Background: an optimization exercise with open tools, aiming at small area, a short achievable clock period and few clock cycles per item. Do not read the settings as production practice. In this exercise RTL edits were held to simulation tests only and were not proved equivalent to the original. Some runs may be left out. An edit can pass the tests and still lose a function that they never use.

==> flow/design.v, too long to show whole: its modules and the start of the top module <==
// module convolution: 21611 lines
// module fa: 4 lines
// module ha: 4 lines
module convolution (
    input wire clk,
    input wire rst,
    input wire start,
    input wire [647:0] input_matrix,
    output reg [647:0] output_matrix,
    output reg done
);
  // ...
==> flow/run.sh <==
#!/bin/bash
# synth_recipe.tcl (not shown) runs the flow's synth.tcl, then flattens the netlist and writes it again
# the make line also repeats each setting of config.mk as NAME=value (left out here)
make -C /OpenROAD-flow-scripts/flow DESIGN_CONFIG=/design/flow/config.mk WORK_HOME=/design/flow/orfs CLKGATE_MAP_FILE= SYNTH_SCRIPT=/design/flow/synth_recipe.tcl finish
==> flow/config.mk <==
export PLATFORM = sky130hd
export DESIGN_NAME = convolution
export DESIGN_NICKNAME = convolution
export VERILOG_FILES = /design/flow/design.v
export SDC_FILE = /design/flow/constraint.sdc
export NUM_CORES = 4
export LEC_CHECK = 0
export CAP_MARGIN = 20
export CORE_MARGIN = 2
export CORE_UTILIZATION = 50
export PLACE_DENSITY = 0.6
export SLEW_MARGIN = 20
export SYNTH_HIERARCHICAL = 1
export SYNTH_MINIMUM_KEEP_SIZE = 0
==> flow/constraint.sdc <==
create_clock -name core_clock -period 16.0 [get_ports {clk}]
set_input_delay 3.2000 -clock core_clock [delete_from_list [all_inputs] [get_ports {clk}]]
set_output_delay 3.2000 -clock core_clock [all_outputs]
set_load 0.01 [all_outputs]
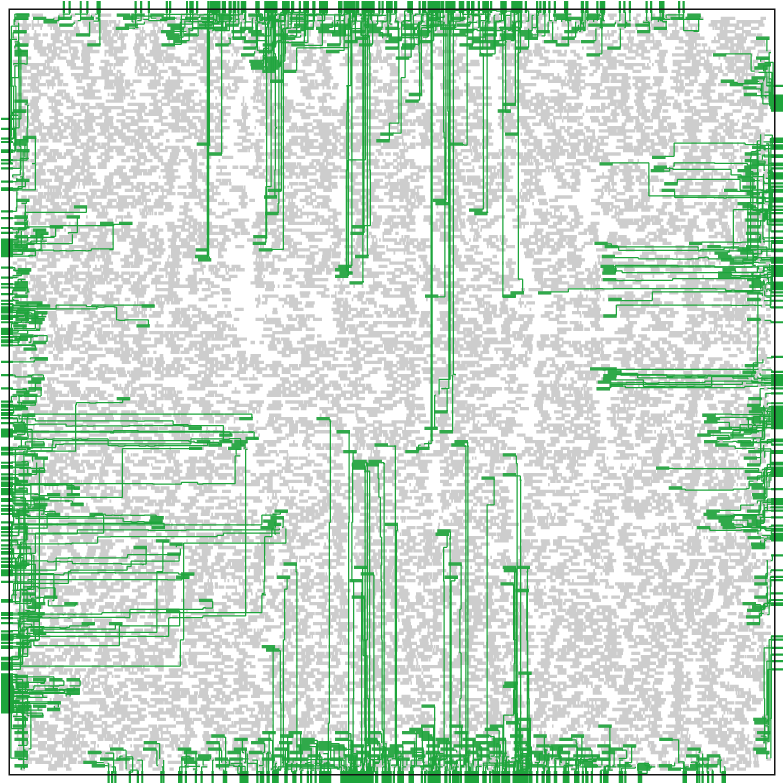
Run 1: wires at chosen ports, followed through buffers
[output_matrix] green | bits: 648 | direction: output | end cells: 648 | wire: 42.5 mm
port bufs: 1299
I/O Pins: 1300

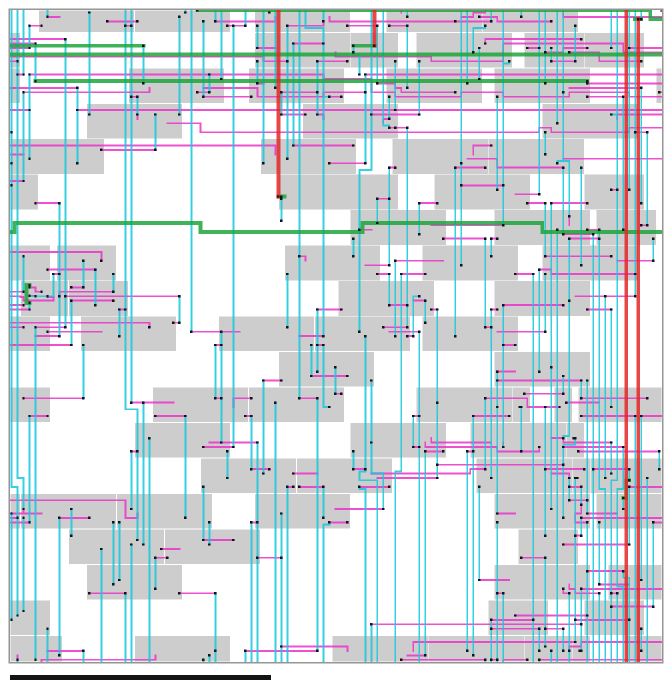
Run 1: a small window of the routed layout
Scale bar: 20 µm. Window x 289 to 339, y 289 to 339 µm. Cells in gray, sequential cells in the stronger gray; small squares are vias.
[metal 3] green
[metal 1] magenta
[metal 4] red
[metal 2] cyan
cells with their middle in the window: 75
most frequent: fa_1 (57), ha_1 (9), inv_1 (5)
sequential cells in the window: 0

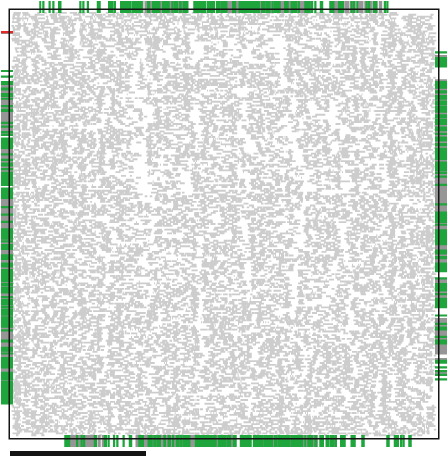
Run 1: pin map
Scale bar: 200 µm. Pins as bars across the die edge, other pins in gray.
[clk] red | pins: 1 | direction: input | edge: left
[output_matrix] green | pins: 648 | direction: output | edge: 183 bottom, 177 top, 153 left, 135 right
all pins by edge: 338 left, 337 bottom, 326 top, 299 right
Die Ht: 628.5 µm
die width: 628.5 µm

==> metrics.md, run 1 <==
| Metric | Value |
|---|---|
| Status | finished clean |
| GRT Resource Usage Total | around a third |
| CTS Buffer Depth | 4 |
| Final worst slack | 1.903 ns |
| Multi-input gates | 9460 |
| Detail Placement HPWL | 548.9 mm |
| Antenna Violating Nets Remaining | 0 |
| # rows | ~230 |
| Share of cells above drive strength 1 | 1.864% |
| Full die area | roughly 390000 µm² |
| Inserted Clock Buffers | 101 |
| Register-to-register setup slack | 15.23 ns |
| Max Slew Vio Count | 0 |
| Cell area after synthesis | 195000 µm² |
| 1st-iter DRT viols | 5674 |
| DR vias/cell | about 5.5 |
| CTS H-tree depth | 3 |
| Inverters | 1945 |
| Layout area overhead | 12.20% |
| Unrepaired setup endpoints after global routing | false |
| Setup violations, final | 0 |
| Crit end category | register |
| Residual DRC | 0 |
Testbench counts for the RTL of run 1, summed over its fixed seeds: cycles 96, items 96.
[run 1: per-layer routing]
| metal | global-route usage, % | vias up | wire, µm |
|---|---|---|---|
| met5 | 0 | - | 60 |
| met4 | 14.92 | 10 | 33950 |
| met3 | 5.616 | 818 | 33780 |
| met2 | 54.35 | 2988 | 307000 |
| met1 | 38.48 | 58560 | 209300 |
| li1 | - | 40560 | - |
[run 1: cell families after synthesis]
group,Yosys count
adder cells (fa/ha/maj),8973
buffers and inverters,1945
flip-flops,649
AND/OR/NAND/NOR,244
AO/OA/AOI/OAI,162
XOR/XNOR,81
[run 1: synthesized netlist by cell type, drive strengths merged]
library cell | instances | share of area (%)
inv | 1945 | 3.7
dfrtp | 1 | 0.013
a31oi | 81 | 0.26
ha | 1944 | 12
fa | 7029 | 72
nand2 | 162 | 0.31
or2 | 1 | 0.0032
xor2 | 81 | 0.36
a311o | 81 | 0.42
edfxtp | 648 | 10
nor4 | 81 | 0.26
Run 1, critical path on the layout:
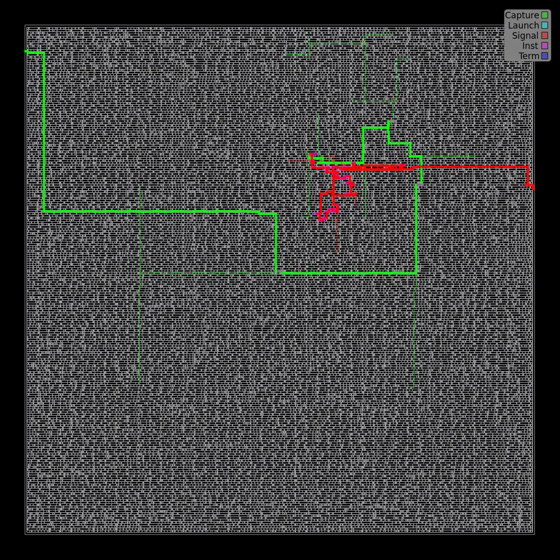

## Run 2: what changed since run 1
==> flow/flow/run.sh (new file) <==
#!/bin/bash
# Own layout flow: the standard flow (standard.sh, unchanged synthesis), with the
# port buffers that global placement inserts made sky130_fd_sc_hd__buf_1 instead of
# the default pick (a clock delay buffer). Every port still gets its own buffer.
set -euo pipefail
bash standard.sh "BUFFER_PORTS_ARGS=-buffer_cell sky130_fd_sc_hd__buf_1" finish > flow_make.log 2>&1
==> flow/standard.sh (new file) <==
#!/bin/bash
# synth_recipe.tcl (not shown) runs the flow's synth.tcl, then flattens the netlist and writes it again
# the make line also repeats each setting of config.mk as NAME=value (left out here)
make -C /OpenROAD-flow-scripts/flow DESIGN_CONFIG=/design/flow/config.mk WORK_HOME=/design/flow/orfs CLKGATE_MAP_FILE= SYNTH_SCRIPT=/design/flow/synth_recipe.tcl "${@:-finish}"
removed: flow/run.sh
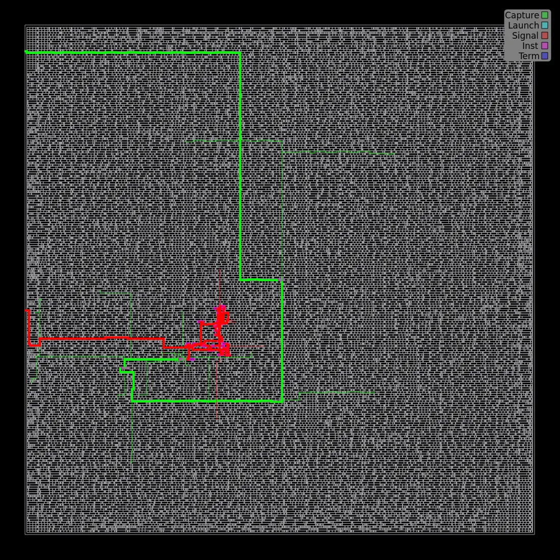
Run 2: critical path on the layout
final worst slack: 2.385 ns
fin util: 54.23%

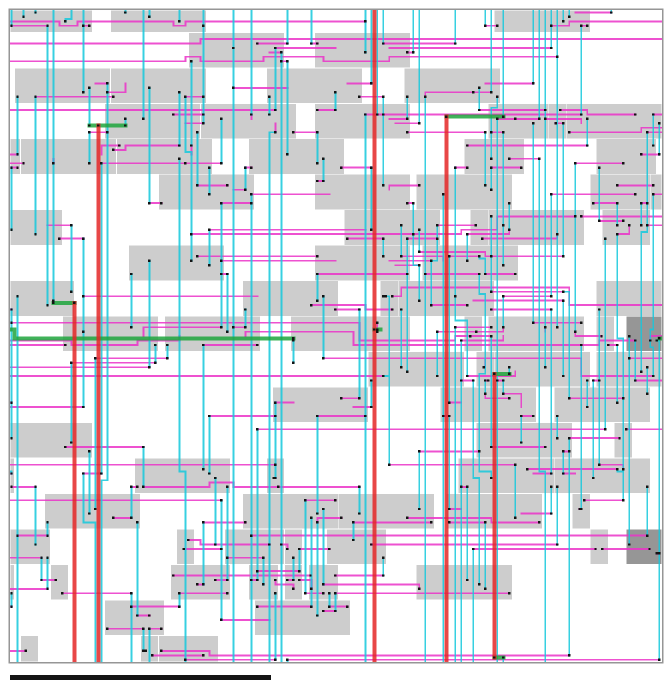
Run 2: a small window of the routed layout
Scale bar: 20 µm. Window x 289 to 339, y 289 to 339 µm. Cells in gray, sequential cells in the stronger gray; small squares are vias.
[metal 3] green
[metal 2] cyan
[metal 4] red
[metal 1] magenta
cells with their middle in the window: 79
sequential cells in the window: 0
most frequent: fa_1 (49), inv_1 (14), ha_1 (10)

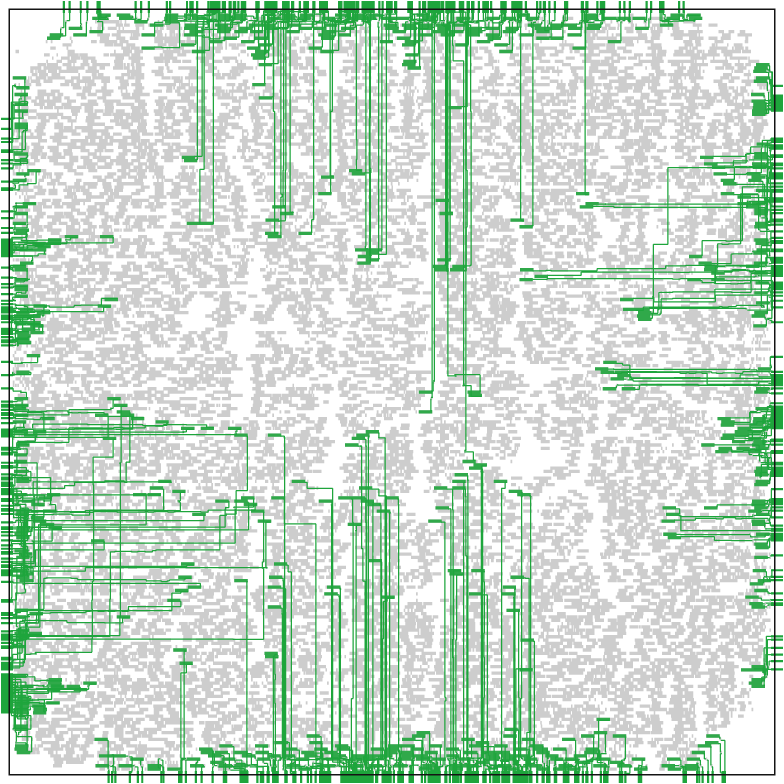
Run 2: wires at chosen ports, followed through buffers

==> metrics.md, run 2 <==
| Metric | Value |
|---|---|
| Status | finished clean (unchanged) |
| I/O Pins | 1300 (unchanged) |
| Full die area | 394900 µm² (unchanged) |
| Synth cell count leaders | fa_1, inv_1, ha_1, edfxtp_1, nand2_1 (unchanged) |
| Core area | 388500 µm² (unchanged) |
| Period minus WS final | 13.61 ns (was 14.10 ns) |
| Antenna Violating Nets Remaining | 0 (unchanged) |
| Top-count cell post-synth | fa_1 (unchanged) |
| Setup violations, final | 0 (unchanged) |
| Port bufs | 1299 (unchanged) |
| Inserted Clock Buffers | 102 (was 101) |
| GP Congestion | 0.9683 (was 0.9567) |
| Initial antenna violation count | 128 (was 108) |
| Top cells by area, synth | fa_1, ha_1, edfxtp_1 (unchanged) |
| Die Ht | 628.5 µm (unchanged) |
| Area share of the largest cell type after synthesis | 72.17% (unchanged) |
| Post-synth top area cell | fa_1 (unchanged) |
| Mean area per synthesized cell | 16.17 µm² (unchanged) |
| Post-CTS sizing | 0 (unchanged) |
| 1st-iter DRT viols | 5715 (was 5674) |
| Detail Placement HPWL | 537.3 mm (was 548.9 mm) |
| CTS H-tree depth | 3 (unchanged) |
| CP Data Required Time | 16.65 ns (was 16.62 ns) |
| Post-synthesis async set-or-reset flop share | 0.1541% (unchanged) |
| DR vias/cell | 5.445 (was 5.451) |
| Most frequent cells in the layout | fa_1, inv_1, ha_1 (unchanged) |
| Register-to-register setup slack | 15.23 ns (about the same) |
| GRT Resource Usage Total | 30.78% (was 31.45%) |
| Hold crit path type | register to register (unchanged) |
| Layout area overhead | 8.074% (was 12.20%) |
| Unrepaired setup endpoints after global routing | false (unchanged) |
| # rows | 229 (unchanged) |
| Levels on crit path | 30 (unchanged) |
| Residual DRC | 0 (unchanged) |
| Reg2reg path depth | 1 (unchanged) |
| Synth Flop Type | edfxtp_1 (unchanged) |
| Share of cells above drive strength 1 | 1.937% (was 1.864%) |
| Die width | 628.5 µm (unchanged) |
| Clk latency of the worst-skew pair | 0.85 ns (was 0.86 ns) |
| Measured slew at the worst slew-check pin | 1.076 ns (was 1.036 ns) |
| CTS Buffer Depth | 4 (unchanged) |
| Layout net count | 23.17k (about the same) |
| Post-synth EDFFs | 648 (unchanged) |
| Crit end category | register (unchanged) |
| Cell area after synthesis | 195000 µm² (unchanged) |
| Max Slew Vio Count | 0 (unchanged) |
==> run 2: cell counts after synthesis <==
No cell type changed its count.
==> run 2: metrics by stage <==
step	instances	hold WS (ns)	instance area, µm²
final	18910	0.4688	210700
after global routing	18900	0.4933	210700
after CTS	18830	0.4765	210500
after detailed placement	18640	0.4618	207100
after global placement	18640	0.4515	207100
after floorplan	12050	0.5121	195000
==> run 2: final cells by class <==
class / instances / area [µm²]
well taps: 5197 / 6502
flip-flops and latches: 649 / 19480
repair buffers: 1391 / 5615
inverters: 1945 / 7301
fillers: 32110 / 177800
clock inverters: 74 / 772.0
multi-input cells: 9460 / 168200
diodes: 82 / 205.2
clock buffers: 110 / 2646
==> run 2: kinds of logic after synthesis <==
logic type | synth area share [%]
and+or+nand+nor | 0.5750
adders and majority gates | 84.65
buffers and inverters | 3.745
xor gates and xnor gates | 0.3639
AOI/OAI and AO/OA | 0.6758
DFF | 9.993
==> run 2: layer usage <==
metal | track usage, % | up-vias | part of all wire [%]
met5 | 0 | - | 0.019
met3 | 5.395 | 760 | 5.8
met1 | 37.91 | 58540 | 36
met4 | 14.90 | 16 | 5.9
met2 | 52.85 | 3011 | 52
li1 | - | 40620 | -
Run 2, pin map:
Scale bar: 200 µm. Pins as bars across the die edge, other pins in gray.
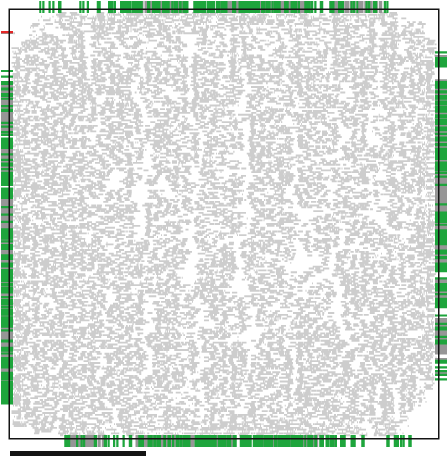

--- run 3: outline of the changes from run 2 ---
flow/design.v: 21619 -> 20242 lines; modules unchanged: 2
  convolution: edited, 21611 -> 20234 lines
--- a/flow/config.mk
+++ b/flow/config.mk
@@ -8,6 +8,6 @@
 export CAP_MARGIN = 20
 export CORE_MARGIN = 2
-export CORE_UTILIZATION = 50
-export PLACE_DENSITY = 0.6
+export CORE_UTILIZATION = 60
+export PLACE_DENSITY = 0.7
 export SLEW_MARGIN = 20
 export SYNTH_HIERARCHICAL = 1
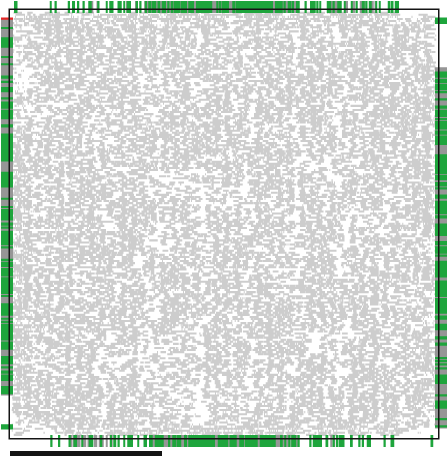
Run 3: pin map
Scale bar: 200 µm. Pins as bars across the die edge, other pins in gray.
[clk] red | pins: 1 | direction: input | edge: left
[output_matrix] green | pins: 648 | direction: output | edge: 166 left, 166 right, 160 top, 156 bottom

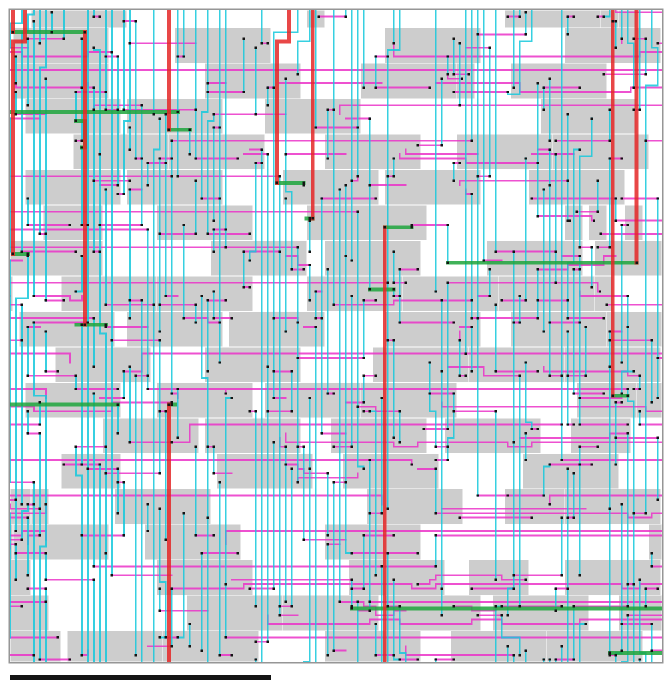
Run 3: a small window of the routed layout
Scale bar: 20 µm. Window x 256 to 306, y 256 to 306 µm. Cells in gray, sequential cells in the stronger gray; small squares are vias.
[metal 3] green
[metal 2] cyan
[metal 1] magenta
[metal 4] red
cells with their middle in the window: 89
sequential cells in the window: 0
most frequent: fa_1 (74), ha_1 (7), inv_1 (4)

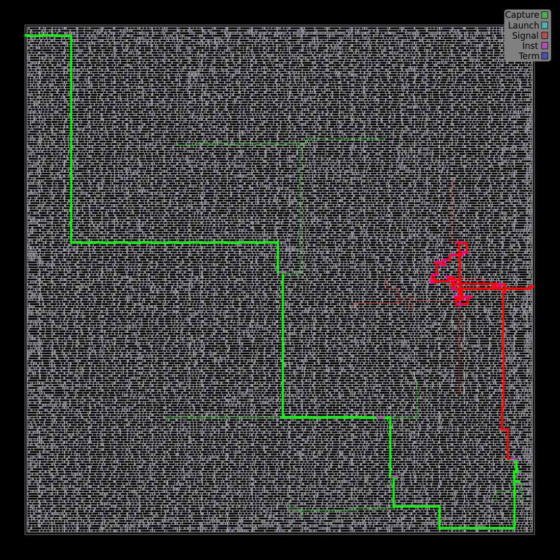
Run 3: critical path on the layout
final worst slack: 2.892 ns
fin util: 64.74%
filler-free cell count of the finished design: 17.43k

==> metrics.md, run 3 <==
| Metric | Value |
|---|---|
| Core area | 311100 µm² (was 388500 µm²) |
| Top cells by area, synth | fa_1, edfxtp_1, ha_1 (was fa_1, ha_1, edfxtp_1) |
| Clk latency of the worst-skew pair | 0.83 ns (was 0.85 ns) |
| Post-synth top area cell | fa_1 (unchanged) |
| Post-synthesis async set-or-reset flop share | 0.1541% (unchanged) |
| Crit end category | register (unchanged) |
| M1 WL | 183.2 mm (was 205.8 mm) |
| Post-Synth XOR/XNOR Area | 1.525% (was 0.3639%) |
| Full die area | 316500 µm² (was 394900 µm²) |
| Top Metal Used | met5 (unchanged) |
| Met1 GRT Util | 44.25% (was 37.91%) |
| Inserted Clock Buffers | 96 (was 102) |
| GP Congestion | 1.014 (was 0.9683) |
| Antenna Violating Nets Remaining | 0 (unchanged) |
| CTS Buffer Depth | 4 (unchanged) |
| Routed met2 length | 273.6 mm (was 298.7 mm) |
| CP Data Required Time | 16.62 ns (was 16.65 ns) |
| Hold Slack | 0.4658 ns (was 0.4688 ns) |
| Mean area per synthesized cell | 16.20 µm² (was 16.17 µm²) |
| Busiest grt layer | met2 (unchanged) |
| Largest family of logic cells by synthesized area | adder cells (unchanged) |
| Die width | 562.6 µm (was 628.5 µm) |
| Status | finished clean (unchanged) |
| Metal3 WL | 44.05 mm (was 32.87 mm) |
| Reg2reg path depth | 1 (unchanged) |
| Initial antenna violation count | 152 (was 128) |
| Post-synth EDFFs | 648 (unchanged) |
| Design Area, Final | 201400 µm² (was 210700 µm²) |
| Layout net count | 21.74k (was 23.17k) |
| DR vias/cell | 5.918 (was 5.445) |
| Most frequent cells in the layout | fa_1, inv_1, buf_1 (was fa_1, inv_1, ha_1) |
| Max Slew Vio Count | 0 (unchanged) |
| CTS H-tree depth | 3 (unchanged) |
| Setup violations, final | 0 (unchanged) |
| Post-CTS sizing | 0 (unchanged) |
Testbench counts for the RTL of run 3, summed over its fixed seeds: cycles 96, items 96.
-- run 3: cell count changes in the layout (fill, tap and decap cells not counted), moves of 63 or more --
cell,previous run,this run
a221oi_1,0,63
a22o_1,0,63
a311o_1,81,0
conb_1,0,81
fa_1,7029,6867
ha_1,1944,1134
inv_1,1945,1358
maj3_1,0,180
nand2_1,162,327
nor4_1,81,0
o21ai_0,0,144
xnor2_1,0,80
xor2_1,81,246
-- run 3: critical path, delay by kind of cell --
family                     cells  cell delay [ns]
buffers and inverters          1             0.79
adders and majority gates     19             8.13
AOI/OAI and AO/OA              3             0.47
and+or+nand+nor                3             1.11
-- run 3: area by class of cell --
type                    count  area, µm²
repair buffers           1359       5368
clock buffers             113       2487
flip-flops and latches    649      19480
multi-input cells        9628     162900
inverters                1358       5097
fillers                 22980     109700
well taps                4140       5180
clock inverters            59      591.8
diodes                    120      300.3
-- run 3: cell families (layout without fill, tap and decap cells) --
logic type,count (synthesis),count (layout)
simple gates,594,594
other cells,1,201
xor+xnor,326,326
fa+ha+maj,8181,8181
flops,649,649
buf+inv,1358,2889
compound gates,446,446
Run 3, wires at chosen ports, followed through buffers:
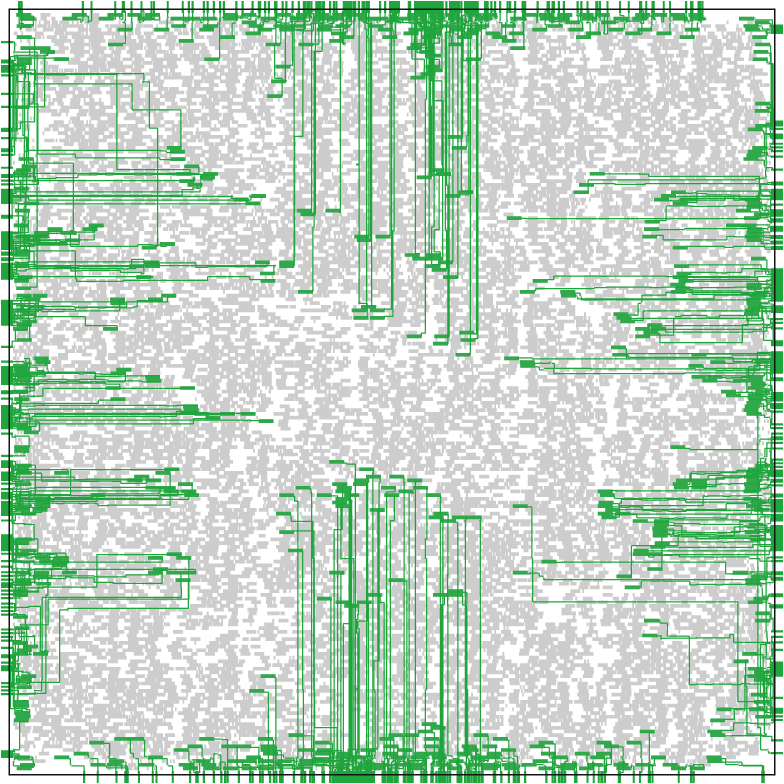

## Run 4: what changed since run 3
--- a/flow/config.mk
+++ b/flow/config.mk
@@ -10,4 +10,5 @@
 export CORE_UTILIZATION = 60
 export PLACE_DENSITY = 0.7
+export SETUP_SLACK_MARGIN = 3
 export SLEW_MARGIN = 20
 export SYNTH_HIERARCHICAL = 1
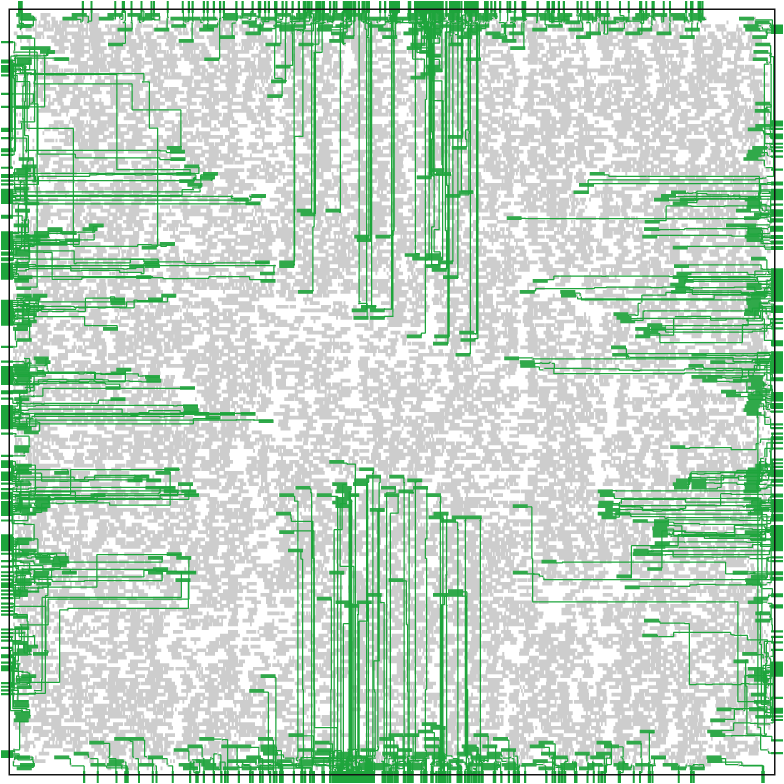
Run 4: wires at chosen ports, followed through buffers
[output_matrix] green | bits: 648 | direction: output | end cells: 648 | wire: 44.4 mm

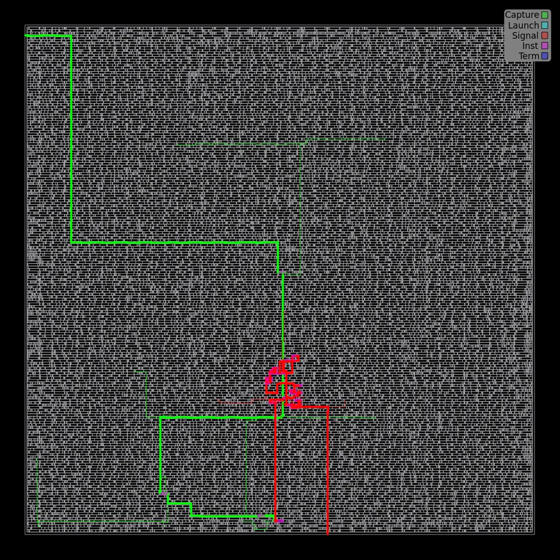
Run 4: critical path on the layout
final worst slack: 3.202 ns
final setup TNS: 0 ns
filler-free cell count of the finished design: 17.43k
Period minus WS final: 12.80 ns

==> metrics.md, run 4 <==
| Metric | Value |
|---|---|
| Die width | 562.6 µm (unchanged) |
| CP Data Required Time | 16.58 ns (was 16.62 ns) |
| Status | finished clean (unchanged) |
| Clk latency of the worst-skew pair | 0.83 ns (about the same) |
| Setup violations, final | 0 (unchanged) |
| Adder-cell area share of the yosys netlist | 81.97% (unchanged) |
| GRT Resource Usage Total | 36.57% (unchanged) |
| Post-synthesis async set-or-reset flop share | 0.1541% (unchanged) |
| Synth Flop Type | edfxtp_1 (unchanged) |
| Antenna Violating Nets Remaining | 0 (unchanged) |
| Mean area per synthesized cell | 16.20 µm² (unchanged) |
| Residual DRC | 0 (unchanged) |
| CTS H-tree depth | 3 (unchanged) |
| Core area | 311100 µm² (unchanged) |
| Synth cell count leaders | fa_1, inv_1, ha_1, edfxtp_1, nand2_1 (unchanged) |
| DR vias/cell | 5.918 (about the same) |
| Most frequent cells in the layout | fa_1, inv_1, buf_1 (unchanged) |
| Crit end category | register (unchanged) |
| Top cell family by delay on the critical path | adder cells (unchanged) |
| Placed cells | 17.13k (unchanged) |
| CP Buf/Inv Count | 1 (unchanged) |
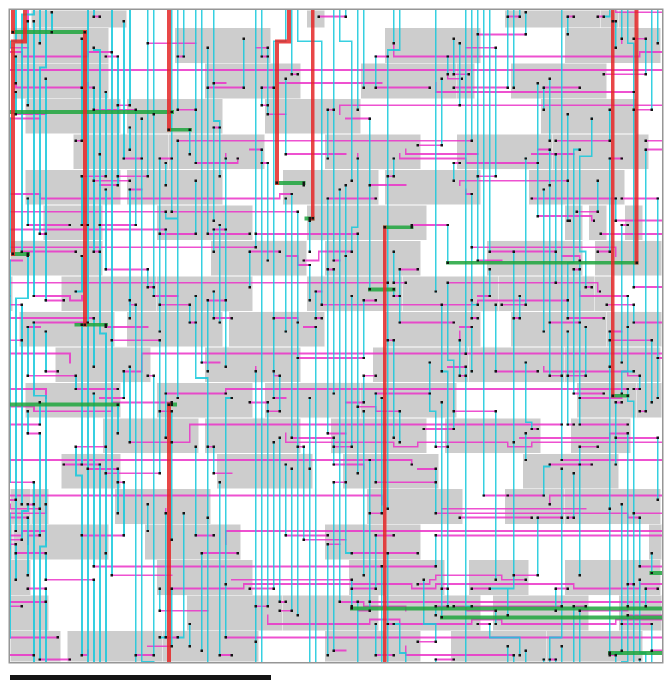
Run 4: a small window of the routed layout
Scale bar: 20 µm. Window x 256 to 306, y 256 to 306 µm. Cells in gray, sequential cells in the stronger gray; small squares are vias.
[metal 2] cyan
[metal 1] magenta
[metal 3] green
[metal 4] red
sequential cells in the window: 0
most frequent: fa_1 (74), ha_1 (7), inv_1 (4)
cells with their middle in the window: 89

==> run 4: cell counts after synthesis <==
No cell type changed its count.
==> run 4: layer usage <==
metal | vias to the layer above | GRT usage, % | wire [µm]
met3 | 1052 | 9.059 | 44000
met5 | - | 0 | 150
met4 | 24 | 22.66 | 40110
met2 | 4211 | 59.66 | 273800
li1 | 39600 | - | -
met1 | 58240 | 44.25 | 183300
==> run 4: layout make-up <==
cell class / count / share of cell area, %
sequential: 649 / 9.669
clock inverter: 59 / 0.2937
antenna: 119 / 0.1478
tap: 4140 / 2.571
multi-input combinational: 9628 / 80.86
timing repair buffer: 1359 / 2.694
inverter: 1358 / 2.530
clock buffer: 113 / 1.234
Run 4, pin map:
Scale bar: 200 µm. Pins as bars across the die edge, other pins in gray.
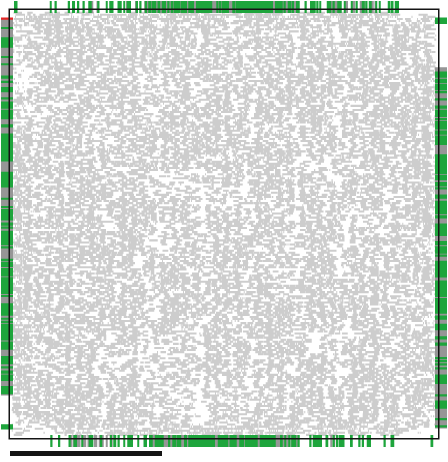

## Run 5: what changed since run 4
--- a/flow/config.mk
+++ b/flow/config.mk
@@ -10,5 +10,5 @@
 export CORE_UTILIZATION = 60
 export PLACE_DENSITY = 0.7
-export SETUP_SLACK_MARGIN = 3
+export SETUP_SLACK_MARGIN = 4
 export SLEW_MARGIN = 20
 export SYNTH_HIERARCHICAL = 1
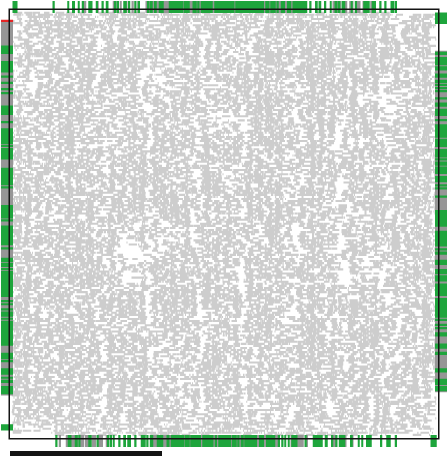
Run 5: pin map
Scale bar: 200 µm. Pins as bars across the die edge, other pins in gray.
die width: 562.6 µm
Die Ht: 562.6 µm

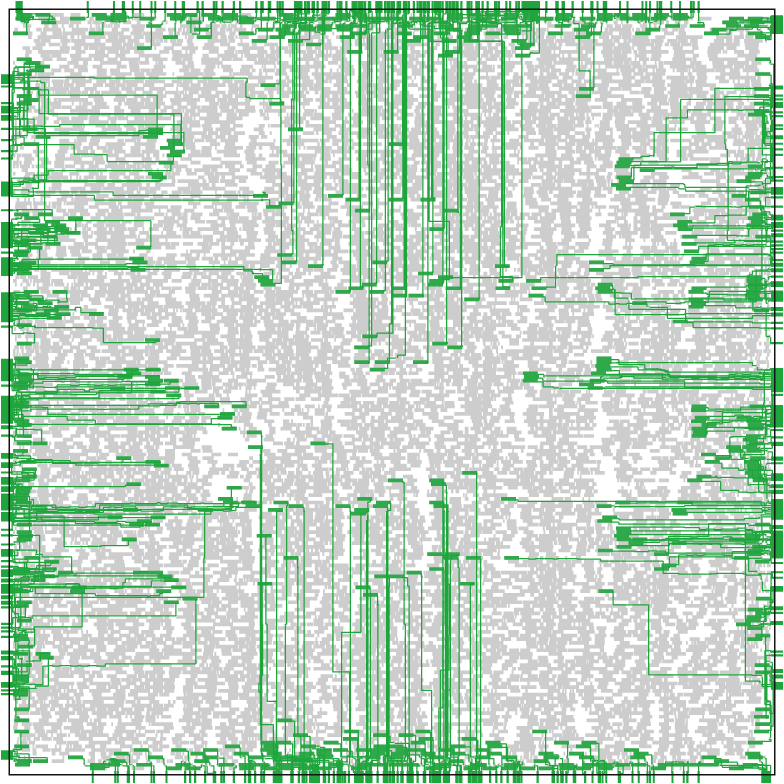
Run 5: wires at chosen ports, followed through buffers
[output_matrix] green | bits: 648 | direction: output | end cells: 648 | wire: 43.2 mm

==> metrics.md, run 5 <==
| Metric | Value |
|---|---|
| Mean area per synthesized cell | 16.20 µm² (unchanged) |
| Post-synth top area cell | fa_1 (unchanged) |
| Reg2reg path depth | 1 (unchanged) |
| Post-CTS sizing | 235 (was 0) |
| Cell area after synthesis | 187200 µm² (unchanged) |
| Placed Area | 202100 µm² (was 198100 µm²) |
| Multi-input combinational area share | 79.36% (was 80.86%) |
| CP Buf/Inv Count | 3 (was 1) |
| Number of sequential cells | 649 (unchanged) |
| Detail Placement HPWL | 490.5 mm (was 499.4 mm) |
| Fraction of area in registers | 9.200% (was 9.669%) |
| Design Area, Final | 211800 µm² (was 201500 µm²) |
| 1st-iter DRT viols | 6941 (was 7260) |
| Status | finished clean (unchanged) |
| Measured slew at the worst slew-check pin | 1.003 ns (was 1.029 ns) |
| Synth cell count leaders | fa_1, inv_1, ha_1, edfxtp_1, nand2_1 (unchanged) |
| Area occupied by multi-input gates | 168100 µm² (was 162900 µm²) |
| Top-count cell post-synth | fa_1 (unchanged) |
| GP Congestion | 1.015 (was 1.014) |
| CTS Buffer Depth | 4 (unchanged) |
| DR vias/cell | 5.836 (was 5.918) |
| Levels on crit path | 26 (unchanged) |
| GRT Resource Usage Total | 36.05% (was 36.57%) |
| Final setup TNS | 0 ns (unchanged) |
| Inserted Clock Buffers | 97 (was 96) |
| Unrepaired setup endpoints after global routing | true (was false) |
| Most frequent cells in the layout | fa_1, inv_1, fa_2 (was fa_1, inv_1, buf_1) |
| Share of cells above drive strength 1 | 19.13% (was 2.841%) |
| CLK BUF | 107 (was 113) |
| Inverters | 1358 (unchanged) |
| Clk latency of the worst-skew pair | 0.87 ns (was 0.83 ns) |
| Filler instances | 21.96k (was 22.99k) |
| # rows | 205 (unchanged) |
| I/O Pins | 1300 (unchanged) |
| CTS H-tree depth | 3 (unchanged) |
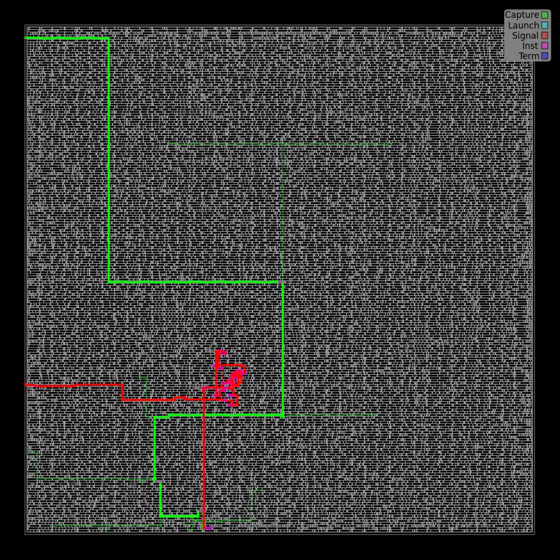
Run 5: critical path on the layout
filler-free cell count of the finished design: 18.02k
Period minus WS final: 11.89 ns
fin util: 68.07%
final worst slack: 4.105 ns

-- run 5: metal layers --
layer  part of all wire (%)  track usage [%]  vias up  wire length, µm
li1                       -                -    40790                -
met5                  0.024                0        -              131
met2                     50            58.40     4143           270600
met4                    7.4            21.91       20            39700
met3                    7.9            8.109     1020            42560
met1                     34            44.79    59160           185100
-- run 5: cell families (layout without fill, tap and decap cells) --
family          count (synthesis)  in the layout  share of synthesized area, %
fa+ha+maj                    8181           8181                         81.97
buf+inv                      1358           3493                         2.723
flops                         649            649                         10.41
simple gates                  594            594                         1.756
compound gates                446            446                         1.614
xor+xnor                      326            326                         1.525
other cells                     1            187                      0.002003
-- run 5: stage by stage --
stage / cells / setup WS [ns]
after floorplan: 11640 / 3.938
after global placement: 17130 / 2.528
after detailed placement: 17130 / 2.264
after CTS: 17310 / 3.992
after global routing: 18000 / 3.881
final: 18020 / 4.105
Run 5, a small window of the routed layout:
Scale bar: 20 µm. Window x 256 to 306, y 256 to 306 µm. Cells in gray, sequential cells in the stronger gray; small squares are vias.
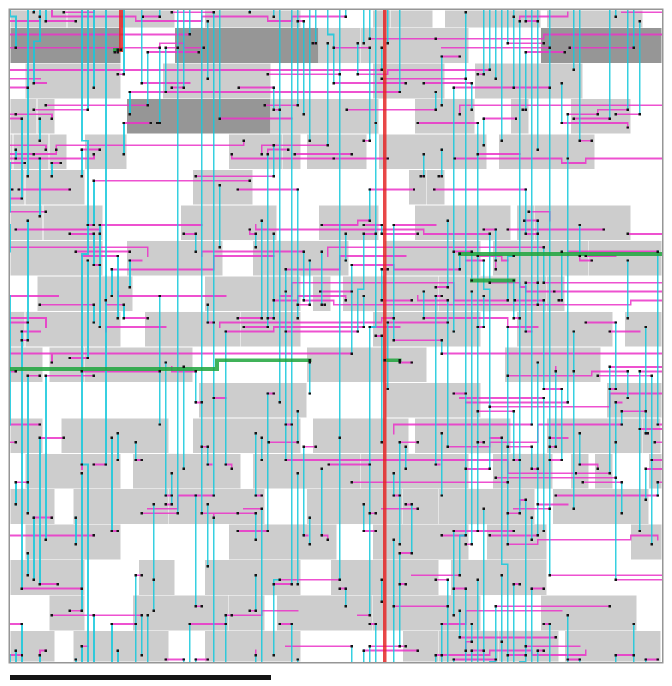

## Run 6: what changed since run 5
--- a/flow/config.mk
+++ b/flow/config.mk
@@ -10,5 +10,5 @@
 export CORE_UTILIZATION = 60
 export PLACE_DENSITY = 0.7
-export SETUP_SLACK_MARGIN = 4
+export SETUP_SLACK_MARGIN = 4.5
 export SLEW_MARGIN = 20
 export SYNTH_HIERARCHICAL = 1
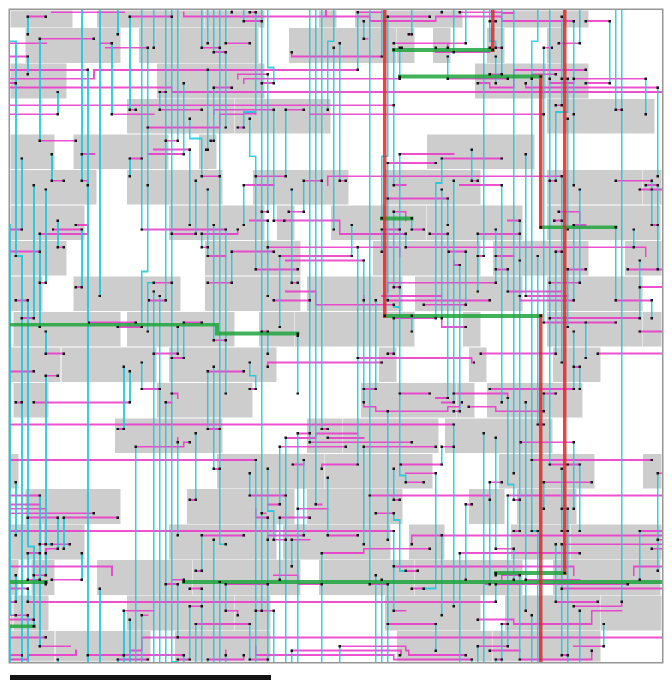
Run 6: a small window of the routed layout
Scale bar: 20 µm. Window x 256 to 306, y 256 to 306 µm. Cells in gray, sequential cells in the stronger gray; small squares are vias.

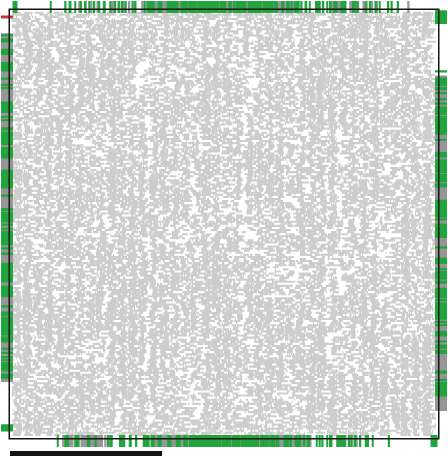
Run 6: pin map
Scale bar: 200 µm. Pins as bars across the die edge, other pins in gray.
[output_matrix] green | pins: 648 | direction: output | edge: 165 left, 163 right, 160 bottom, 160 top
[clk] red | pins: 1 | direction: input | edge: left
all pins by edge: 344 left, 336 right, 312 bottom, 308 top

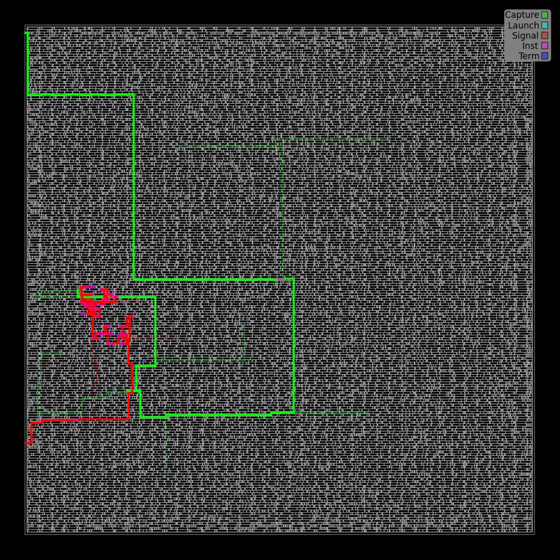
Run 6: critical path on the layout
Period minus WS final: 11.66 ns
final worst slack: 4.336 ns
filler-free cell count of the finished design: 18.52k
fin util: 72.04%

==> metrics.md, run 6 <==
| Metric | Value |
|---|---|
| CTS H-tree depth | 3 (unchanged) |
| Top cell family by delay on the critical path | adder cells (unchanged) |
| Top Metal Used | met5 (unchanged) |
| Post-Synth XOR/XNOR Area | 1.525% (unchanged) |
| Post-synth top area cell | fa_1 (unchanged) |
| Hold crit path type | register to register (unchanged) |
| Full die area | 316500 µm² (unchanged) |
| Most frequent cells in the layout | fa_1, fa_2, inv_1 (was fa_1, inv_1, fa_2) |
| I/O Pins | 1300 (unchanged) |
| Post-synthesis async set-or-reset flop share | 0.1541% (unchanged) |
| Placed Area | 206000 µm² (was 202100 µm²) |
| Signal buf overhead | 7.125% (was 4.975%) |
| Inverters | 1358 (unchanged) |
| Detail Placement HPWL | 494.6 mm (was 490.5 mm) |
| Register-to-register setup slack | 15.21 ns (was 15.22 ns) |
| CP Data Required Time | 16.64 ns (was 16.60 ns) |
| Adder-cell area share of the yosys netlist | 81.97% (unchanged) |
| Share of cells above drive strength 1 | 34.20% (was 19.13%) |
| Top-count cell post-synth | fa_1 (unchanged) |
| Cell area after synthesis | 187200 µm² (unchanged) |
| Max Slew Vio Count | 0 (unchanged) |
| Die Ht | 562.6 µm (unchanged) |
| Core area | 311100 µm² (unchanged) |
| Layout area overhead | 19.73% (was 13.12%) |
| Initial antenna violation count | 139 (unchanged) |
| Setup violations, final | 0 (unchanged) |
| Inserted Clock Buffers | 94 (was 97) |
| Largest family of logic cells by synthesized area | adder cells (unchanged) |
| 1st-iter DRT viols | 6471 (was 6941) |
| Crit end category | register (unchanged) |
| M1 WL | 190.4 mm (was 185.1 mm) |
| Status | finished clean (unchanged) |
| Layout net count | 22.85k (was 22.35k) |
| CTS Buffer Depth | 4 (unchanged) |
[run 6: timing repair]
item / in CTS / in global routing
endpoints found under the setup margin: 491 / 318
buffers inserted: 424 / 682
resized for setup: 872 / 943
pin swaps: 521 / 855
[run 6: per-stage QoR]
step / util (%) / cells
global route: 72.04 / 18510
finish: 72.04 / 18520
global placement: 66.21 / 17140
CTS: 69.09 / 17730
floorplan: - / 11640
detailed placement: 66.21 / 17140
[run 6: kinds of logic (layout without fill, tap and decap cells)]
family	Yosys count	in the layout
other	1	190
DFF	649	649
adders and majority gates	8181	8181
and+or+nand+nor	594	594
AOI/OAI and AO/OA	446	446
buffers and inverters	1358	3991
xor gates and xnor gates	326	326
[run 6: metal layers]
| layer | track usage [%] | vias up |
|---|---|---|
| met2 | 60.53 | 4063 |
| met5 | 0 | - |
| met1 | 44.92 | 60610 |
| met4 | 23.59 | 28 |
| li1 | - | 41770 |
| met3 | 7.800 | 1127 |
Run 6, wires at chosen ports, followed through buffers:
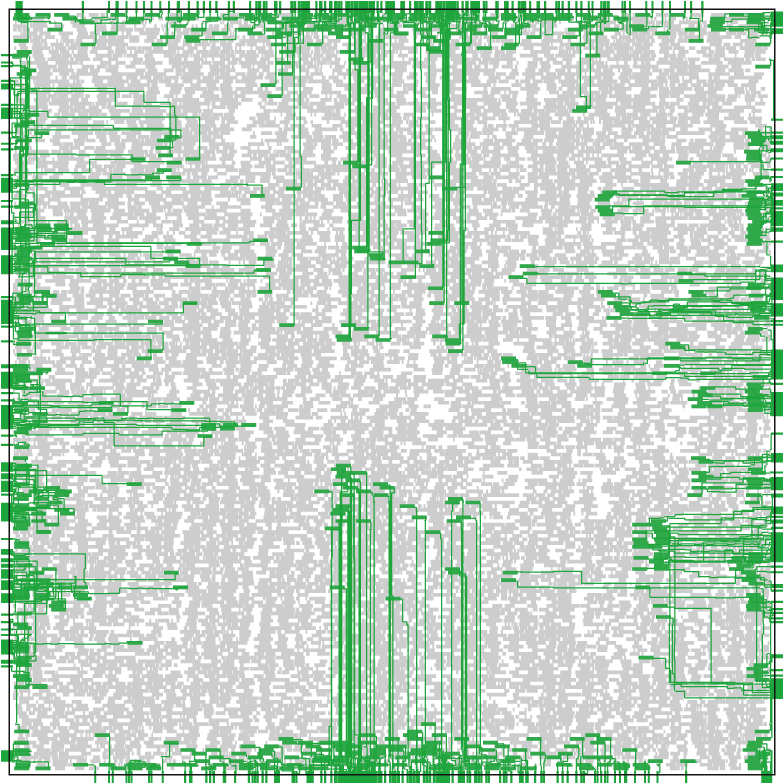

## Run 7: what changed since run 6
--- a/flow/config.mk
+++ b/flow/config.mk
@@ -10,5 +10,5 @@
 export CORE_UTILIZATION = 60
 export PLACE_DENSITY = 0.7
-export SETUP_SLACK_MARGIN = 4.5
+export SETUP_SLACK_MARGIN = 3.5
 export SLEW_MARGIN = 20
 export SYNTH_HIERARCHICAL = 1
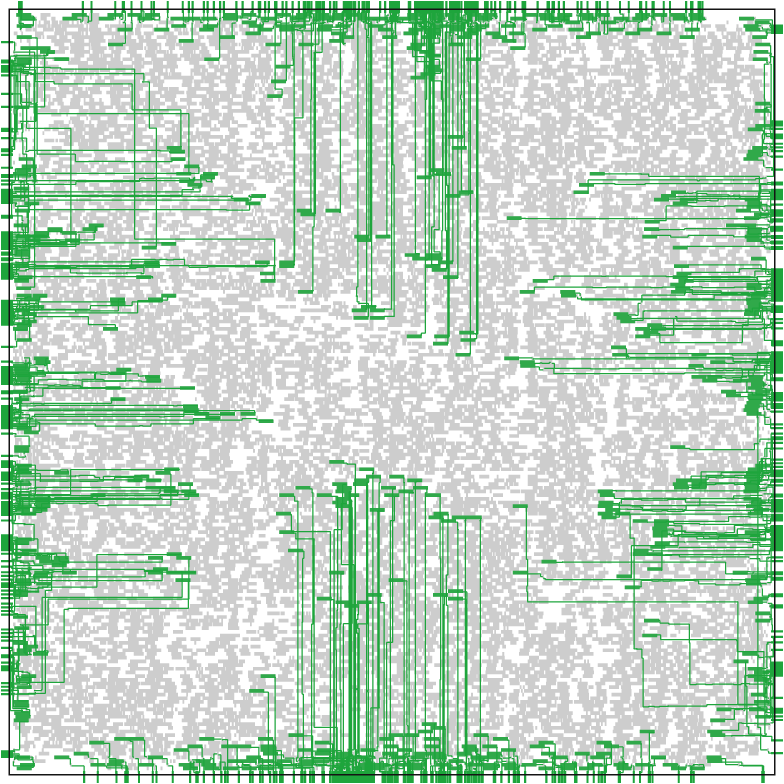
Run 7: wires at chosen ports, followed through buffers
[output_matrix] green | bits: 648 | direction: output | end cells: 648 | wire: 44.3 mm

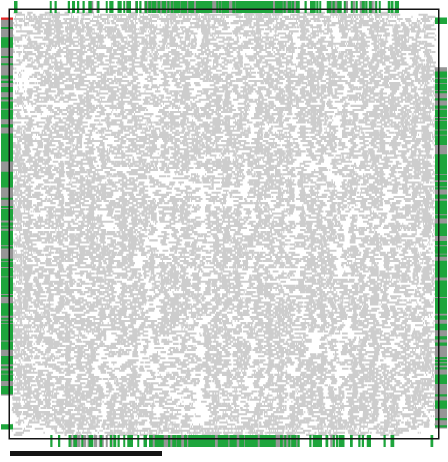
Run 7: pin map
Scale bar: 200 µm. Pins as bars across the die edge, other pins in gray.
[clk] red | pins: 1 | direction: input | edge: left
[output_matrix] green | pins: 648 | direction: output | edge: 166 left, 166 right, 160 top, 156 bottom

==> metrics.md, run 7 <==
| Metric | Value |
|---|---|
| Initial antenna violation count | 149 (was 139) |
| Synth Area in Simple Gates | 1.756% (unchanged) |
| Residual DRC | 0 (unchanged) |
| Status | finished clean (unchanged) |
| Detail Placement HPWL | 499.4 mm (was 494.6 mm) |
| Share of cells above drive strength 1 | 6.538% (was 34.20%) |
| Most frequent cells in the layout | fa_1, inv_1, buf_1 (was fa_1, fa_2, inv_1) |
| Clk latency of the worst-skew pair | 0.83 ns (was 0.85 ns) |
| Adder-cell area share of the yosys netlist | 81.97% (unchanged) |
| CTS Buffer Depth | 4 (unchanged) |
| 1st-iter DRT viols | 7329 (was 6471) |
| Placed cells | 17.13k (was 17.14k) |
| Layout area overhead | 8.478% (was 19.73%) |
| Port bufs | 1299 (unchanged) |
| Die Ht | 562.6 µm (unchanged) |
| Final setup TNS | 0 ns (unchanged) |
| Top cell family by delay on the critical path | adder cells (unchanged) |
| Full die area | 316500 µm² (unchanged) |
| Inserted Clock Buffers | 96 (was 94) |
| Filler-free cell count of the finished design | 17.52k (was 18.52k) |
| Final worst slack | 3.691 ns (was 4.336 ns) |
| Post-synthesis async set-or-reset flop share | 0.1541% (unchanged) |
| Register-to-register setup slack | 15.23 ns (was 15.21 ns) |
| Layout net count | 21.84k (was 22.85k) |
| Antenna Violating Nets Remaining | 0 (unchanged) |
| Synth cell count leaders | fa_1, inv_1, ha_1, edfxtp_1, nand2_1 (unchanged) |
| Post-synth top area cell | fa_1 (unchanged) |
| CP Buf/Inv Count | 3 (was 4) |
| DR vias/cell | 5.923 (was 5.811) |
| Cell area after synthesis | 187200 µm² (unchanged) |
| Top-count cell post-synth | fa_1 (unchanged) |
| # rows | 205 (unchanged) |
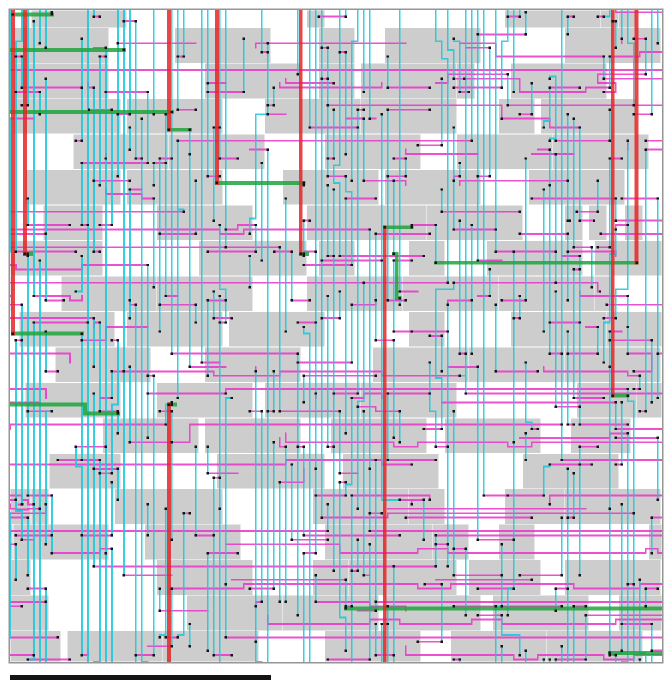
Run 7: a small window of the routed layout
Scale bar: 20 µm. Window x 256 to 306, y 256 to 306 µm. Cells in gray, sequential cells in the stronger gray; small squares are vias.
[metal 2] cyan
[metal 3] green
[metal 4] red
[metal 1] magenta
sequential cells in the window: 0
most frequent: fa_1 (68), buf_4 (10), fa_2 (6)
cells with their middle in the window: 99

-- run 7: layout make-up --
class                           instances  area [µm²]
Timing Repair Buffer                 1454        6355
Fill cell                           22850      108000
Inverter                             1358        5097
Multi-Input combinational cell       9628      163600
Clock buffer                          113        2487
Tap cell                             4140        5180
Antenna cell                          119       297.8
Clock inverter                         59       591.8
Sequential cell                       649       19480
-- run 7: logic make-up after synthesis --
kind of cell,Yosys count
simple gates,594
flops,649
fa+ha+maj,8181
xor+xnor,326
compound gates,446
other cells,1
buf+inv,1358
-- run 7: layer usage --
| layer | wire length (µm) | share of wire [%] | vias to the layer above | global-route usage [%] |
|---|---|---|---|---|
| met1 | 184000 | 34 | 58610 | 44.40 |
| li1 | - | - | 39790 | - |
| met2 | 274600 | 51 | 4285 | 59.83 |
| met5 | 165 | 0.030 | - | 0 |
| met4 | 40150 | 7.4 | 26 | 22.31 |
| met3 | 44390 | 8.2 | 1064 | 8.925 |
-- run 7: timing repair --
action	4_1_cts	5_1_grt
gates resized for setup	135	385
setup endpoints to repair	137	332
pin swaps	0	43
buffers inserted	0	95
Run 7, critical path on the layout:
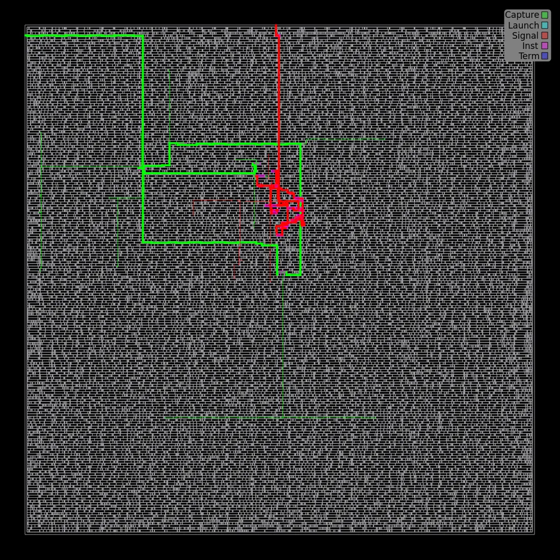

## Run 8: what changed since run 7
--- a/flow/config.mk
+++ b/flow/config.mk
@@ -10,5 +10,5 @@
 export CORE_UTILIZATION = 60
 export PLACE_DENSITY = 0.7
-export SETUP_SLACK_MARGIN = 3.5
+export SETUP_SLACK_MARGIN = 3.75
 export SLEW_MARGIN = 20
 export SYNTH_HIERARCHICAL = 1
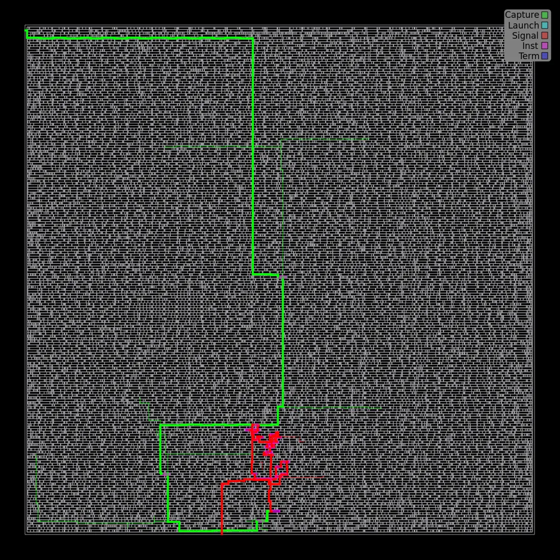
Run 8: critical path on the layout
final worst slack: 3.847 ns
fin util: 66.56%
filler-free cell count of the finished design: 17.81k
Period minus WS final: 12.15 ns

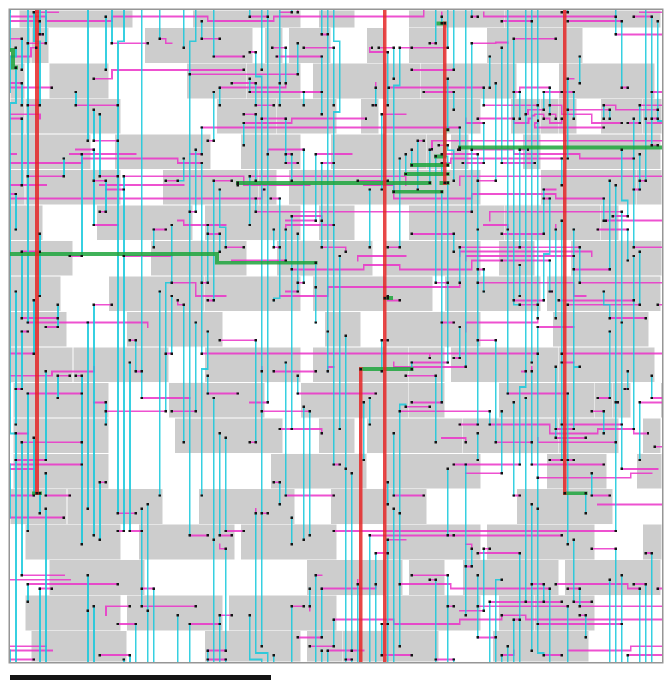
Run 8: a small window of the routed layout
Scale bar: 20 µm. Window x 256 to 306, y 256 to 306 µm. Cells in gray, sequential cells in the stronger gray; small squares are vias.
[metal 3] green
[metal 2] cyan
[metal 4] red
[metal 1] magenta
cells with their middle in the window: 112
most frequent: fa_1 (64), inv_1 (12), buf_4 (10)
sequential cells in the window: 0

==> metrics.md, run 8 <==
| Metric | Value |
|---|---|
| Status | finished clean (unchanged) |
| Inserted Clock Buffers | 96 (unchanged) |
| GRT Resource Usage Total | 36.38% (was 36.59%) |
| Synth Area in Simple Gates | 1.756% (unchanged) |
| Mapped Cells | 11.56k (unchanged) |
| Cell area after synthesis | 187200 µm² (unchanged) |
| Antenna Violating Nets Remaining | 0 (unchanged) |
| Post-synthesis sequential area ratio | 10.41% (unchanged) |
| Post-synth EDFFs | 648 (unchanged) |
| Synth Area in Compound Gates | 1.614% (unchanged) |
| Unrepaired setup endpoints after global routing | true (unchanged) |
| Initial antenna violation count | 150 (was 149) |
| Port bufs | 1299 (unchanged) |
| Most frequent cells in the layout | fa_1, inv_1, buf_1 (unchanged) |
| Hold crit path type | register to register (unchanged) |
| Area occupied by multi-input gates | 165000 µm² (was 163600 µm²) |
| Area share of the largest cell type after synthesis | 73.43% (unchanged) |
| 1st-iter DRT viols | 6970 (was 7329) |
| I/O Pins | 1300 (unchanged) |
| Adder-cell area share of the yosys netlist | 81.97% (unchanged) |
| Final setup TNS | 0 ns (unchanged) |
| Post-Synth XOR/XNOR Area | 1.525% (unchanged) |
| Top-count cell post-synth | fa_1 (unchanged) |
| Register-to-register setup slack | 15.23 ns (about the same) |
| Slowest-stage cell, CP | fa_1 (unchanged) |
| Setup violations, final | 0 (unchanged) |
| Mux contribution to synthesized area | 0% (unchanged) |
| Hold Slack | 0.4670 ns (was 0.4657 ns) |
| Synth cell count leaders | fa_1, inv_1, ha_1, edfxtp_1, nand2_1 (unchanged) |
| Post-synthesis async set-or-reset flop share | 0.1541% (unchanged) |
| CP Data Required Time | 16.64 ns (was 16.62 ns) |
| Top cells by area, synth | fa_1, edfxtp_1, ha_1 (unchanged) |
| Core area | 311100 µm² (unchanged) |
| Clk latency of the worst-skew pair | 0.83 ns (about the same) |
| Layout net count | 22.14k (was 21.84k) |
| CTS H-tree depth | 3 (unchanged) |
| Die width | 562.6 µm (unchanged) |
| Largest family of logic cells by synthesized area | adder cells (unchanged) |
| Layout area overhead | 10.62% (was 8.478%) |
| Placement Setup Slack | 2.315 ns (was 2.149 ns) |
| Seq. cell area | 19480 µm² (unchanged) |
| Filler instances | 22.39k (was 22.85k) |
| Residual DRC | 0 (unchanged) |
| # rows | 205 (unchanged) |
| Full die area | 316500 µm² (unchanged) |
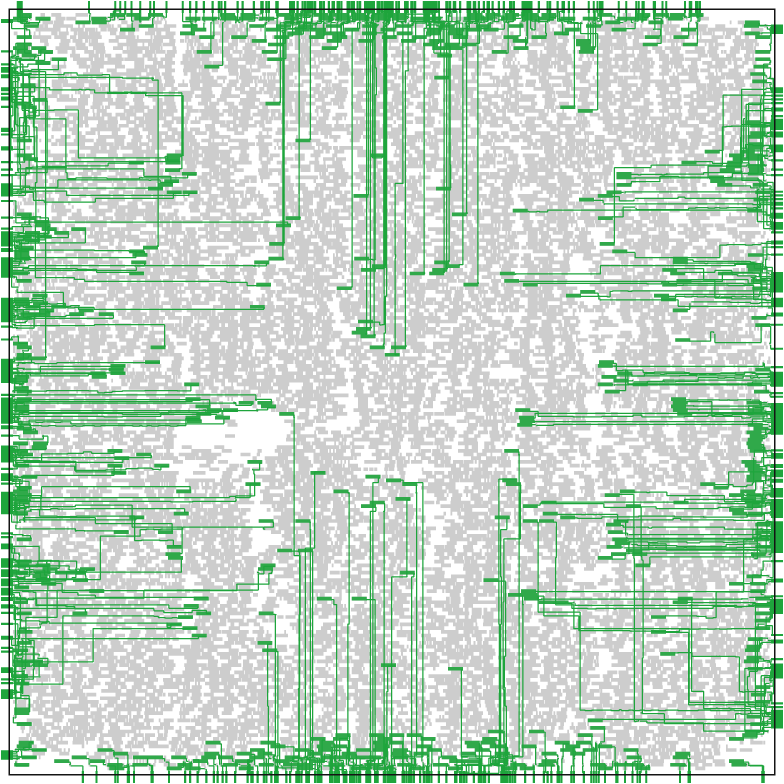
Run 8: wires at chosen ports, followed through buffers

## run 8: area by class of cell
type                       count  share of cell area, %
antenna                      110                 0.1329
clock buffer                 102                  1.191
clock inverter                68                 0.3462
inverter                    1358                  2.461
multi-input combinational   9628                  79.68
sequential                   649                  9.408
tap                         4140                  2.501
timing repair buffer        1752                  4.278
## run 8: repair_timing
action / in CTS / in global routing
gates resized for setup: 275 / 657
pin swaps: 1 / 212
endpoints found under the setup margin: 288 / 379
setup buffers: 1 / 390
hold buffers: 0 / 0
endpoints found under the hold margin: 0 / 0
## run 8: stage by stage
step	std cells	instance area, µm²	utilization (%)
CTS	17310	202100	64.96
global route	17800	207100	66.55
floorplan	11640	187900	-
global placement	17140	198400	63.78
finish	17810	207100	66.56
detailed placement	17140	198400	63.78
## run 8: layer usage
metal  up-vias  wire, µm  GRT usage (%)
met4        20     39290          22.25
li1      40380         -              -
met2      4305    272600          58.70
met1     58770    187300          44.80
met5         -       143              0
met3      1071     45010          8.945
## run 8: critical path, delay by kind of cell
kind	cells	cell delay, ns
adder cells (fa/ha/maj)	23	8.75
XOR/XNOR	1	0.30
buffers and inverters	2	0.52
Run 8, pin map:
Scale bar: 200 µm. Pins as bars across the die edge, other pins in gray.
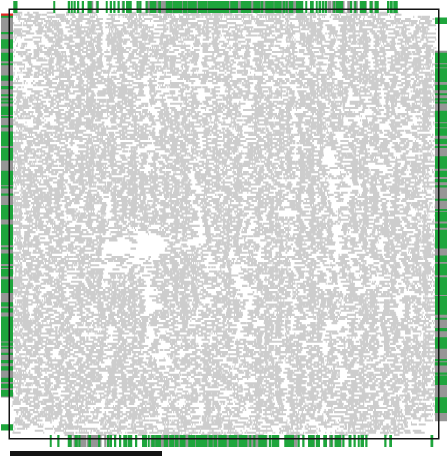

## Run 9: what changed since run 8
--- a/flow/config.mk
+++ b/flow/config.mk
@@ -10,5 +10,5 @@
 export CORE_UTILIZATION = 60
 export PLACE_DENSITY = 0.7
-export SETUP_SLACK_MARGIN = 3.75
+export SETUP_SLACK_MARGIN = 3.25
 export SLEW_MARGIN = 20
 export SYNTH_HIERARCHICAL = 1
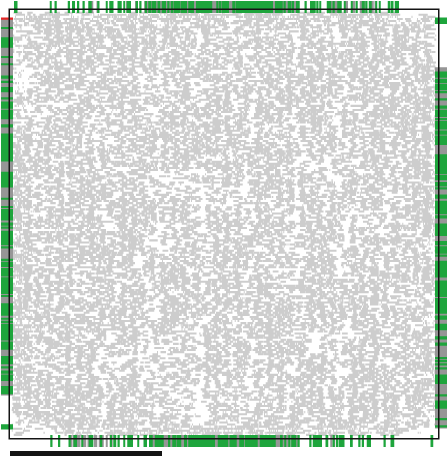
Run 9: pin map
Scale bar: 200 µm. Pins as bars across the die edge, other pins in gray.
[clk] red | pins: 1 | direction: input | edge: left
[output_matrix] green | pins: 648 | direction: output | edge: 166 left, 166 right, 160 top, 156 bottom

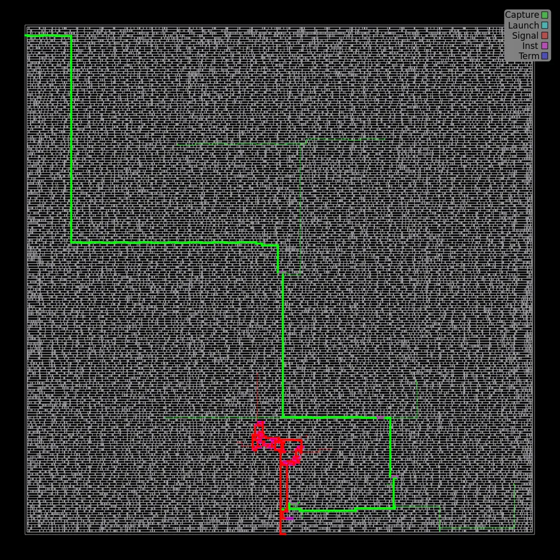
Run 9: critical path on the layout
final worst slack: 3.404 ns
fin util: 64.84%
filler-free cell count of the finished design: 17.43k

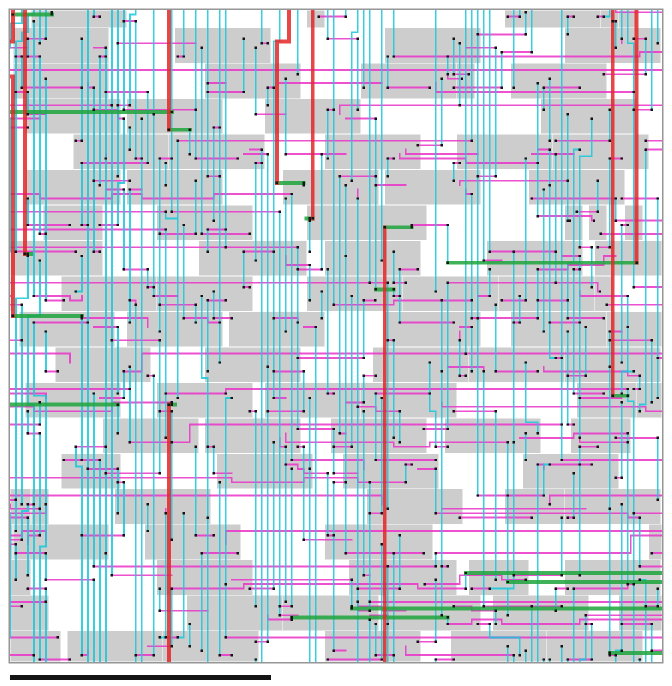
Run 9: a small window of the routed layout
Scale bar: 20 µm. Window x 256 to 306, y 256 to 306 µm. Cells in gray, sequential cells in the stronger gray; small squares are vias.
[metal 1] magenta
[metal 4] red
[metal 2] cyan
[metal 3] green
most frequent: fa_1 (71), ha_1 (7), inv_1 (4)
sequential cells in the window: 0
cells with their middle in the window: 89

==> metrics.md, run 9 <==
| Metric | Value |
|---|---|
| Filler instances | 22.96k (was 22.39k) |
| Synth Flop Type | edfxtp_1 (unchanged) |
| Core area | 311100 µm² (unchanged) |
| Routed met2 length | 273.8 mm (was 272.6 mm) |
| Metal3 WL | 44.40 mm (was 45.01 mm) |
| Seq. cell area | 19480 µm² (unchanged) |
| Top-count cell post-synth | fa_1 (unchanged) |
| Post-CTS sizing | 12 (was 275) |
| Inverters | 1358 (unchanged) |
| Met2 Use GR | 59.67% (was 58.70%) |
| CP Data Required Time | 16.57 ns (was 16.64 ns) |
| Met1 GRT Util | 44.20% (was 44.80%) |
| Design Area, Final | 201700 µm² (was 207100 µm²) |
| DR vias/cell | 5.916 (was 5.871) |
| Layout area overhead | 7.759% (was 10.62%) |
| Reg2reg path depth | 1 (unchanged) |
| Max Slew Vio Count | 0 (unchanged) |
| Residual DRC | 0 (unchanged) |
| Port bufs | 1299 (unchanged) |
| Clk latency of the worst-skew pair | 0.83 ns (about the same) |
| Detail Placement HPWL | 499.4 mm (was 497.0 mm) |
| M1 WL | 182.9 mm (was 187.3 mm) |
| Initial antenna violation count | 145 (was 150) |
| Share of cells above drive strength 1 | 3.904% (was 11.74%) |
| Tapcells | 4140 (unchanged) |
| Full die area | 316500 µm² (unchanged) |
| Placed cells | 17.13k (was 17.14k) |
| I/O Pins | 1300 (unchanged) |
| # hold bufs at CTS | 0 (unchanged) |
| Post-synth top area cell | fa_1 (unchanged) |
| Post-synth EDFFs | 648 (unchanged) |
| 1st-iter DRT viols | 7114 (was 6970) |
| Layout net count | 21.74k (was 22.14k) |
| Die width | 562.6 µm (unchanged) |
| Most frequent cells in the layout | fa_1, inv_1, buf_1 (unchanged) |
| Period minus WS final | 12.60 ns (was 12.15 ns) |
| Post-CTS setup repair buffer count | 0 (was 1) |
| CTS Buffer Depth | 4 (unchanged) |
| Register-to-register setup slack | 15.23 ns (about the same) |
| Area occupied by multi-input gates | 163000 µm² (was 165000 µm²) |
| Unrepaired setup endpoints after global routing | true (unchanged) |
| Measured slew at the worst slew-check pin | 1.054 ns (was 1.097 ns) |
| N_diodes | 123 (was 110) |
| Top cells by area, synth | fa_1, edfxtp_1, ha_1 (unchanged) |
| Placed Area | 198100 µm² (was 198400 µm²) |
| CTS H-tree depth | 3 (unchanged) |
| Placement Setup Slack | 2.149 ns (was 2.315 ns) |
| Final setup TNS | 0 ns (unchanged) |
| Cell area after synthesis | 187200 µm² (unchanged) |
| Area share of the largest cell type after synthesis | 73.43% (unchanged) |
| Post-synthesis async set-or-reset flop share | 0.1541% (unchanged) |
| Status | finished clean (unchanged) |
==> run 9: cell counts after synthesis <==
Identical to the previous run, type by type.
==> run 9: cells by family (layout without fill, tap and decap cells) <==
kind of cell,after synthesis,count (layout),synth area share (%)
AOI/OAI and AO/OA,446,446,1.614
xor gates and xnor gates,326,326,1.525
adders and majority gates,8181,8181,81.97
buffers and inverters,1358,2889,2.723
DFF,649,649,10.41
other,1,204,0.002003
and+or+nand+nor,594,594,1.756
==> run 9: critical path, stage by stage <==
cell and delay [ns]:
buf_1 0.45, fa_1 0.55, fa_1 0.45, ha_1 0.21
fa_1 0.38, fa_1 0.38, fa_1 0.39, fa_1 0.39
fa_1 0.38, ha_1 0.53, fa_1 0.51, fa_1 0.39
fa_1 0.41, fa_1 0.51, ha_1 0.16, fa_1 0.45
inv_1 0.11, fa_1 0.39, fa_1 0.39, fa_1 0.39
fa_1 0.44, ha_1 0.21, fa_1 0.37, ha_1 0.20
fa_1 0.37, ha_1 0.35, xor2_1 0.18
Run 9, wires at chosen ports, followed through buffers:
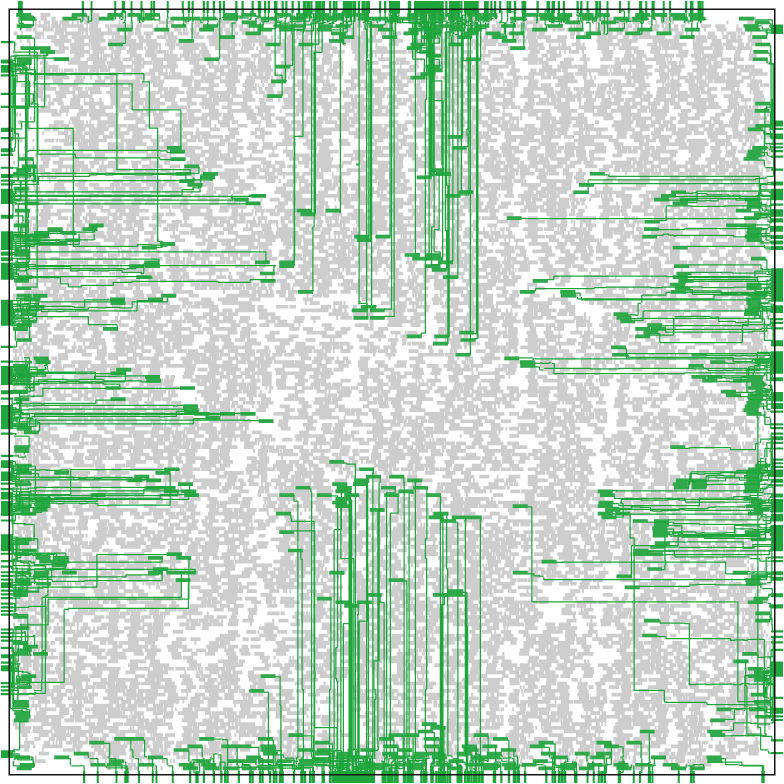

## Run 10: what changed since run 9
--- a/flow/config.mk
+++ b/flow/config.mk
@@ -8,7 +8,7 @@
 export CAP_MARGIN = 20
 export CORE_MARGIN = 2
-export CORE_UTILIZATION = 60
-export PLACE_DENSITY = 0.7
-export SETUP_SLACK_MARGIN = 3.25
+export CORE_UTILIZATION = 68
+export PLACE_DENSITY = 0.78
+export SETUP_SLACK_MARGIN = 4
 export SLEW_MARGIN = 20
 export SYNTH_HIERARCHICAL = 1
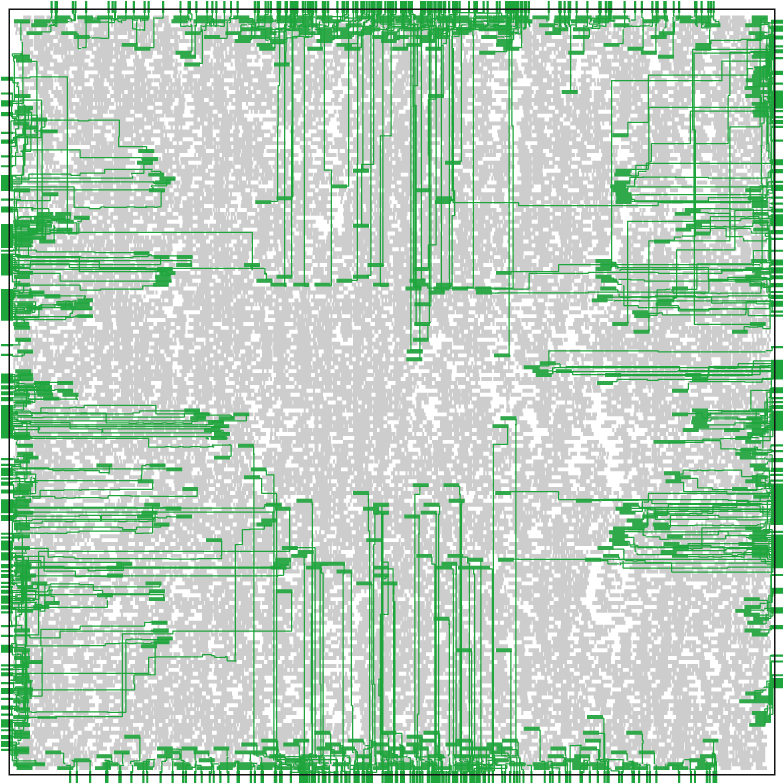
Run 10: wires at chosen ports, followed through buffers
[output_matrix] green | bits: 648 | direction: output | end cells: 648 | wire: 43.1 mm

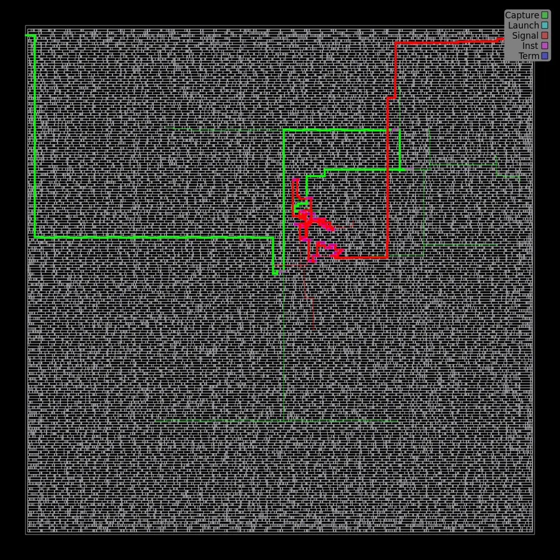
Run 10: critical path on the layout
fin util: 77.28%
final worst slack: 4.052 ns
filler-free cell count of the finished design: 17.53k
Period minus WS final: 11.95 ns

==> metrics.md, run 10 <==
| Metric | Value |
|---|---|
| Mean area per synthesized cell | 16.20 µm² (unchanged) |
| GRT Resource Usage Total | 40.88% (was 36.57%) |
| # hold bufs at CTS | 0 (unchanged) |
| Mux contribution to synthesized area | 0% (unchanged) |
| Status | finished clean (unchanged) |
| Core area | 273900 µm² (was 311100 µm²) |
| Post-synthesis async set-or-reset flop share | 0.1541% (unchanged) |
| 1st-iter DRT viols | 8713 (was 7114) |
| Area occupied by multi-input gates | 168200 µm² (was 163000 µm²) |
| Mapped Cells | 11.56k (unchanged) |
| Setup violations, final | 0 (unchanged) |
| Multi-input gates | 9628 (unchanged) |
| Post-synth EDFFs | 648 (unchanged) |
| Port bufs | 1299 (unchanged) |
| Synth Area in Compound Gates | 1.614% (unchanged) |
| Die width | 528.7 µm (was 562.6 µm) |
| Full die area | 279500 µm² (was 316500 µm²) |
| DR vias/cell | 6.146 (was 5.916) |
| Detail Placement HPWL | 485.2 mm (was 499.4 mm) |
| Residual DRC | 0 (unchanged) |
| Unrepaired setup endpoints after global routing | true (unchanged) |
| Fraction of area in registers | 9.206% (was 9.658%) |
| GP Congestion | 1.037 (was 1.014) |
| Filler instances | 16.21k (was 22.96k) |
| Post-synthesis sequential area ratio | 10.41% (unchanged) |
| Cell area after synthesis | 187200 µm² (unchanged) |
| Post-synth top area cell | fa_1 (unchanged) |
| Max-area cell class | multi-input gates (unchanged) |
| N_diodes | 123 (unchanged) |
| Die Ht | 528.7 µm (was 562.6 µm) |
| Seq. cell area | 19480 µm² (unchanged) |
| Synth cell count leaders | fa_1, inv_1, ha_1, edfxtp_1, nand2_1 (unchanged) |
| Register-to-register setup slack | 15.23 ns (about the same) |
| Initial antenna violation count | 148 (was 145) |
| Clock-cell share of area | 1.468% (was 1.526%) |
| CTS H-tree depth | 3 (unchanged) |
| Most frequent cells in the layout | fa_1, inv_1, fa_2 (was fa_1, inv_1, buf_1) |
| Final setup TNS | 0 ns (unchanged) |
| Top-count cell post-synth | fa_1 (unchanged) |
| Largest family of logic cells by synthesized area | adder cells (unchanged) |
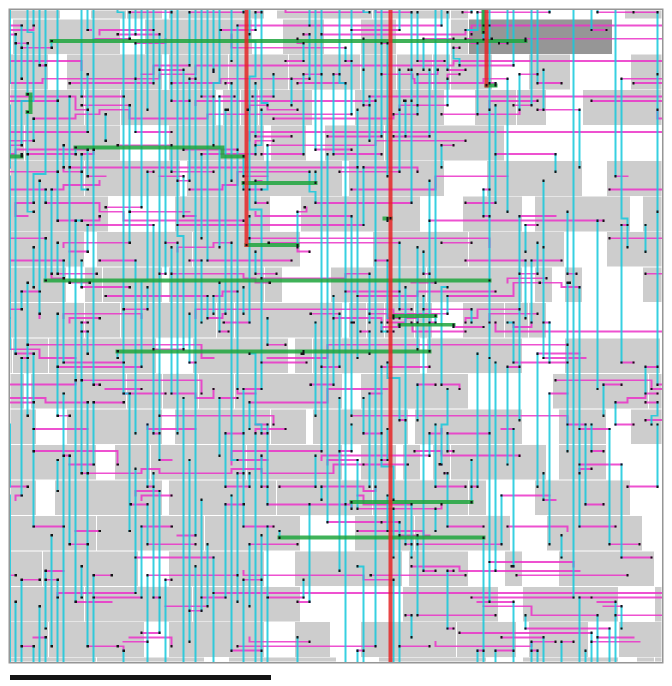
Run 10: a small window of the routed layout
Scale bar: 20 µm. Window x 239 to 289, y 239 to 289 µm. Cells in gray, sequential cells in the stronger gray; small squares are vias.

run 10: cell count changes in the layout (fill, tap and decap cells not counted), moves of 84 or more:
cell / delta
fa_1: -1171
buf_1: -109
ha_1: -224
ha_2: +85
buf_4: +633
fa_2: +1171
ha_4: +139
buf_2: +84
run 10: stage by stage:
step,hold WS (ns),instance area [µm²],setup WS [ns],instances
finish,0.4632,211600,4.052,17530
global route,0.4961,211600,3.853,17520
CTS,0.4691,204900,4.000,16750
detailed placement,0.4547,201400,2.630,16570
global placement,0.4521,201400,2.761,16570
floorplan,0.5121,191600,3.938,11640
run 10: timing repair:
action | 4_1_cts | 5_1_grt
gates resized for setup | 277 | 509
pin swaps | 8 | 355
endpoints found under the setup margin | 322 | 354
setup buffers | 8 | 657
run 10: layer usage:
layer	up-vias	global-route usage [%]	part of all wire, %	routed length, µm
met1	60170	50.51	33	178700
met4	18	27.60	8.3	44920
met5	-	0	0.021	115
met2	5262	64.66	50	269900
li1	40900	-	-	-
met3	1376	10.27	8.9	48510
Run 10, pin map:
Scale bar: 200 µm. Pins as bars across the die edge, other pins in gray.
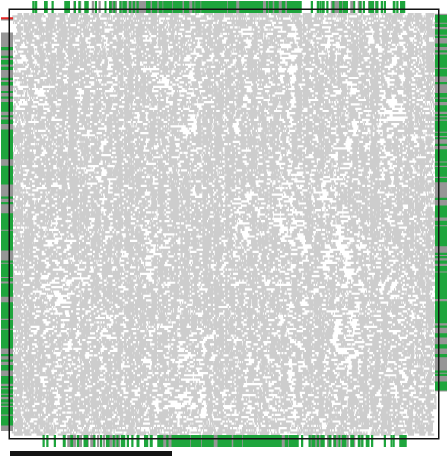

## Run 11: what changed since run 10
--- a/flow/config.mk
+++ b/flow/config.mk
@@ -8,6 +8,6 @@
 export CAP_MARGIN = 20
 export CORE_MARGIN = 2
-export CORE_UTILIZATION = 68
-export PLACE_DENSITY = 0.78
+export CORE_UTILIZATION = 55
+export PLACE_DENSITY = 0.65
 export SETUP_SLACK_MARGIN = 4
 export SLEW_MARGIN = 20
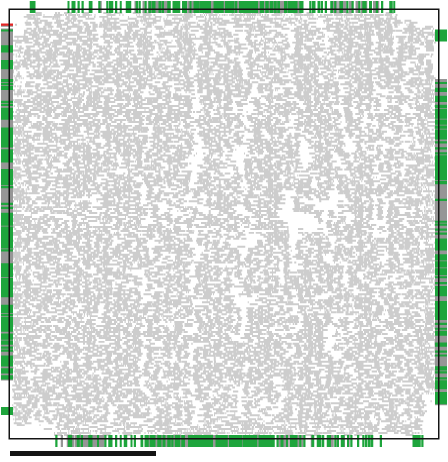
Run 11: pin map
Scale bar: 200 µm. Pins as bars across the die edge, other pins in gray.
die width: 587.4 µm
Die Ht: 587.4 µm

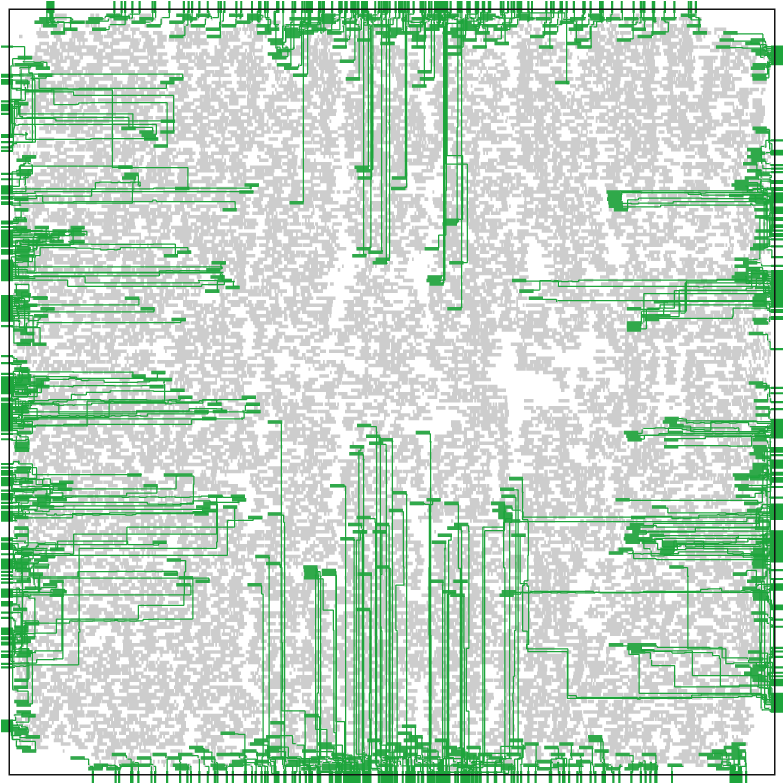
Run 11: wires at chosen ports, followed through buffers
[output_matrix] green | bits: 648 | direction: output | end cells: 648 | wire: 42.6 mm

==> metrics.md, run 11 <==
| Metric | Value |
|---|---|
| Final setup TNS | 0 ns (unchanged) |
| Inverters | 1358 (unchanged) |
| Area share of the largest cell type after synthesis | 73.43% (unchanged) |
| GP Congestion | 1.011 (was 1.037) |
| Post-Synth XOR/XNOR Area | 1.525% (unchanged) |
| Placed Area | 202600 µm² (was 201400 µm²) |
| Full die area | 345100 µm² (was 279500 µm²) |
| Synth Flop Type | edfxtp_1 (unchanged) |
| Unrepaired setup endpoints after global routing | true (unchanged) |
| GRT Resource Usage Total | 33.14% (was 40.88%) |
| CP Data Required Time | 16.57 ns (was 16.61 ns) |
| CLK BUF | 109 (was 108) |
| Max incr delay on CP | 0.58 ns (was 0.57 ns) |
| Mux contribution to synthesized area | 0% (unchanged) |
| Hold crit path type | register to register (unchanged) |
| Filler instances | 25.73k (was 16.21k) |
| Cell area after synthesis | 187200 µm² (unchanged) |
| Number of sequential cells | 649 (unchanged) |
| Layout net count | 22.37k (was 22.40k) |
| Detail Placement HPWL | 499.9 mm (was 485.2 mm) |
| Reg2reg path depth | 1 (unchanged) |
| Placed cells | 17.52k (was 16.57k) |
| Inserted Clock Buffers | 95 (unchanged) |
| Post-synthesis async set-or-reset flop share | 0.1541% (unchanged) |
| Adder-cell area share of the yosys netlist | 81.97% (unchanged) |
| Most frequent cells in the layout | fa_1, inv_1, fa_2 (unchanged) |
| Setup violations, final | 0 (unchanged) |
| Plain + repair buffers | 1985 (was 2012) |
| Tapcells | 4536 (was 3589) |
| Status | finished clean (unchanged) |
| Share of cells above drive strength 1 | 19.30% (was 19.86%) |
| N_diodes | 98 (was 123) |
| Synth Area in Simple Gates | 1.756% (unchanged) |
| I/O Pins | 1300 (unchanged) |
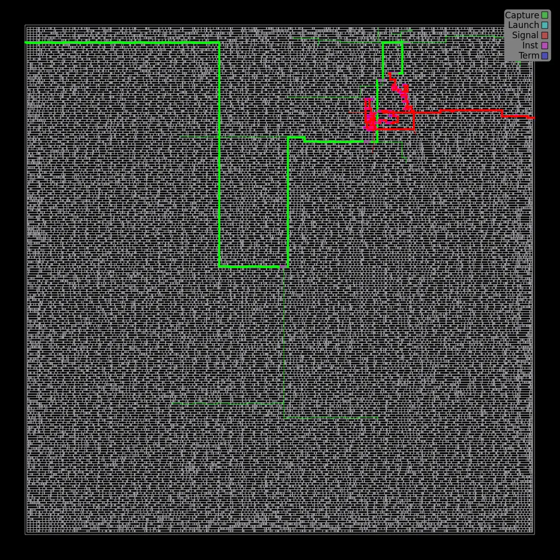
Run 11: critical path on the layout
Period minus WS final: 11.92 ns
final worst slack: 4.079 ns
filler-free cell count of the finished design: 18.42k
fin util: 62.60%

==> run 11: cell count changes in the layout (fill, tap and decap cells not counted), moves of 6 or more <==
| cell | before | now |
|---|---|---|
| fa_1 | 5660 | 5693 |
| fa_2 | 1207 | 1174 |
| buf_2 | 93 | 66 |
| diode_2 | 123 | 98 |
| buf_4 | 690 | 667 |
| clkbuf_4 | 59 | 70 |
| ha_1 | 907 | 915 |
| buf_1 | 1039 | 1046 |
| clkbuf_2 | 95 | 101 |
| clkinv_1 | 11 | 17 |
==> run 11: worst max-delay path: cells and delay by family <==
family | cells | cell delay, ns
fa+ha+maj | 24 | 8.68
buf+inv | 3 | 0.42
xor+xnor | 1 | 0.17
==> run 11: per-layer routing <==
layer	global-route usage (%)	vias up	share of wire, %
met5	0	-	0.033
met4	17.29	26	6.2
met3	7.062	903	7.2
met2	54.71	3618	51
met1	41.59	58960	36
li1	-	40780	-
==> run 11: what timing repair did <==
item                                    4_1_cts  5_1_grt
gates resized for setup                     274      519
buffers inserted                              3      629
pin swaps                                    10      343
hold buffers                                  0        0
endpoints found under the setup margin      336      383

-- afterwards: timing with drivers on the ports --
How much do the figures lean on ideal ports? The routed layouts below were timed once more, with nothing changed but the port constraints.
Step 1: set_driving_cell puts a clkbuf_16 on clk and a buf_2 on each other input, an assumption about the parent block.
Step 2, shift: input delay + t, output delay - t, t = (earliest + latest rising clock arrival at the registers) / 2. This alone moves slack from input paths to output paths.
Slacks: no drivers / after step 1 / after step 2; pairs: no drivers / after step 1.
run | t (ns) | setup slack, ns | slew at the worst register clock pin (ns)
run 1 | 0.999 | 1.903 / 1.994 / 0.995 | 0.07 / 0.07
run 2 | 1.004 | 2.385 / 2.387 / 1.383 | 0.08 / 0.08
run 3 | 0.965 | 2.892 / 2.858 / 1.894 | 0.07 / 0.07
run 4 | 0.967 | 3.202 / 3.200 / 2.234 | 0.07 / 0.07
run 5 | 0.963 | 4.105 / 4.055 / 3.093 | 0.07 / 0.07
run 6 | 0.968 | 4.336 / 4.360 / 3.392 | 0.08 / 0.08
run 7 | 0.966 | 3.691 / 3.659 / 2.693 | 0.07 / 0.07
run 8 | 0.982 | 3.847 / 3.848 / 2.866 | 0.07 / 0.07
run 9 | 0.969 | 3.404 / 3.345 / 2.376 | 0.07 / 0.07
run 10 | 0.959 | 4.052 / 3.979 / 3.021 | 0.07 / 0.07
run 11 | 0.969 | 4.079 / 4.125 / 3.156 | 0.07 / 0.07
After both steps every run listed still meets setup and hold. The setup slack of run 10, which loses most, moves by -0.073 ns with the drivers and by -1.031 ns with both steps.
